From an optimization exercise on the open Yosys and OpenROAD flow, aimed at small area; shortcuts taken in it are not production practice.
Only simulation tests tie the RTL to the original design; equivalence was not proved.
The series may have gaps, and a smaller design here may also do less where the tests do not look.
Power and IR drop assume default switching activity. The flow treats the clock pin as an ideal source, which a real chip does not have.

==> design/flow/design.v <==
module sync_fifo 
#(
	parameter FIFO_DEPTH = 256,
	parameter DATA_WIDTH =  32,
	parameter WIDTH      = 9
) (
	input                         i_clk            ,  
	input                         i_rst_n          ,  
	input                         i_valid_s        ,  
	input                         i_ready_m        ,  
	input        [WIDTH-1:0]      i_almostempty_lvl,  
	input        [WIDTH-1:0]      i_almostfull_lvl ,  
	input        [DATA_WIDTH-1:0] i_datain         ,  
	output logic                  o_almostfull     ,  
	output logic                  o_full           ,  
	output logic                  o_ready_s        ,  
	output logic                  o_valid_m        ,  
	output logic                  o_almostempty    ,  
	output logic                  o_empty          ,  
	output logic [DATA_WIDTH-1:0] o_dataout           
);
logic [DATA_WIDTH-1:0] fifo [FIFO_DEPTH-1:0];
logic [WIDTH-1:0] ptr;
assign o_dataout = fifo[0];
assign o_almostfull = (ptr >= i_almostfull_lvl);
assign o_full       = (ptr == FIFO_DEPTH);
assign o_valid_m    = !o_empty;
assign o_empty      = (!(|ptr));
assign o_ready_s    = !o_full;
assign o_almostempty= (ptr <= i_almostempty_lvl);
always_ff @(posedge i_clk or negedge i_rst_n) begin
	if(~i_rst_n) begin
		ptr <= 0;
	end else begin
		case ({i_ready_m, i_valid_s})
			2'b01: begin
				ptr <= o_full ? ptr : ptr + 1;
			end
			2'b10: begin 
				ptr <= o_empty ? ptr : ptr - 1;
			end
			2'b11: begin
				ptr <= o_empty ? ptr + 1 : ptr;
			end
			default: begin 
				ptr <= ptr;
			end
		endcase
	end
end
always_ff @(posedge i_clk or negedge i_rst_n) begin
	if(~i_rst_n) begin
		for (int i = 0; i < FIFO_DEPTH; i++) begin
			fifo[i] <= {DATA_WIDTH{1'b0}};
		end
	end else begin
		case ({i_ready_m, i_valid_s})
			2'b01: begin 
				if (o_ready_s) begin
					fifo[ptr] <= i_datain;					
				end
			end
			2'b10: begin 
				fifo[FIFO_DEPTH-1] <= {DATA_WIDTH{1'b0}};
				for (int i = 0; i < FIFO_DEPTH-1; i++) begin
					fifo[i] <= fifo[i+1];
				end				
			end
			2'b11: begin 
				fifo[FIFO_DEPTH-1] <= o_full ? i_datain : {DATA_WIDTH{1'b0}};
				fifo[0] <= (o_empty || (ptr == 1)) ? i_datain : fifo[1];
				for (int i = 1; i < FIFO_DEPTH-1; i++) begin
					if (i == (ptr-1)) begin
						fifo[i] <= i_datain;
					end
					else begin 
						fifo[i] <= fifo[i+1];
					end
				end
			end
		endcase
	end
end
endmodule
==> design/flow/run.sh <==
#!/bin/bash
# synth_recipe.tcl (not shown) runs the flow's synth.tcl, then flattens the netlist and writes it again
# the make line also repeats each setting of config.mk as NAME=value (left out here)
make -C /OpenROAD-flow-scripts/flow DESIGN_CONFIG=/design/flow/config.mk WORK_HOME=/design/flow/orfs CLKGATE_MAP_FILE= SYNTH_SCRIPT=/design/flow/synth_recipe.tcl finish
==> design/flow/config.mk <==
export PLATFORM = sky130hd
export DESIGN_NAME = sync_fifo
export DESIGN_NICKNAME = sync_fifo
export VERILOG_FILES = /design/flow/design.v
export SDC_FILE = /design/flow/constraint.sdc
export NUM_CORES = 8
export LEC_CHECK = 0
export CAP_MARGIN = 20
export CORE_MARGIN = 2
export CORE_UTILIZATION = 40
export SLEW_MARGIN = 20
==> design/flow/constraint.sdc <==
create_clock -name core_clock -period 10.0 [get_ports {i_clk}]
set_input_delay 2.0000 -clock core_clock [delete_from_list [all_inputs] [get_ports {i_clk}]]
set_output_delay 2.0000 -clock core_clock [all_outputs]
set_load 0.01 [all_outputs]
==> flow_summary_export.csv, run 1 <==
group,metric,value,unit
worst_setup_path,critPathRequiredTime,8.00,ns
floorplan,ioPinCount,92,
hold_path,min_path_type,"flop to flop",
clocking,h-tree-depth,6,
finish,seqCellArea,205200,um^2
placement,placed_area,427400,um^2
drt,met2WireLength,748.8,mm
sta,finalSetupViolCount,0,
placement,hpwl,1103,mm
worst_setup_path,timing.critical_path.to,"o_full",
finish,multi_input_area,192500,um^2
drt,wl_met3,227.4,mm
worst_setup_path,crit_buf_inv,5,
floorplan,num_rows,374,
sta,fin_setup_tns,0,ns
floorplan,dieArea,1045000,um^2
finish,layout_commonest_cell,"nand2_1",
floorplan,die_w,1.022,mm
logic_synthesis,synth_edf_count,0,
finish,fillers,98040,
placement,gp_congestion,1.001,
global_routing,antenna_found_initial,166,
placement,dp.cells,55000,
finish,area_growth,10.67,%
sta,fin_worst_skew,0.1010,ns
finish,final_cell_mix,"nand2_1 (9,107), dfrtp_1 (8,194), a211oi_1 (4,287)",
worst_setup_path,crit_type,"flop to primary output",
finish,finish.utilization,0.4433,
clocking,hold_buffers,0,
finish,buffers,1388,
sta,finalCriticalPeriod,7.392,ns
finish,multi_input_cells,31660,
logic_synthesis,synth_nets,45630,
sta,final_max_slew_viol_count,0,
worst_setup_path,arrival,5.39,ns
global_routing,grt_pass1_wl,2613,mm
sta,finalCritPeriodShare,0.7392,
worst_setup_path,cp_num_cells,8,
worst_setup_path,path_delay_family,"buffers and inverters",
finish,fin_area,459100,um^2
clocking,cts_resized,0,
worst_setup_path,cp-startpoint,"ptr[0]",
sta,rsz0062_at_grt,"no",
drt,drtPass1Iterations,8,
logic_synthesis,ys_seq_area_frac,0.4947,
drt,wirelength,1825,mm
power,p_leak,0.1821,uW
worst_setup_path,path_cells,"inv_1 -> ha_1 -> buf_4 -> nor3b_4 -> buf_4 -> nand3_1 -> inv_1 -> clkdlybuf4s50_1",
logic_synthesis,async_flop_share,1.000,
clocking,cts_setup_buffers,0,
finish,fin_cells,56820,
hold_path,hold-path-endpoint,"fifo[245][25]",
logic_synthesis,syn_area,414800,um^2
floorplan,tap_cells,13720,
global_routing,use_met1,0.4490,
drt,wl_met1,714.5,mm
clocking,cts_tree,"yes",
drt,viasPerCell,6.638,
logic_synthesis,ys_types,92,
finish,drive_gt1_frac,0.08432,
logic_synthesis,syn_inst,45550,
global_routing,overflow,0,
placement,place.port_buffers,91,
finish,clock_area_frac,0.06637,
logic_synthesis,syn_area_per_cell,9.108,um^2
finish,diodes,149,
worst_setup_path,end_kind,"primary output",
sta,fmax,0.1353,GHz
finish,clkbuf_count,1361,
power,power.ir.vdd_worst,0.3126,mV
drt,drt_iter0_drc,56410,
worst_setup_path,reg2reg_slack,3.59,ns
sta,hold_violations,0,
clocking,clk_latency,1.37,ns
finish,bufAreaShareNonClock,0.02813,
worst_setup_path,reg2reg_to,"fifo[134][22]",
global_routing,use_met2,0.4657,
status,status,"no timing/DRC/antenna violations",
hold_path,hold_depth,2,
finish,inv_count,58,
[run 1: power by group]
| part | leakage, uW | internal, uW | total (uW) | switching, uW |
|---|---|---|---|---|
| logic | 0.0769 | 7830 | 24400 | 16500 |
| registers | 0.0902 | 39800 | 45400 | 5620 |
| clock network | 0.0150 | 19900 | 35100 | 15100 |
[run 1: cells in the mapped netlist (all sizes together) (648+ instances only)]
cell    number  area (um^2)
a221o     2015        20170
nand2     9171        34420
o21ai      943         4723
a21oi      810         4069
clkbuf    4979        18690
nor2      1990         7472
buf        648         2923
nor3      1381         7127
dfrtp     8201       205200
and3       908         5680
a211oi    4291        32230
a22oi      674         5060
a31oi     3892        24370
nor2b     2734        17100
mux2i     1178        11790
[run 1: cells by family after synthesis]
group,Yosys count,share of synthesized area
DFF,8201,0.4947
muxes,1245,0.03024
AOI/OAI and AO/OA,13840,0.2429
adders and majority gates,25,0.0007540
buffers and inverters,5685,0.05262
xor gates and xnor gates,7,0.0001478
and+or+nand+nor,16540,0.1786
[run 1: sequential cells by signal, indices dropped and copies added (netlist names)]
| signal | flops |
|---|---|
| fifo | 8192 |
| ptr | 9 |
Fig. 1: run 1, routed metal, one colour a layer
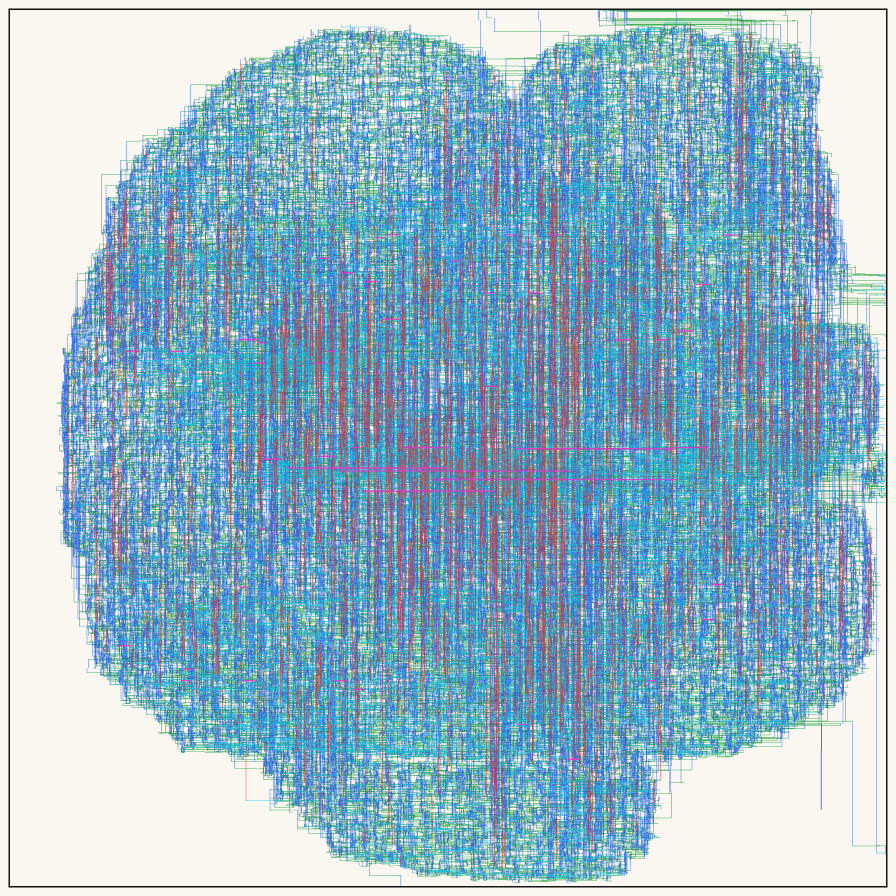
colour	layer	wire length
cyan	metal 3	227 mm
blue	metal 2	749 mm
red	metal 4	132 mm
magenta	metal 5	1,750 um
green	metal 1	714 mm

Fig. 2: run 1, M2 wires
Bar = 200 um.
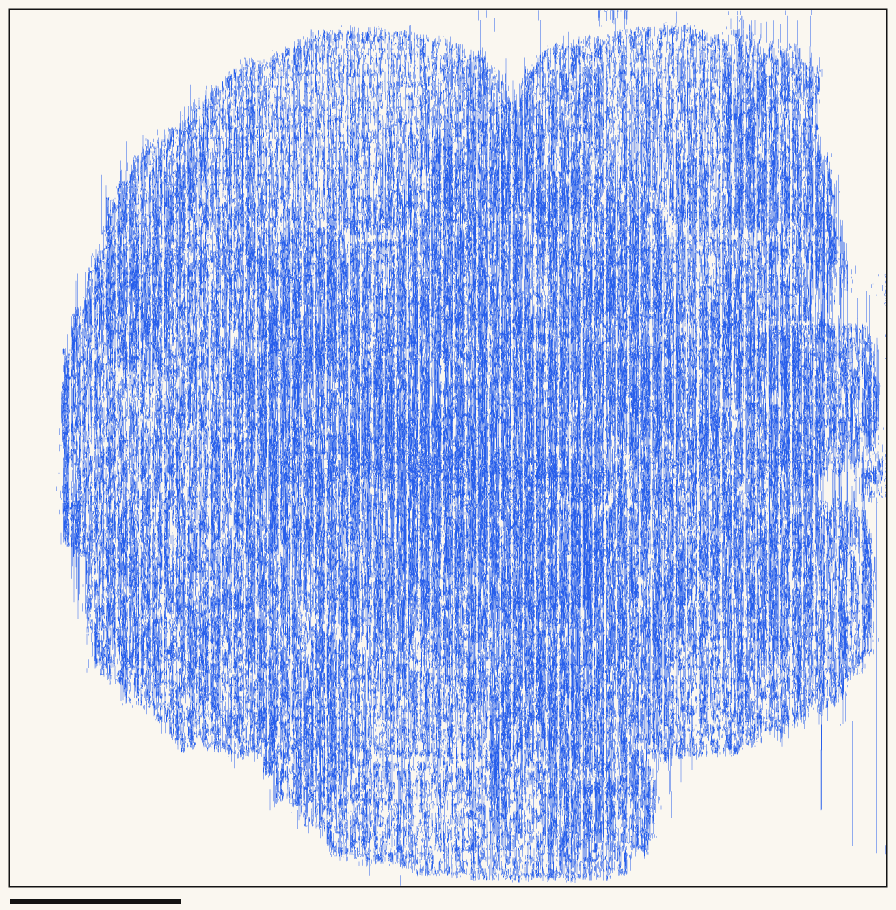
share of all routed wire	41%
main direction	vertical

Fig. 3: run 1, clock tree branches
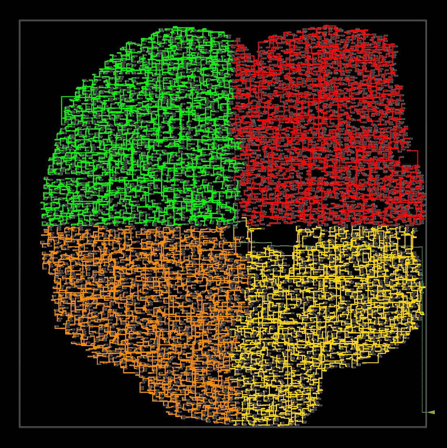
Root Driver: clkbuf_16
Num CTS Buffers: 899
Clock Sinks: 8,201

Fig. 4: run 1, where the registers sit
Bar = 200 um. Other cells in grey.
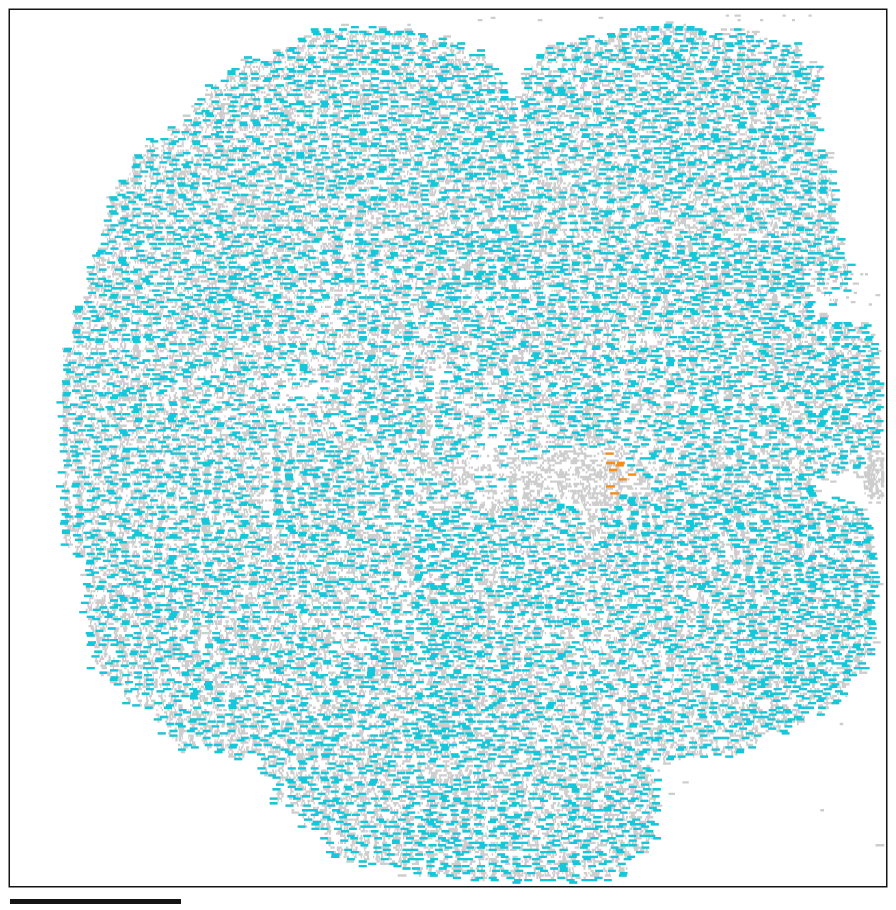

==> run 2: changes to the inputs <==
==> design/flow/design.v (replaced) <==
module sync_fifo
#(
	parameter FIFO_DEPTH = 256,
	parameter DATA_WIDTH =  32,
	parameter WIDTH      = 9
) (
	input                         i_clk            ,
	input                         i_rst_n          ,
	input                         i_valid_s        ,
	input                         i_ready_m        ,
	input        [WIDTH-1:0]      i_almostempty_lvl,
	input        [WIDTH-1:0]      i_almostfull_lvl ,
	input        [DATA_WIDTH-1:0] i_datain         ,
	output logic                  o_almostfull     ,
	output logic                  o_full           ,
	output logic                  o_ready_s        ,
	output logic                  o_valid_m        ,
	output logic                  o_almostempty    ,
	output logic                  o_empty          ,
	output logic [DATA_WIDTH-1:0] o_dataout
);
localparam int LB = 3;                  
localparam int L  = 1 << LB;            
localparam int PC = L;                  
localparam int KC = L - 1;              
localparam int NR = (FIFO_DEPTH - PC) / L;  
localparam int RB = 5;                  
localparam int DW = DATA_WIDTH;
logic [WIDTH-1:0] count;
logic [3:0]       pcnt;    
logic [2:0]       kcnt;    
logic [LB-1:0]    phase;
logic [RB-1:0]    ra_r, wa_r;
logic [LB-1:0]    ra_s, wa_s;
assign o_empty       = (count == 0);
assign o_valid_m     = !o_empty;
assign o_full        = (count == FIFO_DEPTH);
assign o_ready_s     = !o_full;
assign o_almostfull  = (count >= i_almostfull_lvl);
assign o_almostempty = (count <= i_almostempty_lvl);
logic pop, push, pfree, s_zero, has_k, rd, src_p, src_s, kout, d2k, pin;
assign pop    = i_ready_m & !o_empty;
assign push   = i_valid_s & (!o_full | i_ready_m);
assign pfree  = !(pcnt == PC) | pop;
assign s_zero = (count == WIDTH'(pcnt) + WIDTH'(kcnt));
assign has_k  = (kcnt != 0);
assign rd     = !s_zero & (ra_s == phase) & pfree;
assign src_p  = s_zero & pfree & (has_k | push);
assign src_s  = !(s_zero & pfree) & (has_k | push) & (s_zero | (wa_s == phase));
assign kout   = has_k & (src_p | src_s);
assign d2k    = push & (has_k | !(src_p | src_s));
assign pin    = rd | src_p;
logic [RB-1:0] ra_rn, wa_rn;
assign ra_rn = (ra_r == NR-1) ? {RB{1'b0}} : ra_r + 1'b1;
assign wa_rn = (wa_r == NR-1) ? {RB{1'b0}} : wa_r + 1'b1;
always_ff @(posedge i_clk or negedge i_rst_n) begin
	if (~i_rst_n) begin
		count <= '0;
		pcnt  <= '0;
		kcnt  <= '0;
		phase <= '0;
		ra_r  <= '0;
		ra_s  <= '0;
		wa_r  <= '0;
		wa_s  <= '0;
	end else begin
		count <= count + WIDTH'(push) - WIDTH'(pop);
		pcnt  <= pcnt - 4'(pop) + 4'(pin);
		kcnt  <= kcnt - 3'(kout) + 3'(d2k);
		phase <= phase + 1'b1;
		if (src_s & s_zero) begin
			ra_r <= wa_r;
			ra_s <= phase;
			wa_s <= phase + 1'b1;
			if (phase == L-1) wa_r <= wa_rn;
		end else begin
			if (rd) begin
				ra_s <= ra_s + 1'b1;
				if (ra_s == L-1) ra_r <= ra_rn;
			end
			if (src_s) begin
				wa_s <= wa_s + 1'b1;
				if (wa_s == L-1) wa_r <= wa_rn;
			end
		end
	end
end
logic [DW-1:0] kq [KC];
logic [DW-1:0] pq [PC];
logic [DW-1:0] ring [NR][L];
logic [DW-1:0] src, ring_out, pin_data;
assign src = has_k ? kq[0] : i_datain;
always_comb begin
	ring_out = ring[0][L-1];
	for (int i = 1; i < NR; i++)
		if (ra_r == i) ring_out = ring[i][L-1];
end
assign pin_data  = rd ? ring_out : src;
assign o_dataout = pq[0];
for (genvar i = 0; i < NR; i++) begin : g_ring
	logic we;
	assign we = src_s & (wa_r == i);
	always_ff @(posedge i_clk) begin
		ring[i][0] <= we ? src : ring[i][L-1];
		for (int j = 1; j < L; j++)
			ring[i][j] <= ring[i][j-1];
	end
end
logic [3:0] pa;
assign pa = pcnt - 4'(pop);
for (genvar i = 0; i < PC; i++) begin : g_p
	always_ff @(posedge i_clk) begin
		if (pin && pa == 4'(i))
			pq[i] <= pin_data;
		else if (pop)
			pq[i] <= (i == PC-1) ? pq[i] : pq[(i+1) % PC];
	end
end
logic [2:0] ka;
assign ka = kcnt - 3'(kout);
for (genvar i = 0; i < KC; i++) begin : g_k
	always_ff @(posedge i_clk) begin
		if (d2k && ka == 3'(i))
			kq[i] <= i_datain;
		else if (kout)
			kq[i] <= (i == KC-1) ? kq[i] : kq[(i+1) % KC];
	end
end
endmodule
Fig. 5: run 2, where the registers sit
Bar = 200 um. Other sequential cells in the stronger grey, the rest of the logic in the fainter grey.
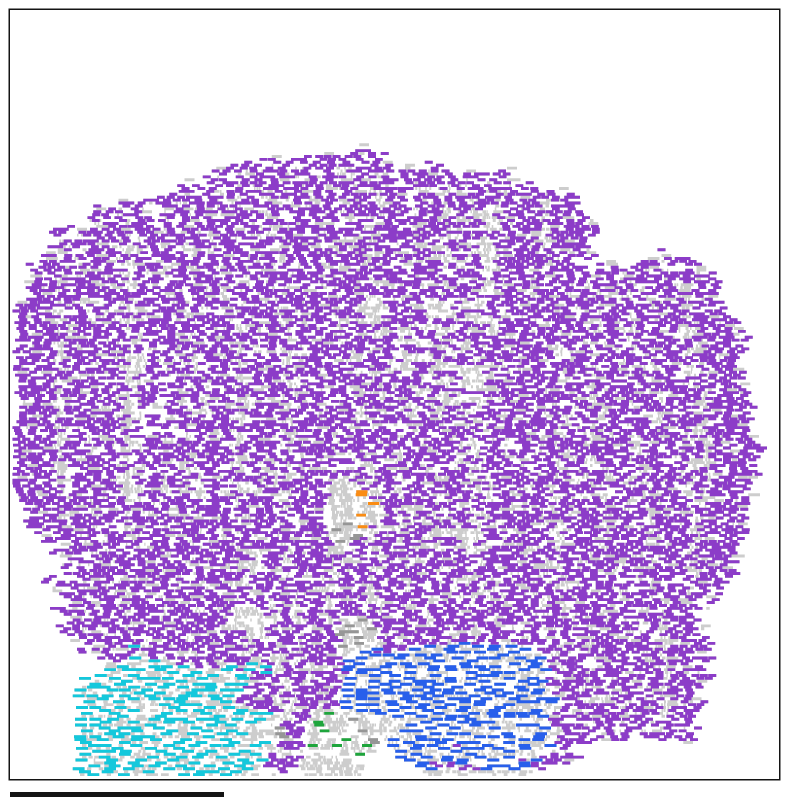
colour	netlist name	flops
purple	ring	7,936
orange	ra_r	5
cyan	kq	224
green	count	9
blue	pq	256
not coloured	21

==> run 2 against run 1 <==
Effect of this change:
- still clean
- first-iteration DRC count shrank 88%
- synthesized cell count decreased by 70%
- fmax is 15% higher
- clock skew shrank 0.055 ns
- non-clock buffer count is 1063 lower
- count of clock-buffer cells in the layout fell by 303
- die area shrank 51%
- combinational power is about 60% lower
- sequential power shrank 19%
- global-route usage decreased by 17 points
- via count is 74% lower
- critical path type is now input pin to primary output
==> flow_summary_export.csv, run 2 <==
group,metric,value,unit
logic_synthesis,synth_top_family_by_area,"compound AO/OA/AOI/OAI gates",
worst_setup_path,arrival,4.40,ns
finish,seqCellArea,174200,um^2
finish,final_cell_mix,"dfxtp_1 (7,936), clkbuf_16 (743), nor2_1 (725)",
worst_setup_path,path_delay_family,"compound AO/OA/AOI/OAI gates",
worst_setup_path,reg2reg_to,"kq[1][24]",
clocking,cts_max_path_buffers,4,
finish,top_register,"ring",
drt,dr.max_layer_used,"met5",
logic_synthesis,synth-compound-area-share,0.06070,
floorplan,num_rows,261,
sta,hold_violations,0,
finish,fillers,43500,
finish,layout_commonest_cell,"dfxtp_1",
logic_synthesis,synth_edf_count,480,
drt,wirelength,430.6,mm
sta,final_max_slew_viol_count,0,
sta,fmax,0.1562,GHz
worst_setup_path,end_kind,"primary output",
power,p_clk_frac,0.375,
worst_setup_path,path_cells,"clkdlybuf4s50_1 -> ha_1 -> nand2b_1 -> a21o_1 -> a21o_1 -> a21o_1 -> a211o_1 -> a21oi_1 -> o21ai_0 -> clkdlybuf4s50_1",
logic_synthesis,async_flop_share,0.004142,
drt,viasPerCell,4.537,
clocking,hold_buffers,0,
sta,finalCriticalPeriod,6.400,ns
logic_synthesis,syn_area_per_cell,14.91,um^2
floorplan,die_w,717.3,um
logic_synthesis,yosysTopAreaCell,"dfxtp_1",
hold_path,hold_depth,0,
floorplan,core_area,506200,um^2
worst_setup_path,crit_buf_inv,2,
floorplan,ioPinCount,92,
hold_path,hold-path-endpoint,"ring[14][5]",
drt,met2WireLength,183.0,mm
placement,place.port_buffers,91,
logic_synthesis,synth_top_area_frac,0.7806,
power,p_leak,0.09268,uW
logic_synthesis,synthAdderAreaFrac,0.003701,
drt,wl_met1,215.8,mm
sta,fin_setup_tns,0,ns
clocking,cts_setup_buffers,0,
sta,finalSetupViolCount,0,
clocking,cts_resized,0,
worst_setup_path,cp_num_cells,10,
placement,gp_congestion,0.7912,
power,swShare,0.2674,
status,status,"no timing/DRC/antenna violations",
finish,multi_input_area,27210,um^2
logic_synthesis,synth_simple_gate_area_frac,0.04316,
power,intPower,54600,uW
logic_synthesis,yosys.cell_count.top_type,"dfxtp_1",
logic_synthesis,ys_types,94,
logic_synthesis,synthTopCellsByCount,"dfxtp_1 (7,936), nor2_1 (732), a21oi_1 (707), nand2_1 (707), o21ai_0 (633)",
clocking,cts_tree,"yes",
finish,finish.utilization,0.4687,
clocking,cts_root_buf,"clkbuf_16",
worst_setup_path,critPathRequiredTime,8.00,ns
power,p_switching,19930,uW
worst_setup_path,worst_path_max_delay_cell,"clkdlybuf4s50_1",
sta,rsz0062_at_grt,"no",
logic_synthesis,synth-xor-area-share,0.001193,
global_routing,overflow,0,
worst_setup_path,reg2reg_slack,4.34,ns
logic_synthesis,syn_inst,13650,
logic_synthesis,synth_nets,13760,
global_routing,grt_pass1_wl,625.3,mm
logic_synthesis,ys_seq_area_frac,0.8558,
floorplan,die_y,717.3,um
logic_synthesis,syn_area,203500,um^2
global_routing,antenna_found_initial,35,
sta,fin_worst_skew,0.04576,ns
drt,drtPass1Iterations,5,
floorplan,dieArea,514500,um^2
finish,biggestRegsByFlops,"ring x7936, pq x256, kq x224",
clocking,clk_latency,1.07,ns
global_routing,use_met1,0.2428,
global_routing,use_met2,0.2424,
worst_setup_path,timing.critical_path.to,"o_almostfull",
hold_path,min_path_type,"flop to flop",
drt,wl_met3,19.82,mm
placement,hpwl,256.3,mm
sta,finalCritPeriodShare,0.6400,
logic_synthesis,synth.area.top_cells,"dfxtp_1 (78%), edfxtp_1 (7.1%), a21oi_1 (1.7%)",
power,combPwrFrac,0.132,
logic_synthesis,synth.area.mux_share,0.02144,
drt,drt_iter0_drc,7043,
finish,area_growth,16.57,%
worst_setup_path,cp-startpoint,"i_almostfull_lvl[0]",
worst_setup_path,crit_type,"input pin to primary output",
drt,post_drt_wl_per_cell,20.11,um
clocking,numCtsBuffers,717,
power,power.ir.vdd_worst,0.2130,mV
finish,largest_reg_flops,7936,
power,seq_power_share,0.493,
finish,drive_gt1_frac,0.1183,
clocking,h-tree-depth,6,
Fig. 6: run 2, clock tree branches
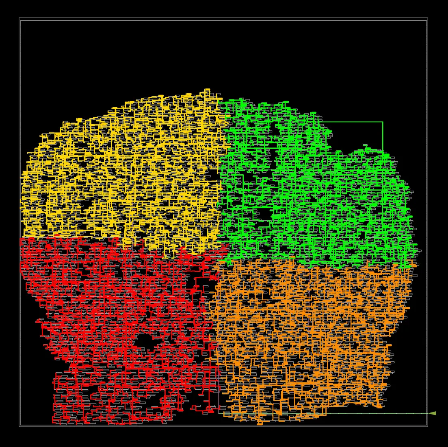
num sequential: 8,451
Clock Sinks: 8,451

-- run 2: cell types whose count changed in the layout (fill, tap and decap cells not counted), moves of 1973 or more --
cell,before,now
dfrtp_1,8194,32
nor2b_1,2730,28
a31oi_1,3837,27
a211oi_1,4287,24
nand2_1,9107,706
a221o_1,2015,42
dfxtp_1,0,7936
-- run 2: through the flow --
stage	area, um^2	std cells	setup WS (ns)	total power, uW	hold WS (ns)
2_1_floorplan	203500	13650	4.029	41810	0.3096
3_3_place_gp	212900	20090	3.473	47190	0.3095
3_5_place_dp	213000	20100	3.605	47350	0.3121
4_1_cts	237200	21400	3.584	75120	0.2952
5_1_grt	237200	21400	3.446	77060	0.2972
6_report	237200	21420	3.600	74540	0.2920
-- run 2: layout make-up --
type	count	area share
clock buffers	1058	0.09019
inverters	140	0.002215
repair buffers	325	0.01121
clock inverters	247	0.01200
flip-flops and latches	8451	0.7342
multi-input cells	4476	0.1147
well taps	6706	0.03537
diodes	13	0.0001371
-- run 2: power groups by stage --
stage	clock network (uW)	registers, uW	logic, uW
after floorplan	0	37200	4620
after global placement	0	37500	9730
after detailed placement	0	37500	9830
after CTS	28500	36800	9880
after global routing	29900	36900	10300
final	28000	36800	9810
Fig. 7: run 2, routed metal, one colour a layer
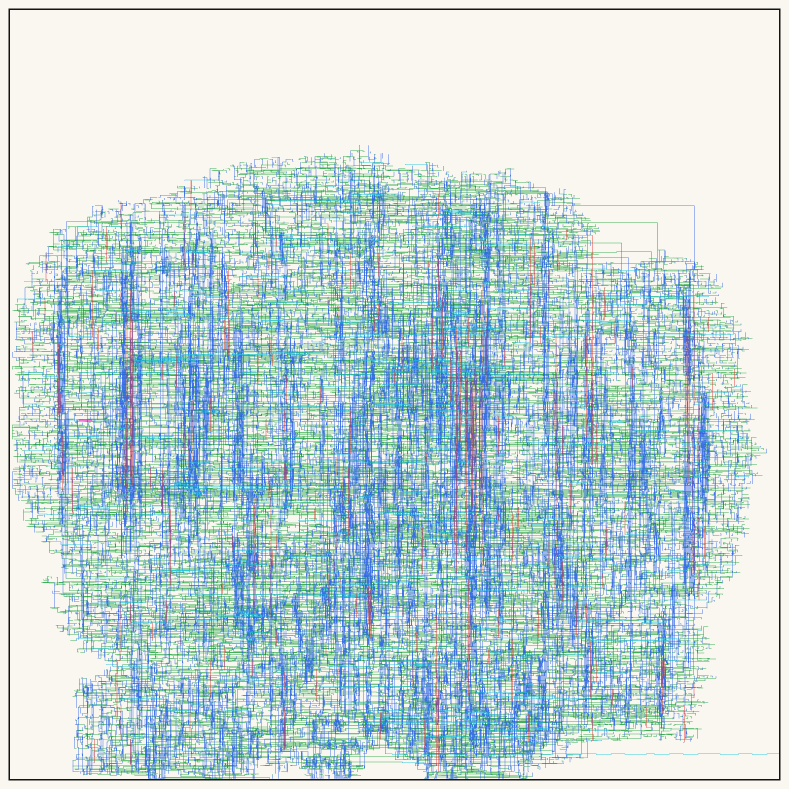

==> run 3: changes to the inputs <==
==> design/flow/design.v (replaced) <==
module sync_fifo
#(
	parameter FIFO_DEPTH = 256,
	parameter DATA_WIDTH =  32,
	parameter WIDTH      = 9
) (
	input                         i_clk            ,
	input                         i_rst_n          ,
	input                         i_valid_s        ,
	input                         i_ready_m        ,
	input        [WIDTH-1:0]      i_almostempty_lvl,
	input        [WIDTH-1:0]      i_almostfull_lvl ,
	input        [DATA_WIDTH-1:0] i_datain         ,
	output logic                  o_almostfull     ,
	output logic                  o_full           ,
	output logic                  o_ready_s        ,
	output logic                  o_valid_m        ,
	output logic                  o_almostempty    ,
	output logic                  o_empty          ,
	output logic [DATA_WIDTH-1:0] o_dataout
);
localparam int LB = 3;                       
localparam int L  = 1 << LB;                 
localparam int KC = L - 1;                   
localparam int NR = (FIFO_DEPTH - L) / L;    
localparam int RB = 5;                       
localparam int DW = DATA_WIDTH;
logic [WIDTH-1:0] count;   
logic [LB:0]      pcnt;    
logic [2:0]       kcnt;    
logic [LB-1:0]    phase;
logic [LB-1:0]    rp;      
logic [RB-1:0]    ra_r, wa_r;  
logic [LB-1:0]    ra_s, wa_s;
assign o_empty       = (count == 0);
assign o_valid_m     = !o_empty;
assign o_full        = (count == FIFO_DEPTH);
assign o_ready_s     = !o_full;
assign o_almostfull  = (count >= i_almostfull_lvl);
assign o_almostempty = (count <= i_almostempty_lvl);
logic pop, push;
logic [LB:0] pa;
logic pfull, s_zero, realign, has_k, rd, wr, wr_p, wr_s, kout, d2k, pin;
assign pop     = i_ready_m & !o_empty;
assign push    = i_valid_s & (!o_full | i_ready_m);
assign pa      = pcnt - pop;
assign pfull   = pa[LB];
assign s_zero  = (count == pcnt + kcnt);
assign realign = s_zero & (pa == 0);
assign has_k   = (kcnt != 0);
assign rd      = !s_zero & (ra_s == phase) & !pfull;
assign wr      = (has_k | push) & (realign | (wa_s == phase));
assign wr_p    = wr & s_zero & !pfull;
assign wr_s    = wr & !(s_zero & !pfull);
assign kout    = has_k & wr;
assign d2k     = push & (has_k | !wr);
assign pin     = rd | wr_p;
logic [RB-1:0] ra_rn, wa_rn;
assign ra_rn = (ra_r == NR-1) ? {RB{1'b0}} : ra_r + 1'b1;
assign wa_rn = (wa_r == NR-1) ? {RB{1'b0}} : wa_r + 1'b1;
always_ff @(posedge i_clk or negedge i_rst_n) begin
	if (~i_rst_n) begin
		count <= '0;
		pcnt  <= '0;
		kcnt  <= '0;
		phase <= '0;
		rp    <= '0;
		ra_r  <= '0;
		ra_s  <= '0;
		wa_r  <= '0;
		wa_s  <= '0;
	end else begin
		count <= count + push - pop;
		pcnt  <= pa + pin;
		kcnt  <= kcnt - kout + d2k;
		phase <= phase + 1'b1;
		if (realign & wr) begin
			rp   <= phase;
			ra_s <= phase + 1'b1;
			wa_s <= phase + 1'b1;
			if (phase == L-1) begin
				ra_r <= wa_rn;
				wa_r <= wa_rn;
			end
		end else begin
			rp <= rp + pop;
			if (pin) begin
				ra_s <= ra_s + 1'b1;
				if (ra_s == L-1) ra_r <= ra_rn;
			end
			if (wr) begin
				wa_s <= wa_s + 1'b1;
				if (wa_s == L-1) wa_r <= wa_rn;
			end
		end
	end
end
logic [DW-1:0] kq [KC];
logic [DW-1:0] pr [L];
logic [DW-1:0] ring [NR][L];
logic [DW-1:0] src, ring_out, pin_data;
assign src = has_k ? kq[0] : i_datain;
always_comb begin
	ring_out = ring[0][L-1];
	for (int i = 1; i < NR; i++)
		if (ra_r == i) ring_out = ring[i][L-1];
end
assign pin_data = rd ? ring_out : src;
for (genvar i = 0; i < NR; i++) begin : g_ring
	logic we;
	assign we = wr_s & (wa_r == i);
	always_ff @(posedge i_clk) begin
		ring[i][0] <= we ? src : ring[i][L-1];
		for (int j = 1; j < L; j++)
			ring[i][j] <= ring[i][j-1];
	end
end
always_ff @(posedge i_clk) begin
	pr[0] <= pin ? pin_data : pr[L-1];
	for (int j = 1; j < L; j++)
		pr[j] <= pr[j-1];
end
logic [LB-1:0] hsel;
assign hsel = phase - rp - 1'b1;
assign o_dataout = pr[hsel];
logic [2:0] ka;
assign ka = kcnt - kout;
for (genvar i = 0; i < KC; i++) begin : g_k
	always_ff @(posedge i_clk) begin
		if (d2k && ka == i)
			kq[i] <= i_datain;
		else if (kout)
			kq[i] <= (i == KC-1) ? kq[i] : kq[(i+1) % KC];
	end
end
endmodule
Fig. 8: run 3, routed metal, one colour a layer
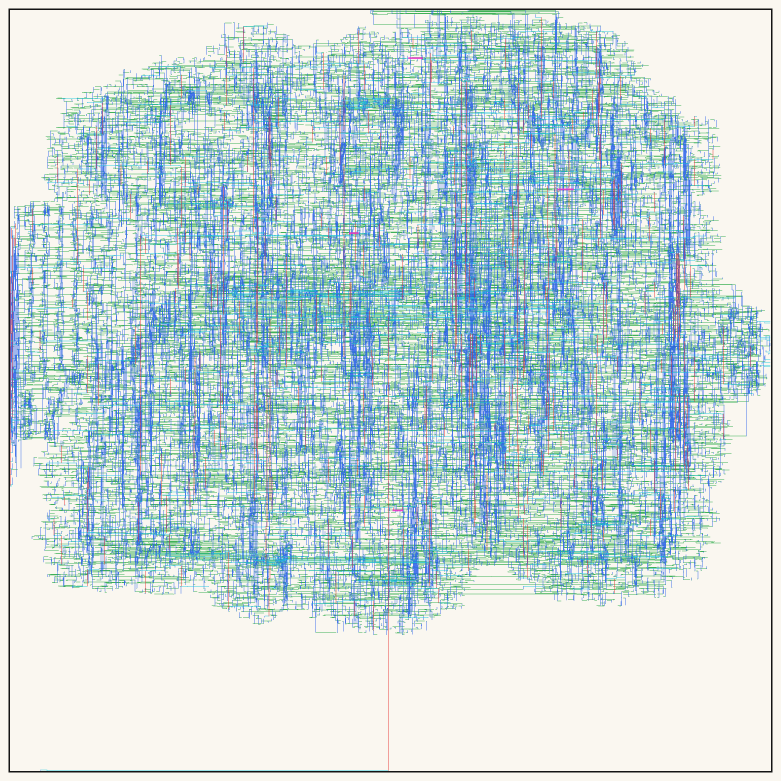
colour	layer	wire length
green	metal 1	206 mm
blue	metal 2	170 mm
red	metal 4	11,500 um
magenta	metal 5	41.4 um
cyan	metal 3	19,100 um

==> run 3 against run 2 <==
Effect of this change:
- synthesized cell count decreased by 2.2%
- total power decreased by 0.47%
- sequential share of layout area increased by 0.23 points
==> flow_summary_export.csv, run 3 <==
group,metric,value,unit
sta,hold_violations,0,
floorplan,core_area,496800,um^2
logic_synthesis,yosysTopAreaCell,"dfxtp_1",
finish,fillers,42640,
drt,wl_met3,19.06,mm
finish,top_area_cell_class,"flip-flops and latches",
logic_synthesis,synth-compound-area-share,0.06184,
logic_synthesis,syn_area,199200,um^2
drt,met2WireLength,170.1,mm
logic_synthesis,synth_edf_count,224,
logic_synthesis,synth-xor-area-share,0.001527,
floorplan,die_y,709.6,um
logic_synthesis,synthTopCellsByCount,"dfxtp_1 (8,192), o21ai_0 (781), nor2_1 (707)",
clocking,cts_max_path_buffers,4,
global_routing,use_met2,0.2332,
finish,multi_input_area,25560,um^2
finish,largest_reg_flops,7936,
finish,area_growth,17.05,%
clocking,numCtsBuffers,718,
logic_synthesis,synth_top_family_by_area,"compound AO/OA/AOI/OAI gates",
sta,fin_setup_tns,0,ns
placement,gp_congestion,0.7718,
finish,clkbuf_count,1063,
placement,dp_slack,3.065,ns
status,status,"no timing/DRC/antenna violations",
global_routing,use_met1,0.2352,
drt,drtPass1Iterations,5,
power,power.ir.vdd_worst,0.2977,mV
global_routing,antenna_found_initial,49,
logic_synthesis,syn_area_per_cell,14.92,um^2
global_routing,overflow,0,
drt,drt_iter0_drc,6274,
logic_synthesis,syn_inst,13350,
power,p_total,74190,uW
clocking,clk_latency,1.09,ns
finish,bufAreaShareNonClock,0.009984,
clocking,h-tree-depth,6,
floorplan,ioPinCount,92,
finish,drive_gt1_frac,0.1178,
finish,clock_area_frac,0.1069,
clocking,cts_sinks,8454,
sta,fin_worst_skew,0.04662,ns
sta,finalCritPeriodShare,0.7856,
global_routing,grt_pass1_wl,597.1,mm
clocking,cts_setup_buffers,0,
floorplan,tap_cells,6655,
finish,buffers,280,
sta,finalSetupViolCount,0,
drt,dr.max_layer_used,"met5",
finish,finish.utilization,0.4692,
worst_setup_path,critPathRequiredTime,8.00,ns
Fig. 9: run 3, close-up of the layout
Bar = 10 um. Window x 520 to 545, y 520 to 545 um. Cells in grey, sequential cells in the stronger grey; small squares are vias.
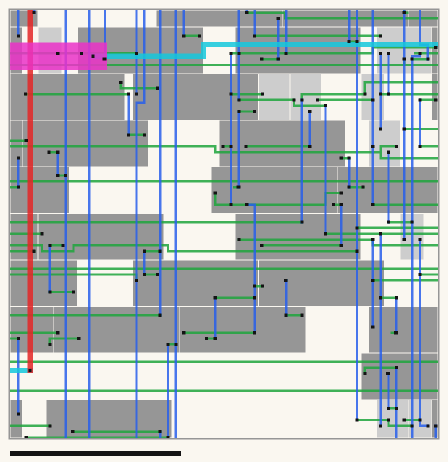
colour	layer
blue	metal 2
cyan	metal 3
red	metal 4
green	metal 1
magenta	metal 5
most frequent	dfxtp_1 (18), nand2_1 (3), o21ai_0 (2)
sequential cells in the window	18
netlist names of flops here include	ring (18)
cells with their middle in the window	27

[run 3: changes by cell type after synthesis, moves of 37 or more]
cell	change
a21oi_1	-83
dfxtp_1	+256
edfxtp_1	-256
inv_1	-70
mux2i_1	-127
o21ai_0	+148
o311ai_0	+37
o31ai_1	-86
[run 3: stage by stage]
step,area (um^2),hold slack (ns)
2_1_floorplan,199200,0.3096
3_3_place_gp,208100,0.3095
3_5_place_dp,208100,0.3121
4_1_cts,233000,0.2954
5_1_grt,233100,0.3006
6_report,233100,0.2910
[run 3: power breakdown]
group | switching [uW] | internal, uW | leakage (uW)
logic | 6220 | 2770 | 0.00998
clock network | 12100 | 16400 | 0.0123
registers | 762 | 35900 | 0.0687
total | 19100 | 55100 | 0.0909
[run 3: path summary, 6_finish.rpt]
path	from	endpoint	slack [ns]	depth (start not counted)
min in group asynchronous	i_rst_n	count[0]	1.01	2
max in group asynchronous	i_rst_n	ra_r[3]	8.52	2
max	phase[0]	o_dataout[5]	2.14	11
min	ring[211][17]	ring[212][17]	0.29	0
max reg2reg	ra_r[0]	pr[0][21]	4.23	11
min reg2reg	ring[211][17]	ring[212][17]	0.29	0
Fig. 10: run 3, where the registers sit
Bar = 200 um. Other sequential cells in the stronger grey, the rest of the logic in the fainter grey.
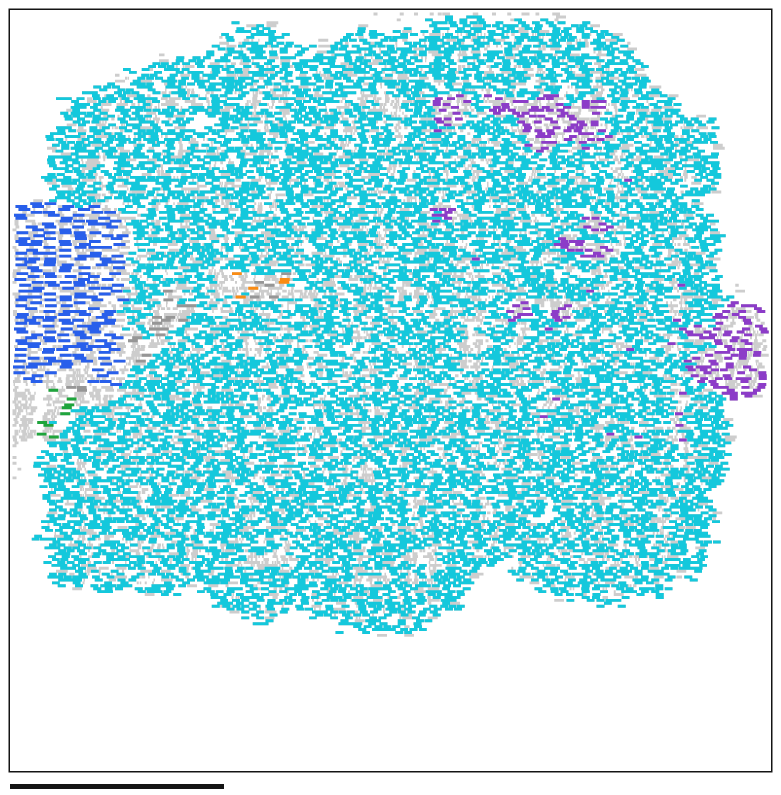

==> run 4: changes to the inputs <==
--- a/design/flow/config.mk
+++ b/design/flow/config.mk
@@ -8,4 +8,7 @@
 export CAP_MARGIN = 20
 export CORE_MARGIN = 2
 export CORE_UTILIZATION = 40
+export CTS_BUF_LIST = sky130_fd_sc_hd__clkbuf_16
+export CTS_CLUSTER_DIAMETER = 80
+export CTS_CLUSTER_SIZE = 28
 export SLEW_MARGIN = 20
Fig. 11: run 4, where the registers sit
Bar = 200 um. Other sequential cells in the stronger grey, the rest of the logic in the fainter grey.
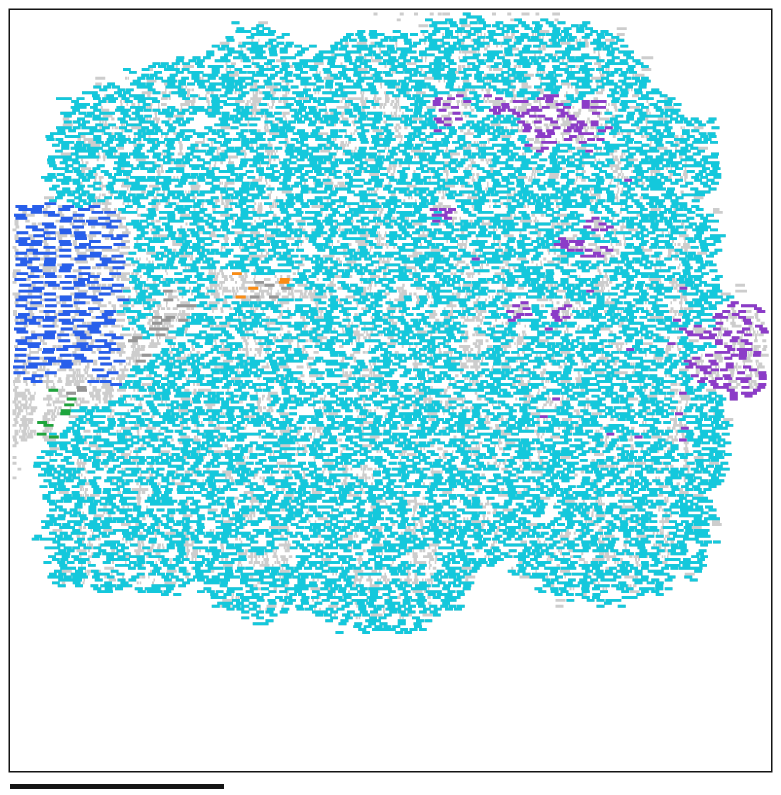
colour	netlist name	flops
green	count	9
orange	ra_r	5
cyan	ring	7,936
purple	pr	256
blue	kq	224

==> run 4 against run 3 <==
Effect of this change:
- clock skew is 0.0019 ns higher
- sequential cell count stayed put
- largest cell class unchanged
- critical endpoint unchanged
- hold slack better by 0.016 ns
- fmax is 1.2% higher
- total power is 17% lower
- critical path depth is 1 higher
- first-iteration DRC count is 6.5% higher
- worst setup slack better by 0.091 ns
==> flow_summary_export.csv, run 4 <==
group,metric,value,unit
power,combPwrFrac,0.145,
drt,met2WireLength,164.1,mm
clocking,cts_root_buf,"clkbuf_16",
logic_synthesis,synth.area.mux_share,0.01909,
sta,finalSetupViolCount,0,
global_routing,met3_usage,0.02022,
global_routing,overflow,0,
worst_setup_path,crit_buf_inv,5,
power,power_clock,16100,uW
finish,fin_area,217500,um^2
power,seq_power_share,0.595,
clocking,cts_setup_buffers,0,
floorplan,num_rows,259,
floorplan,core_area,496800,um^2
logic_synthesis,synth_simple_gate_area_frac,0.03832,
global_routing,use_met2,0.2277,
worst_setup_path,worst_path_max_delay_cell,"nor2_1",
finish,largest_reg_flops,7936,
finish,diodes,21,
finish,top_register,"ring",
finish,area_growth,9.214,%
worst_setup_path,rr_worst_depth,22,
finish,sh_seq_area,0.7893,
sta,rsz0062_at_grt,"no",
power,p_switching,16560,uW
logic_synthesis,async_flop_share,0.004495,
worst_setup_path,critPathRequiredTime,8.00,ns
logic_synthesis,synth_top_family_by_area,"compound AO/OA/AOI/OAI gates",
power,power.ir.vdd_worst,0.2488,mV
drt,viasPerCell,4.481,
logic_synthesis,synthAdderAreaFrac,0.004071,
global_routing,grt_pass1_wl,575.8,mm
logic_synthesis,synth_top_area_frac,0.8235,
logic_synthesis,syn_area_per_cell,14.92,um^2
clocking,numCtsBuffers,345,
floorplan,tap_cells,6655,
clocking,cts_sinks,8454,
finish,nFlopsAndLatches,8454,
logic_synthesis,synth-compound-area-share,0.06184,
finish,top_area_cell_class,"flip-flops and latches",
finish,multi_input_area_share,0.1175,
power,swShare,0.2685,
sta,finalCriticalPeriod,7.764,ns
worst_setup_path,path_cells,"inv_1 -> ha_4 -> inv_1 -> fa_4 -> xnor2_1 -> xor2_4 -> buf_4 -> nand3b_1 -> buf_4 -> nor2_1 -> nor2_1 -> clkdlybuf4s50_1",
finish,multi_input_area,25560,um^2
power,intPower,45110,uW
worst_setup_path,timing.critical_path.to,"o_dataout[5]",
power,p_seq,36700,uW
floorplan,ioPinCount,92,
drt,drtPass1Iterations,6,
global_routing,antenna_found_initial,43,
drt,wirelength,393.7,mm
logic_synthesis,syn_area,199200,um^2
finish,inv_count,68,
worst_setup_path,end_kind,"primary output",
logic_synthesis,synthTopCellsByCount,"dfxtp_1 (8,192), o21ai_0 (781), nor2_1 (707)",
finish,biggestRegsByFlops,"ring x7936, pr x256, kq x224",
hold_path,hold-path-endpoint,"ring[241][25]",
hold_path,hp-start,"ring[240][25]",
finish,buffers,279,
floorplan,die_y,709.6,um
hold_path,hold_depth,0,
logic_synthesis,yosys.cell_count.top_type,"dfxtp_1",
worst_setup_path,reg2reg_to,"kq[1][29]",
power,p_clk_frac,0.261,
logic_synthesis,synth_nets,13470,
worst_setup_path,path_delay_family,"buffers and inverters",
logic_synthesis,ys_seq_area_frac,0.8620,
drt,drt_iter0_drc,6679,
worst_setup_path,arrival,5.76,ns
logic_synthesis,synth-xor-area-share,0.001527,
clocking,cts_resized,0,
finish,multi_input_cells,4258,
logic_synthesis,synth_edf_count,224,
finish,layout_commonest_cell,"dfxtp_1",
finish,fillers,44070,
logic_synthesis,yosysTopAreaCell,"dfxtp_1",
sta,fmax,0.1288,GHz
clocking,cts_max_path_buffers,4,
finish,final_cell_mix,"dfxtp_1 (8,192), o21ai_0 (780), nand2_1 (703)",
placement,hpwl,243.7,mm
worst_setup_path,r2r-start,"count[4]",
drt,wl_met1,201.3,mm
sta,fin_setup_tns,0,ns
worst_setup_path,cp_num_cells,12,
clocking,clk_latency,1.00,ns
sta,fin_worst_skew,0.04856,ns
hold_path,min_path_type,"flop to flop",
clocking,hold_buffers,0,
drt,wl_met3,17.47,mm
placement,place.port_buffers,91,
worst_setup_path,cp-startpoint,"rp[0]",
logic_synthesis,ys_types,89,
status,status,"no timing/DRC/antenna violations",
finish,clkbuf_count,352,
placement,gp_congestion,0.7718,
clocking,h-tree-depth,5,
finish,clock_area_frac,0.04281,
sta,final_max_slew_viol_count,0,
sta,finalCritPeriodShare,0.7764,
power,p_leak,0.08329,uW
logic_synthesis,synth.area.top_cells,"dfxtp_1 (82%), edfxtp_1 (3.4%), o21ai_0 (2.0%)",
drt,post_drt_wl_per_cell,19.55,um
Fig. 12: run 4, M2 wires
Bar = 200 um.
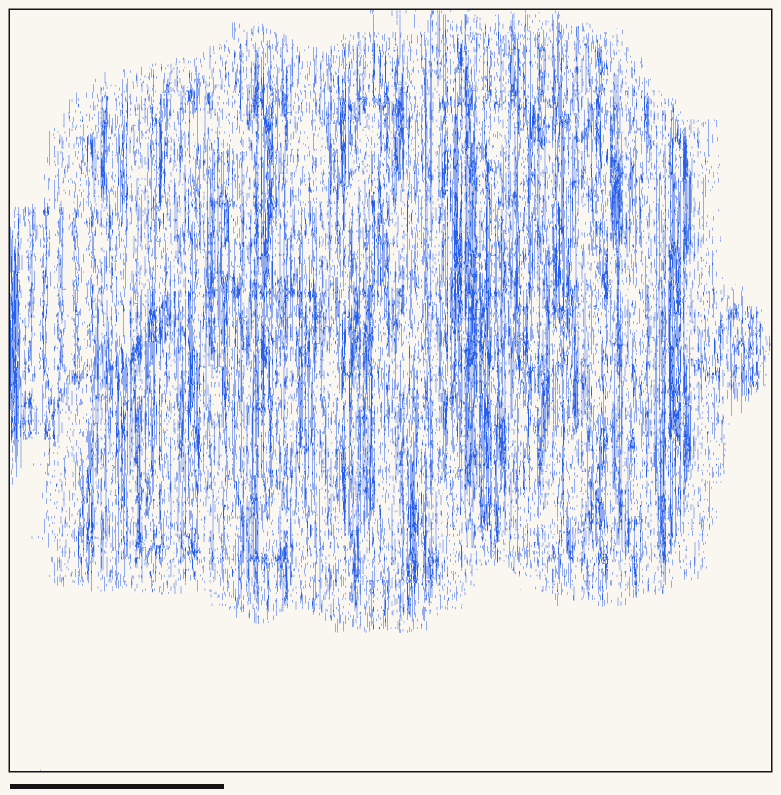
main direction	vertical
nets with wire on the layer	11,283
wire length on this layer	164 mm

-- run 4: cell counts after synthesis --
No cell type changed its count.
-- run 4: worst reg2reg max path: stages (launching register included) --
cell and delay (ns):
dfrtp_1 0.49, inv_1 0.11, ha_1 0.20, nand4b_4 0.13, nor3_1 0.38, nor2b_1 0.11
buf_4 0.18, ha_1 0.20, ha_1 0.19, xnor2_1 0.32, nand3_1 0.16, a21oi_1 0.17
nand3b_1 0.12, nand2_1 0.10, nand2_1 0.10, inv_1 0.17, ha_1 0.19, ha_1 0.20
xnor2_1 0.31, nand2_1 0.27, nor3_4 0.16, buf_4 0.38, or2_2 0.68
-- run 4: stage by stage --
step	worst slack [ns]	instances	util	power (uW)	hold WS, ns
floorplan	2.779	13350	-	41590	0.3096
global placement	2.983	19710	0.4189	46330	0.3095
detailed placement	3.065	19710	0.4190	46400	0.3121
CTS	2.015	20110	0.4377	62180	0.3063
global route	2.007	20120	0.4377	64030	0.3124
finish	2.236	20140	0.4378	61670	0.3073
-- run 4: kinds of logic after synthesis --
logic type,after synthesis
DFF,8454
xor gates and xnor gates,33
buffers and inverters,639
AOI/OAI and AO/OA,2073
and+or+nand+nor,1771
muxes,318
adders and majority gates,63
Fig. 13: run 4, close-up of the layout
Bar = 10 um. Window x 520 to 545, y 520 to 545 um. Cells in grey, sequential cells in the stronger grey; small squares are vias.
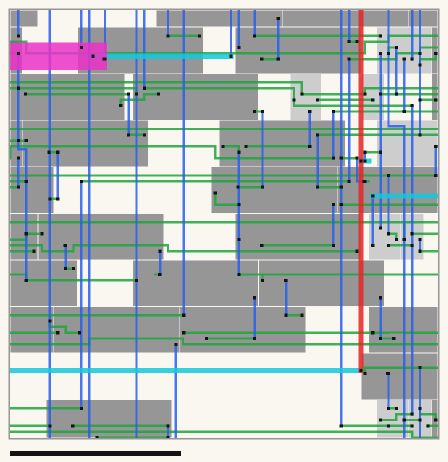

==> run 5: changes to the inputs <==
--- a/design/flow/design.v
+++ b/design/flow/design.v
@@ -99,7 +99,7 @@
 logic [DW-1:0] pr [L];
 logic [DW-1:0] ring [NR][L];
 logic [DW-1:0] src, ring_out, pin_data;
-assign src = has_k ? kq[0] : i_datain;
+assign src = has_k ? kq[kr] : i_datain;
 always_comb begin
 	ring_out = ring[0][L-1];
 	for (int i = 1; i < NR; i++)
@@ -123,14 +123,18 @@
 logic [LB-1:0] hsel;
 assign hsel = phase - rp - 1'b1;
 assign o_dataout = pr[hsel];
-logic [2:0] ka;
-assign ka = kcnt - kout;
+logic [2:0] kr, kw;
+assign kw = (kr + kcnt >= KC) ? kr + kcnt - KC : kr + kcnt;
+always_ff @(posedge i_clk or negedge i_rst_n) begin
+	if (~i_rst_n)
+		kr <= '0;
+	else if (kout)
+		kr <= (kr == KC-1) ? 3'd0 : kr + 1'b1;
+end
 for (genvar i = 0; i < KC; i++) begin : g_k
 	always_ff @(posedge i_clk) begin
-		if (d2k && ka == i)
+		if (d2k && kw == i)
 			kq[i] <= i_datain;
-		else if (kout)
-			kq[i] <= (i == KC-1) ? kq[i] : kq[(i+1) % KC];
 	end
 end
 endmodule
--- a/design/flow/config.mk
+++ b/design/flow/config.mk
@@ -7,8 +7,8 @@
 export LEC_CHECK = 0
 export CAP_MARGIN = 20
 export CORE_MARGIN = 2
-export CORE_UTILIZATION = 40
+export CORE_UTILIZATION = 80
 export CTS_BUF_LIST = sky130_fd_sc_hd__clkbuf_16
 export CTS_CLUSTER_DIAMETER = 80
-export CTS_CLUSTER_SIZE = 28
+export CTS_CLUSTER_SIZE = 32
 export SLEW_MARGIN = 20
Fig. 14: run 5, close-up of the layout
Bar = 10 um. Window x 364 to 389, y 364 to 389 um. Cells in grey, sequential cells in the stronger grey; small squares are vias.
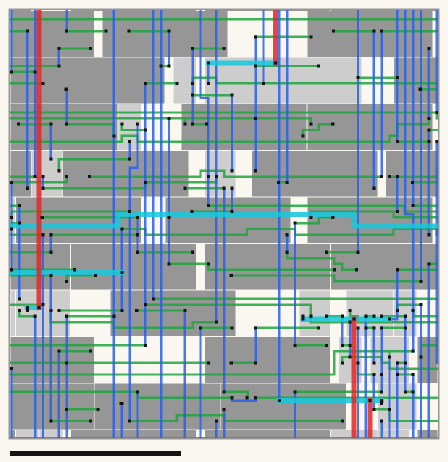
colour	layer
green	metal 1
cyan	metal 3
red	metal 4
blue	metal 2
sequential cells in the window	21
most frequent	dfxtp_1 (21), nand2_1 (4), o21ai_0 (3)
cells with their middle in the window	33
netlist names of flops here include	ring (21)

Fig. 15: run 5, clock tree branches
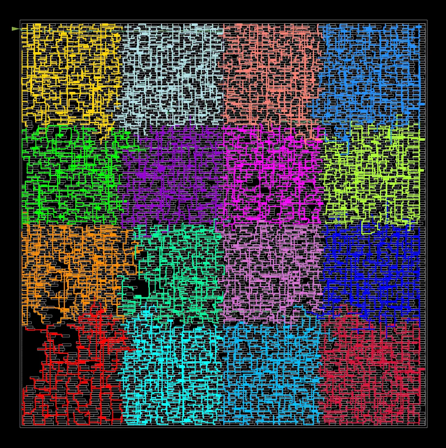
num sequential: 8,457
Num CTS Buffers: 315
# H-tree levels: 5
Clock Sinks: 8,457

==> run 5 against run 4 <==
Effect of this change:
- still clean
- final area shrank 2.6%
- area after synthesis shrank 0.32%
- synthesized cell count grew 0.76%
- utilization grew 42 points
- clock power shrank 4%
- combinational power grew 47%
- worst setup slack lost 0.19 ns
- first-iteration DRC count grew 67%
==> flow_summary_export.csv, run 5 <==
group,metric,value,unit
power,power_clock,15400,uW
finish,drive_gt1_frac,0.05256,
global_routing,overflow,0,
power,combPwrFrac,0.195,
logic_synthesis,syn_area,198500,um^2
logic_synthesis,synthTopCellsByCount,"dfxtp_1 (8,192), nand2_1 (1,300), o21ai_0 (1,216)",
finish,biggestRegsByFlops,"ring x7936, pr x256, kq x224",
drt,wirelength,475.5,mm
clocking,cts_root_buf,"clkbuf_16",
placement,gp_congestion,0.8623,
power,power_leader,"registers",
logic_synthesis,synth.area.top_cells,"dfxtp_1 (83%), edfxtp_1 (3.4%), o21ai_0 (3.1%)",
sta,fmax,0.1258,GHz
power,swShare,0.3136,
worst_setup_path,cp_num_cells,10,
global_routing,use_met1,0.5064,
logic_synthesis,syn_area_per_cell,14.76,um^2
logic_synthesis,synth_top_area_frac,0.8261,
clocking,clk_latency,1.01,ns
status,status,"no timing/DRC/antenna violations",
power,p_total,67050,uW
logic_synthesis,yosysTopAreaCell,"dfxtp_1",
drt,drtPass1Iterations,12,
worst_setup_path,crit_buf_inv,3,
drt,wl_met1,192.0,mm
sta,rsz0062_at_grt,"no",
worst_setup_path,arrival,5.95,ns
placement,dp.cells,16500,
placement,placed_area,203500,um^2
logic_synthesis,ys_types,97,
sta,finalWorstSetupSlack,2.048,ns
floorplan,dieArea,252200,um^2
power,intPower,46020,uW
drt,viasPerCell,6.016,
worst_setup_path,worst_path_max_delay_cell,"nand2_1",
logic_synthesis,ys_seq_area_frac,0.8651,
power,power_combinational,13100,uW
hold_path,hold-path-endpoint,"ring[45][29]",
sta,fin_setup_tns,0,ns
drt,wl_met3,37.81,mm
power,power.ir.vdd_worst,0.5182,mV
logic_synthesis,synth_nets,13580,
worst_setup_path,path_cells,"ha_2 -> inv_1 -> fa_2 -> xnor2_1 -> xor2_4 -> buf_4 -> nand2_1 -> o22ai_1 -> a21oi_1 -> clkdlybuf4s50_1",
finish,finish.utilization,0.8594,
finish,largest_reg_flops,7936,
logic_synthesis,syn_inst,13450,
hold_path,min_path_type,"flop to flop",
finish,area_growth,6.661,%
global_routing,grt_pass1_wl,687.0,mm
worst_setup_path,critPathRequiredTime,8.00,ns
sta,hold_violations,0,
clocking,cts_setup_buffers,0,
power,seq_power_share,0.575,
global_routing,met3_usage,0.06567,
power,p_switching,21020,uW
drt,met2WireLength,220.0,mm
## run 5: cell types whose count changed in the layout (fill, tap and decap cells not counted), moves of 46 or more
| cell | change |
|---|---|
| nand2_1 | +596 |
| nor2_1 | -477 |
| o21ai_0 | +403 |
| a21oi_1 | -335 |
| mux2_2 | -164 |
| a22o_1 | +46 |
## run 5: area by class of cell
| cell class | instances | area, um^2 |
|---|---|---|
| multi-input cells | 4354 | 24730 |
| fillers | 10630 | 34640 |
| repair buffers | 304 | 2590 |
| diodes | 22 | 55.05 |
| well taps | 3312 | 4144 |
| clock inverters | 25 | 212.7 |
| inverters | 68 | 255.2 |
| clock buffers | 320 | 8008 |
| flip-flops and latches | 8457 | 171800 |
## run 5: logic make-up (layout without fill, tap and decap cells)
kind of cell    count (synthesis)  in the layout  synth area share
flops                        8457           8457            0.8651
compound gates               2267           2267           0.06812
simple gates                 1919           1919           0.04192
buf+inv                       642            717           0.01419
fa+ha+maj                      68             68          0.004475
mux                            65             65          0.004538
xor+xnor                       35             35          0.001613
other cells                     0             22                 0
Fig. 16: run 5, M2 wires
Bar = 200 um.
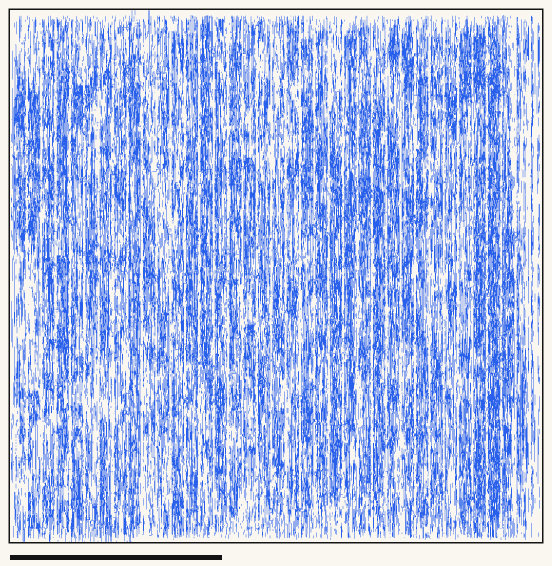

==> run 6: changes to the inputs <==
==> design/flow/flow/run.sh (new file) <==
#!/bin/bash
# The standard layout (standard.sh: standard synthesis and ORFS), with two changes:
#  - clock tree synthesis without dummy loads (same buffer list and clustering as config.mk);
#  - port buffers use the smallest buffer cell.
# make's full output goes to standard.log; each ORFS step logs under orfs/logs.
set -euo pipefail
CTS="-sink_clustering_enable -repair_clock_nets -buf_list sky130_fd_sc_hd__clkbuf_16 -sink_clustering_size 32 -sink_clustering_max_diameter 80 -dont_use_dummy_load"
bash standard.sh "CTS_ARGS=$CTS" "BUFFER_PORTS_ARGS=-buffer_cell sky130_fd_sc_hd__buf_1" finish > standard.log 2>&1
==> design/flow/standard.sh (new file) <==
#!/bin/bash
# synth_recipe.tcl (not shown) runs the flow's synth.tcl, then flattens the netlist and writes it again
# the make line also repeats each setting of config.mk as NAME=value (left out here)
make -C /OpenROAD-flow-scripts/flow DESIGN_CONFIG=/design/flow/config.mk WORK_HOME=/design/flow/orfs CLKGATE_MAP_FILE= SYNTH_SCRIPT=/design/flow/synth_recipe.tcl "${@:-finish}"
removed: design/flow/run.sh
Fig. 17: run 6, M2 wires
Bar = 200 um.
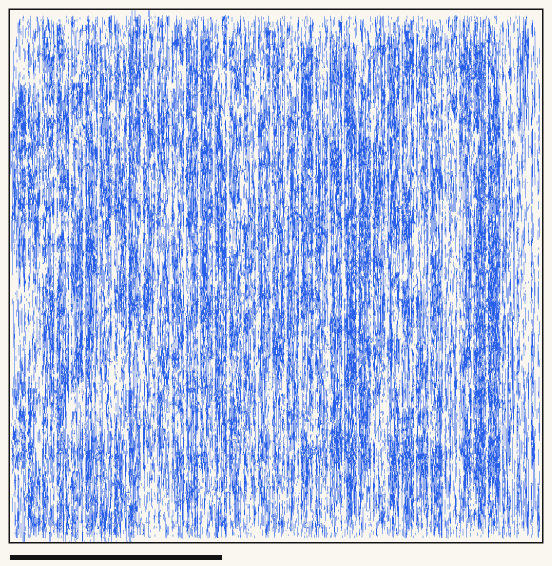
share of all routed wire	45%
longest straight run	204 um
main direction	vertical

Fig. 18: run 6, routed metal, one colour a layer
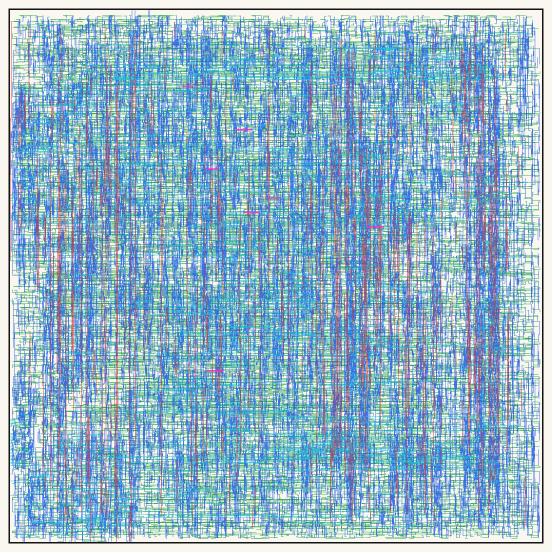
colour	layer	wire length
magenta	metal 5	86.5 um
green	metal 1	190 mm
red	metal 4	27.2 mm
cyan	metal 3	39.6 mm
blue	metal 2	212 mm

==> run 6 against run 5 <==
Effect of this change:
- the layout now fails its checks (antenna rules)
- critical path depth is 2 higher
- cell count is 0.21% lower
- routed wire length is 1.5% lower
- synthesized cell count stayed put
- sequential cell count stayed put
- non-clock buffer count is 6 lower
- critical path type unchanged
- highest routed layer unchanged
==> flow_summary_export.csv, run 6 <==
group,metric,value,unit
status,status,"failed layout checks",
worst_setup_path,reg2reg_to,"pr[0][9]",
power,p_leak,0.08177,uW
finish,layout_commonest_cell,"dfxtp_1",
logic_synthesis,ys_types,97,
finish,top_area_cell_class,"flip-flops and latches",
hold_path,hold-path-endpoint,"ring[44][14]",
finish,clkbuf_count,314,
finish,top_register,"ring",
finish,seqCellArea,171800,um^2
hold_path,min_path_type,"flop to flop",
clocking,clk_latency,1.00,ns
hold_path,hold_depth,0,
global_routing,grt_pass1_wl,673.5,mm
drt,drtPass1Iterations,12,
finish,finish.utilization,0.8555,
worst_setup_path,rr_worst_depth,9,
floorplan,dieArea,252200,um^2
drt,final_antenna_net_count,1,
clocking,h-tree-depth,5,
clocking,cts_root_buf,"clkbuf_16",
power,p_total,66270,uW
clocking,cts_setup_buffers,0,
worst_setup_path,crit_type,"flop to primary output",
drt,post_drt_wl_per_cell,27.85,um
finish,biggestRegsByFlops,"ring x7936, pr x256, kq x224",
finish,area_growth,6.175,%
finish,multi_input_cells,4354,
finish,fin_cells,16830,
floorplan,num_rows,182,
drt,drt_iter0_drc,12100,
finish,sh_seq_area,0.8148,
logic_synthesis,synth_edf_count,224,
finish,drive_gt1_frac,0.05100,
logic_synthesis,synth_nets,13580,
worst_setup_path,crit_buf_inv,3,
logic_synthesis,synthTopCellsByCount,"dfxtp_1 (8,192), nand2_1 (1,300), o21ai_0 (1,216)",
worst_setup_path,cp-startpoint,"phase[0]",
sta,fin_worst_skew,0.08295,ns
logic_synthesis,syn_inst,13450,
sta,hold_violations,0,
worst_setup_path,critPathRequiredTime,8.00,ns
placement,place.port_buffers,91,
worst_setup_path,path_delay_family,"XOR/XNOR gates",
worst_setup_path,worst_path_max_delay_cell,"xnor2_1",
finish,diodes,24,
finish,buffers,298,
drt,viasPerCell,5.963,
sta,holdWs,0.2984,ns
placement,hpwl,274.5,mm
placement,dp_slack,3.673,ns
status,violations,"antenna rules",
sta,finalSetupViolCount,0,
finish,final_cell_mix,"dfxtp_1 (8,192), nand2_1 (1,299), o21ai_0 (1,185)",
finish,multi_input_area_share,0.1174,
finish,multi_input_area,24740,um^2
worst_setup_path,cp_num_cells,12,
global_routing,overflow,0,
logic_synthesis,synth.area.top_cells,"dfxtp_1 (83%), edfxtp_1 (3.4%), o21ai_0 (3.1%)",
finish,fillers,11020,
floorplan,ioPinCount,92,
floorplan,tap_cells,3312,
clocking,cts_tree,"yes",
clocking,cts_sinks,8457,
## run 6: cell types whose count changed in the layout (fill, tap and decap cells not counted), sizes merged
cell / delta
clkbuf: -6
inv: -21
diode: +2
clkdlybuf4s50: -90
clkinv: -3
buf: +83
bufinv: -1
dlymetal6s2s: +1
## run 6: report_power, final
part / switching [uW] / internal [uW]
Combinational: 9900 / 2690
Sequential: 1460 / 37200
Clock: 9350 / 5710
## run 6: logic make-up (layout without fill, tap and decap cells)
family,Yosys count,count (layout),synth area share
compound gates,2267,2267,0.06812
other cells,0,24,0
mux,65,65,0.004538
simple gates,1919,1919,0.04192
flops,8457,8457,0.8651
buf+inv,642,680,0.01419
xor+xnor,35,35,0.001613
fa+ha+maj,68,68,0.004475
## run 6: layer usage
metal | up-vias | share of wire | track usage | wire (um)
met5 | - | 0.00018 | 0 | 86
met4 | 14 | 0.058 | 0.1865 | 27160
met3 | 1196 | 0.084 | 0.06329 | 39590
met2 | 5032 | 0.45 | 0.5698 | 212000
met1 | 49900 | 0.40 | 0.5092 | 189800
li1 | 44200 | - | - | -
Fig. 19: run 6, close-up of the layout
Bar = 10 um. Window x 364 to 389, y 364 to 389 um. Cells in grey, sequential cells in the stronger grey; small squares are vias.
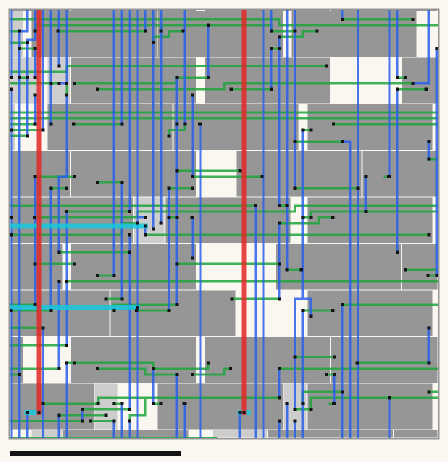

==> run 7: changes to the inputs <==
--- a/design/flow/design.v
+++ b/design/flow/design.v
@@ -29,9 +29,9 @@
 logic [LB:0]      pcnt;    
 logic [2:0]       kcnt;    
 logic [LB-1:0]    phase;
-logic [LB-1:0]    rp;      
+logic [LB-1:0]    hs;      
 logic [RB-1:0]    ra_r, wa_r;  
-logic [LB-1:0]    ra_s, wa_s;
+logic [LB-1:0]    xr, xw;  
 assign o_empty       = (count == 0);
 assign o_valid_m     = !o_empty;
 assign o_full        = (count == FIFO_DEPTH);
@@ -48,8 +48,8 @@
 assign s_zero  = (count == pcnt + kcnt);
 assign realign = s_zero & (pa == 0);
 assign has_k   = (kcnt != 0);
-assign rd      = !s_zero & (ra_s == phase) & !pfull;
-assign wr      = (has_k | push) & (realign | (wa_s == phase));
+assign rd      = !s_zero & (xr == 0) & !pfull;
+assign wr      = (has_k | push) & (realign | (xw == 0));
 assign wr_p    = wr & s_zero & !pfull;
 assign wr_s    = wr & !(s_zero & !pfull);
 assign kout    = has_k & wr;
@@ -64,34 +64,30 @@
 		pcnt  <= '0;
 		kcnt  <= '0;
 		phase <= '0;
-		rp    <= '0;
+		hs    <= '0;
 		ra_r  <= '0;
-		ra_s  <= '0;
 		wa_r  <= '0;
-		wa_s  <= '0;
+		xr    <= '0;
+		xw    <= '0;
 	end else begin
 		count <= count + push - pop;
 		pcnt  <= pa + pin;
 		kcnt  <= kcnt - kout + d2k;
 		phase <= phase + 1'b1;
 		if (realign & wr) begin
-			rp   <= phase;
-			ra_s <= phase + 1'b1;
-			wa_s <= phase + 1'b1;
+			hs <= '0;
+			xr <= '0;
+			xw <= '0;
 			if (phase == L-1) begin
 				ra_r <= wa_rn;
 				wa_r <= wa_rn;
 			end
 		end else begin
-			rp <= rp + pop;
-			if (pin) begin
-				ra_s <= ra_s + 1'b1;
-				if (ra_s == L-1) ra_r <= ra_rn;
-			end
-			if (wr) begin
-				wa_s <= wa_s + 1'b1;
-				if (wa_s == L-1) wa_r <= wa_rn;
-			end
+			hs <= hs + !pop;
+			xr <= xr + !pin;
+			xw <= xw + !wr;
+			if (pin && phase == L-1) ra_r <= ra_rn;
+			if (wr && phase == L-1) wa_r <= wa_rn;
 		end
 	end
 end
@@ -110,19 +106,17 @@
 	logic we;
 	assign we = wr_s & (wa_r == i);
 	always_ff @(posedge i_clk) begin
-		ring[i][0] <= we ? src : ring[i][L-1];
+		ring[i][0] <= (src & {DW{we}}) | (ring[i][L-1] & ~{DW{we}});
 		for (int j = 1; j < L; j++)
 			ring[i][j] <= ring[i][j-1];
 	end
 end
 always_ff @(posedge i_clk) begin
-	pr[0] <= pin ? pin_data : pr[L-1];
+	pr[0] <= (pin_data & {DW{pin}}) | (pr[L-1] & ~{DW{pin}});
 	for (int j = 1; j < L; j++)
 		pr[j] <= pr[j-1];
 end
-logic [LB-1:0] hsel;
-assign hsel = phase - rp - 1'b1;
-assign o_dataout = pr[hsel];
+assign o_dataout = pr[hs];
 logic [2:0] kr, kw;
 assign kw = (kr + kcnt >= KC) ? kr + kcnt - KC : kr + kcnt;
 always_ff @(posedge i_clk or negedge i_rst_n) begin
==> design/flow/flow/run.sh (replaced) <==
#!/bin/bash
# The standard layout (standard.sh: standard synthesis and ORFS), with these changes:
#  - clock tree synthesis without dummy loads (same buffer list and clustering as config.mk);
#  - port buffers use the smallest buffer cell;
#  - antenna repair after detailed routing, up to 5 rounds.
# make's full output goes to standard.log; each ORFS step logs under orfs/logs.
set -euo pipefail
CTS="-sink_clustering_enable -repair_clock_nets -buf_list sky130_fd_sc_hd__clkbuf_16 -sink_clustering_size 30 -sink_clustering_max_diameter 80 -dont_use_dummy_load"
bash standard.sh "CTS_ARGS=$CTS" "BUFFER_PORTS_ARGS=-buffer_cell sky130_fd_sc_hd__buf_1" "MAX_REPAIR_ANTENNAS_ITER_DRT=5" finish > standard.log 2>&1
--- a/design/flow/config.mk
+++ b/design/flow/config.mk
@@ -7,8 +7,8 @@
 export LEC_CHECK = 0
 export CAP_MARGIN = 20
 export CORE_MARGIN = 2
-export CORE_UTILIZATION = 80
+export CORE_UTILIZATION = 70
 export CTS_BUF_LIST = sky130_fd_sc_hd__clkbuf_16
 export CTS_CLUSTER_DIAMETER = 80
-export CTS_CLUSTER_SIZE = 32
+export CTS_CLUSTER_SIZE = 30
 export SLEW_MARGIN = 20
Fig. 20: run 7, close-up of the layout
Bar = 10 um. Window x 389 to 414, y 389 to 414 um. Cells in grey, sequential cells in the stronger grey; small squares are vias.
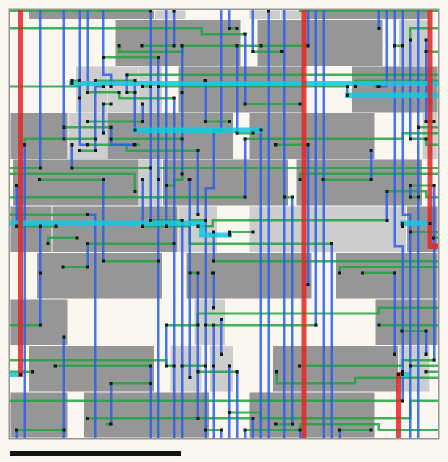
colour	layer
red	metal 4
green	metal 1
cyan	metal 3
blue	metal 2
sequential cells in the window	17
most frequent	dfxtp_1 (17), o21ai_0 (4)
cells with their middle in the window	30
netlist names of flops here include	ring (17)

==> run 7 against run 6 <==
Effect of this change:
- now clean on timing, DRC and antenna
- die area grew 14%
- register-to-register slack better by 0.28 ns
- area after synthesis is 0.34% lower
- highest routed layer unchanged
- final area decreased by 0.13%
- sequential cell count unchanged
- largest power group unchanged
- largest cell class unchanged
- total power fell by 6.0%
- critical path depth down 6
- clock power about the same
- cell count is 1.4% higher
- global-route usage decreased by 7.3 points
==> flow_summary_export.csv, run 7 <==
group,metric,value,unit
logic_synthesis,syn_area,197800,um^2
finish,finish.utilization,0.7470,
logic_synthesis,synth.area.mux_share,0.006356,
sta,finalWorstSetupSlack,3.710,ns
finish,buffers,269,
placement,hpwl,264.6,mm
finish,diodes,17,
placement,dp.cells,16720,
sta,holdWs,0.2870,ns
worst_setup_path,end_kind,"primary output",
finish,sh_seq_area,0.8159,
power,p_seq,37400,uW
clocking,hold_buffers,0,
logic_synthesis,syn_area_per_cell,14.89,um^2
clocking,numCtsBuffers,321,
drt,drt_iter0_drc,8687,
finish,inv_count,109,
sta,rsz0062_at_grt,"no",
finish,fillers,17510,
finish,multi_input_area,23900,um^2
logic_synthesis,ys_seq_area_frac,0.8681,
sta,final_max_slew_viol_count,0,
logic_synthesis,yosys.cell_count.top_type,"dfxtp_1",
logic_synthesis,synth_top_family_by_area,"compound AO/OA/AOI/OAI gates",
logic_synthesis,synth.area.top_cells,"dfxtp_1 (83%), edfxtp_1 (3.4%), o21ai_0 (3.0%)",
power,power_clock,15100,uW
logic_synthesis,synth-compound-area-share,0.06496,
worst_setup_path,crit_buf_inv,2,
floorplan,tap_cells,3743,
logic_synthesis,yosysTopAreaCell,"dfxtp_1",
drt,wirelength,427.7,mm
placement,place.port_buffers,91,
finish,fin_cells,17060,
clocking,cts_setup_buffers,0,
placement,gp_congestion,0.8970,
sta,fmax,0.1590,GHz
placement,placed_area,202400,um^2
floorplan,dieArea,286900,um^2
power,p_switching,18080,uW
finish,nFlopsAndLatches,8457,
placement,dp_slack,3.872,ns
clocking,clk_latency,0.94,ns
finish,bufAreaShareNonClock,0.008018,
clocking,cts_sinks,8457,
power,seq_power_share,0.601,
floorplan,die_y,535.6,um
power,intPower,44200,uW
logic_synthesis,syn_inst,13280,
finish,biggestRegsByFlops,"ring x7936, pr x256, kq x224",
clocking,h-tree-depth,5,
sta,fin_setup_tns,0,ns
drt,viasPerCell,5.494,
logic_synthesis,synthAdderAreaFrac,0.004326,
sta,fin_worst_skew,0.09817,ns
worst_setup_path,arrival,4.29,ns
logic_synthesis,synth_nets,13400,
floorplan,core_area,281800,um^2
finish,drive_gt1_frac,0.04856,
finish,top_area_cell_class,"flip-flops and latches",
worst_setup_path,path_delay_family,"buffers and inverters",
finish,layout_commonest_cell,"dfxtp_1",
power,p_clk_frac,0.242,
finish,largest_reg_flops,7936,
global_routing,overflow,0,
drt,post_drt_wl_per_cell,25.06,um
hold_path,min_path_type,"flop to flop",
logic_synthesis,ys_types,91,
power,p_total,62290,uW
clocking,cts_resized,0,
logic_synthesis,synth-xor-area-share,0.001132,
status,status,"no timing/DRC/antenna violations",
finish,area_growth,6.404,%
worst_setup_path,crit_type,"flop to primary output",
finish,seqCellArea,171800,um^2
sta,finalSetupViolCount,0,
logic_synthesis,synth_simple_gate_area_frac,0.04153,
finish,fin_area,210500,um^2
power,power_combinational,9790,uW
drt,drtPass1Iterations,8,
floorplan,die_w,535.6,um
Fig. 21: run 7, routed metal, one colour a layer
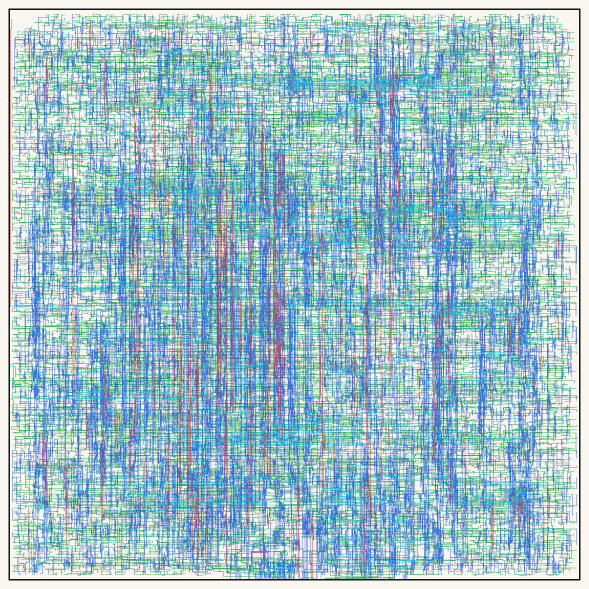
colour	layer	wire length
magenta	metal 5	14.7 um
red	metal 4	16,000 um
cyan	metal 3	26.1 mm
blue	metal 2	189 mm
green	metal 1	197 mm

## run 7: cell types whose count changed after synthesis, sizes merged, moves of 33 or more
| cell | before | now |
|---|---|---|
| a21oi | 290 | 112 |
| buf | 261 | 96 |
| clkbuf | 313 | 475 |
| nand2 | 1301 | 1162 |
| mux2i | 27 | 69 |
| a31oi | 58 | 18 |
| inv | 67 | 106 |
| o21ai | 1228 | 1193 |
| a221oi | 117 | 150 |
## run 7: routing by layer
layer / up-vias / global-route usage / wire length [um]
li1: 43660 / - / -
met1: 46520 / 0.4390 / 196700
met2: 2848 / 0.4502 / 188900
met3: 713 / 0.04034 / 26080
met4: 2 / 0.1021 / 15960
met5: - / 0 / 14
## run 7: path summary, 6_finish.rpt
check	startpoint	end	slack, ns	cells after the start
setup reg to reg	count[5]	kcnt[2]	4.62	20
max in group asynchronous	i_rst_n	count[0]	8.31	2
hold / removal	ring[245][0]	ring[246][0]	0.29	0
min in group asynchronous	i_rst_n	kcnt[2]	1.18	2
hold reg to reg	ring[245][0]	ring[246][0]	0.29	0
setup / recovery	hs[0]	o_dataout[11]	3.71	6

separate check: timing with driven ports:
In the flow no input, the clock included, has a driving cell. The finished layouts below were timed again as built, in two steps. Step 1 assumes that a clkbuf_16 drives the clock port and a buf_2 every other input. Step 2 also shifts input and output timing later by t, the mid clock arrival at the registers, as if the neighbouring blocks saw the same clock. a / b / c = no drivers / after step 1 / after step 2; a / b = the first two.
run | shift t [ns] | slack for setup (ns) | clock arrival spread, ns
run 1 | 1.420 | 2.608 / 2.483 / 3.593 | 0.159 / 0.160
run 2 | 1.170 | 3.600 / 3.576 / 3.576 | 0.059 / 0.058
run 3 | 1.182 | 2.144 / 2.027 / 2.992 | 0.054 / 0.054
run 4 | 1.094 | 2.236 / 2.119 / 3.032 | 0.059 / 0.060
run 5 | 1.075 | 2.048 / 1.938 / 3.013 | 0.091 / 0.092
run 6 | 1.058 | 2.486 / 2.384 / 3.442 | 0.084 / 0.084
run 7 | 0.996 | 3.710 / 3.609 / 3.971 | 0.098 / 0.098
For run 2, which loses most, drivers alone change the setup slack by -0.024 ns; drivers and shift together by -0.024 ns.
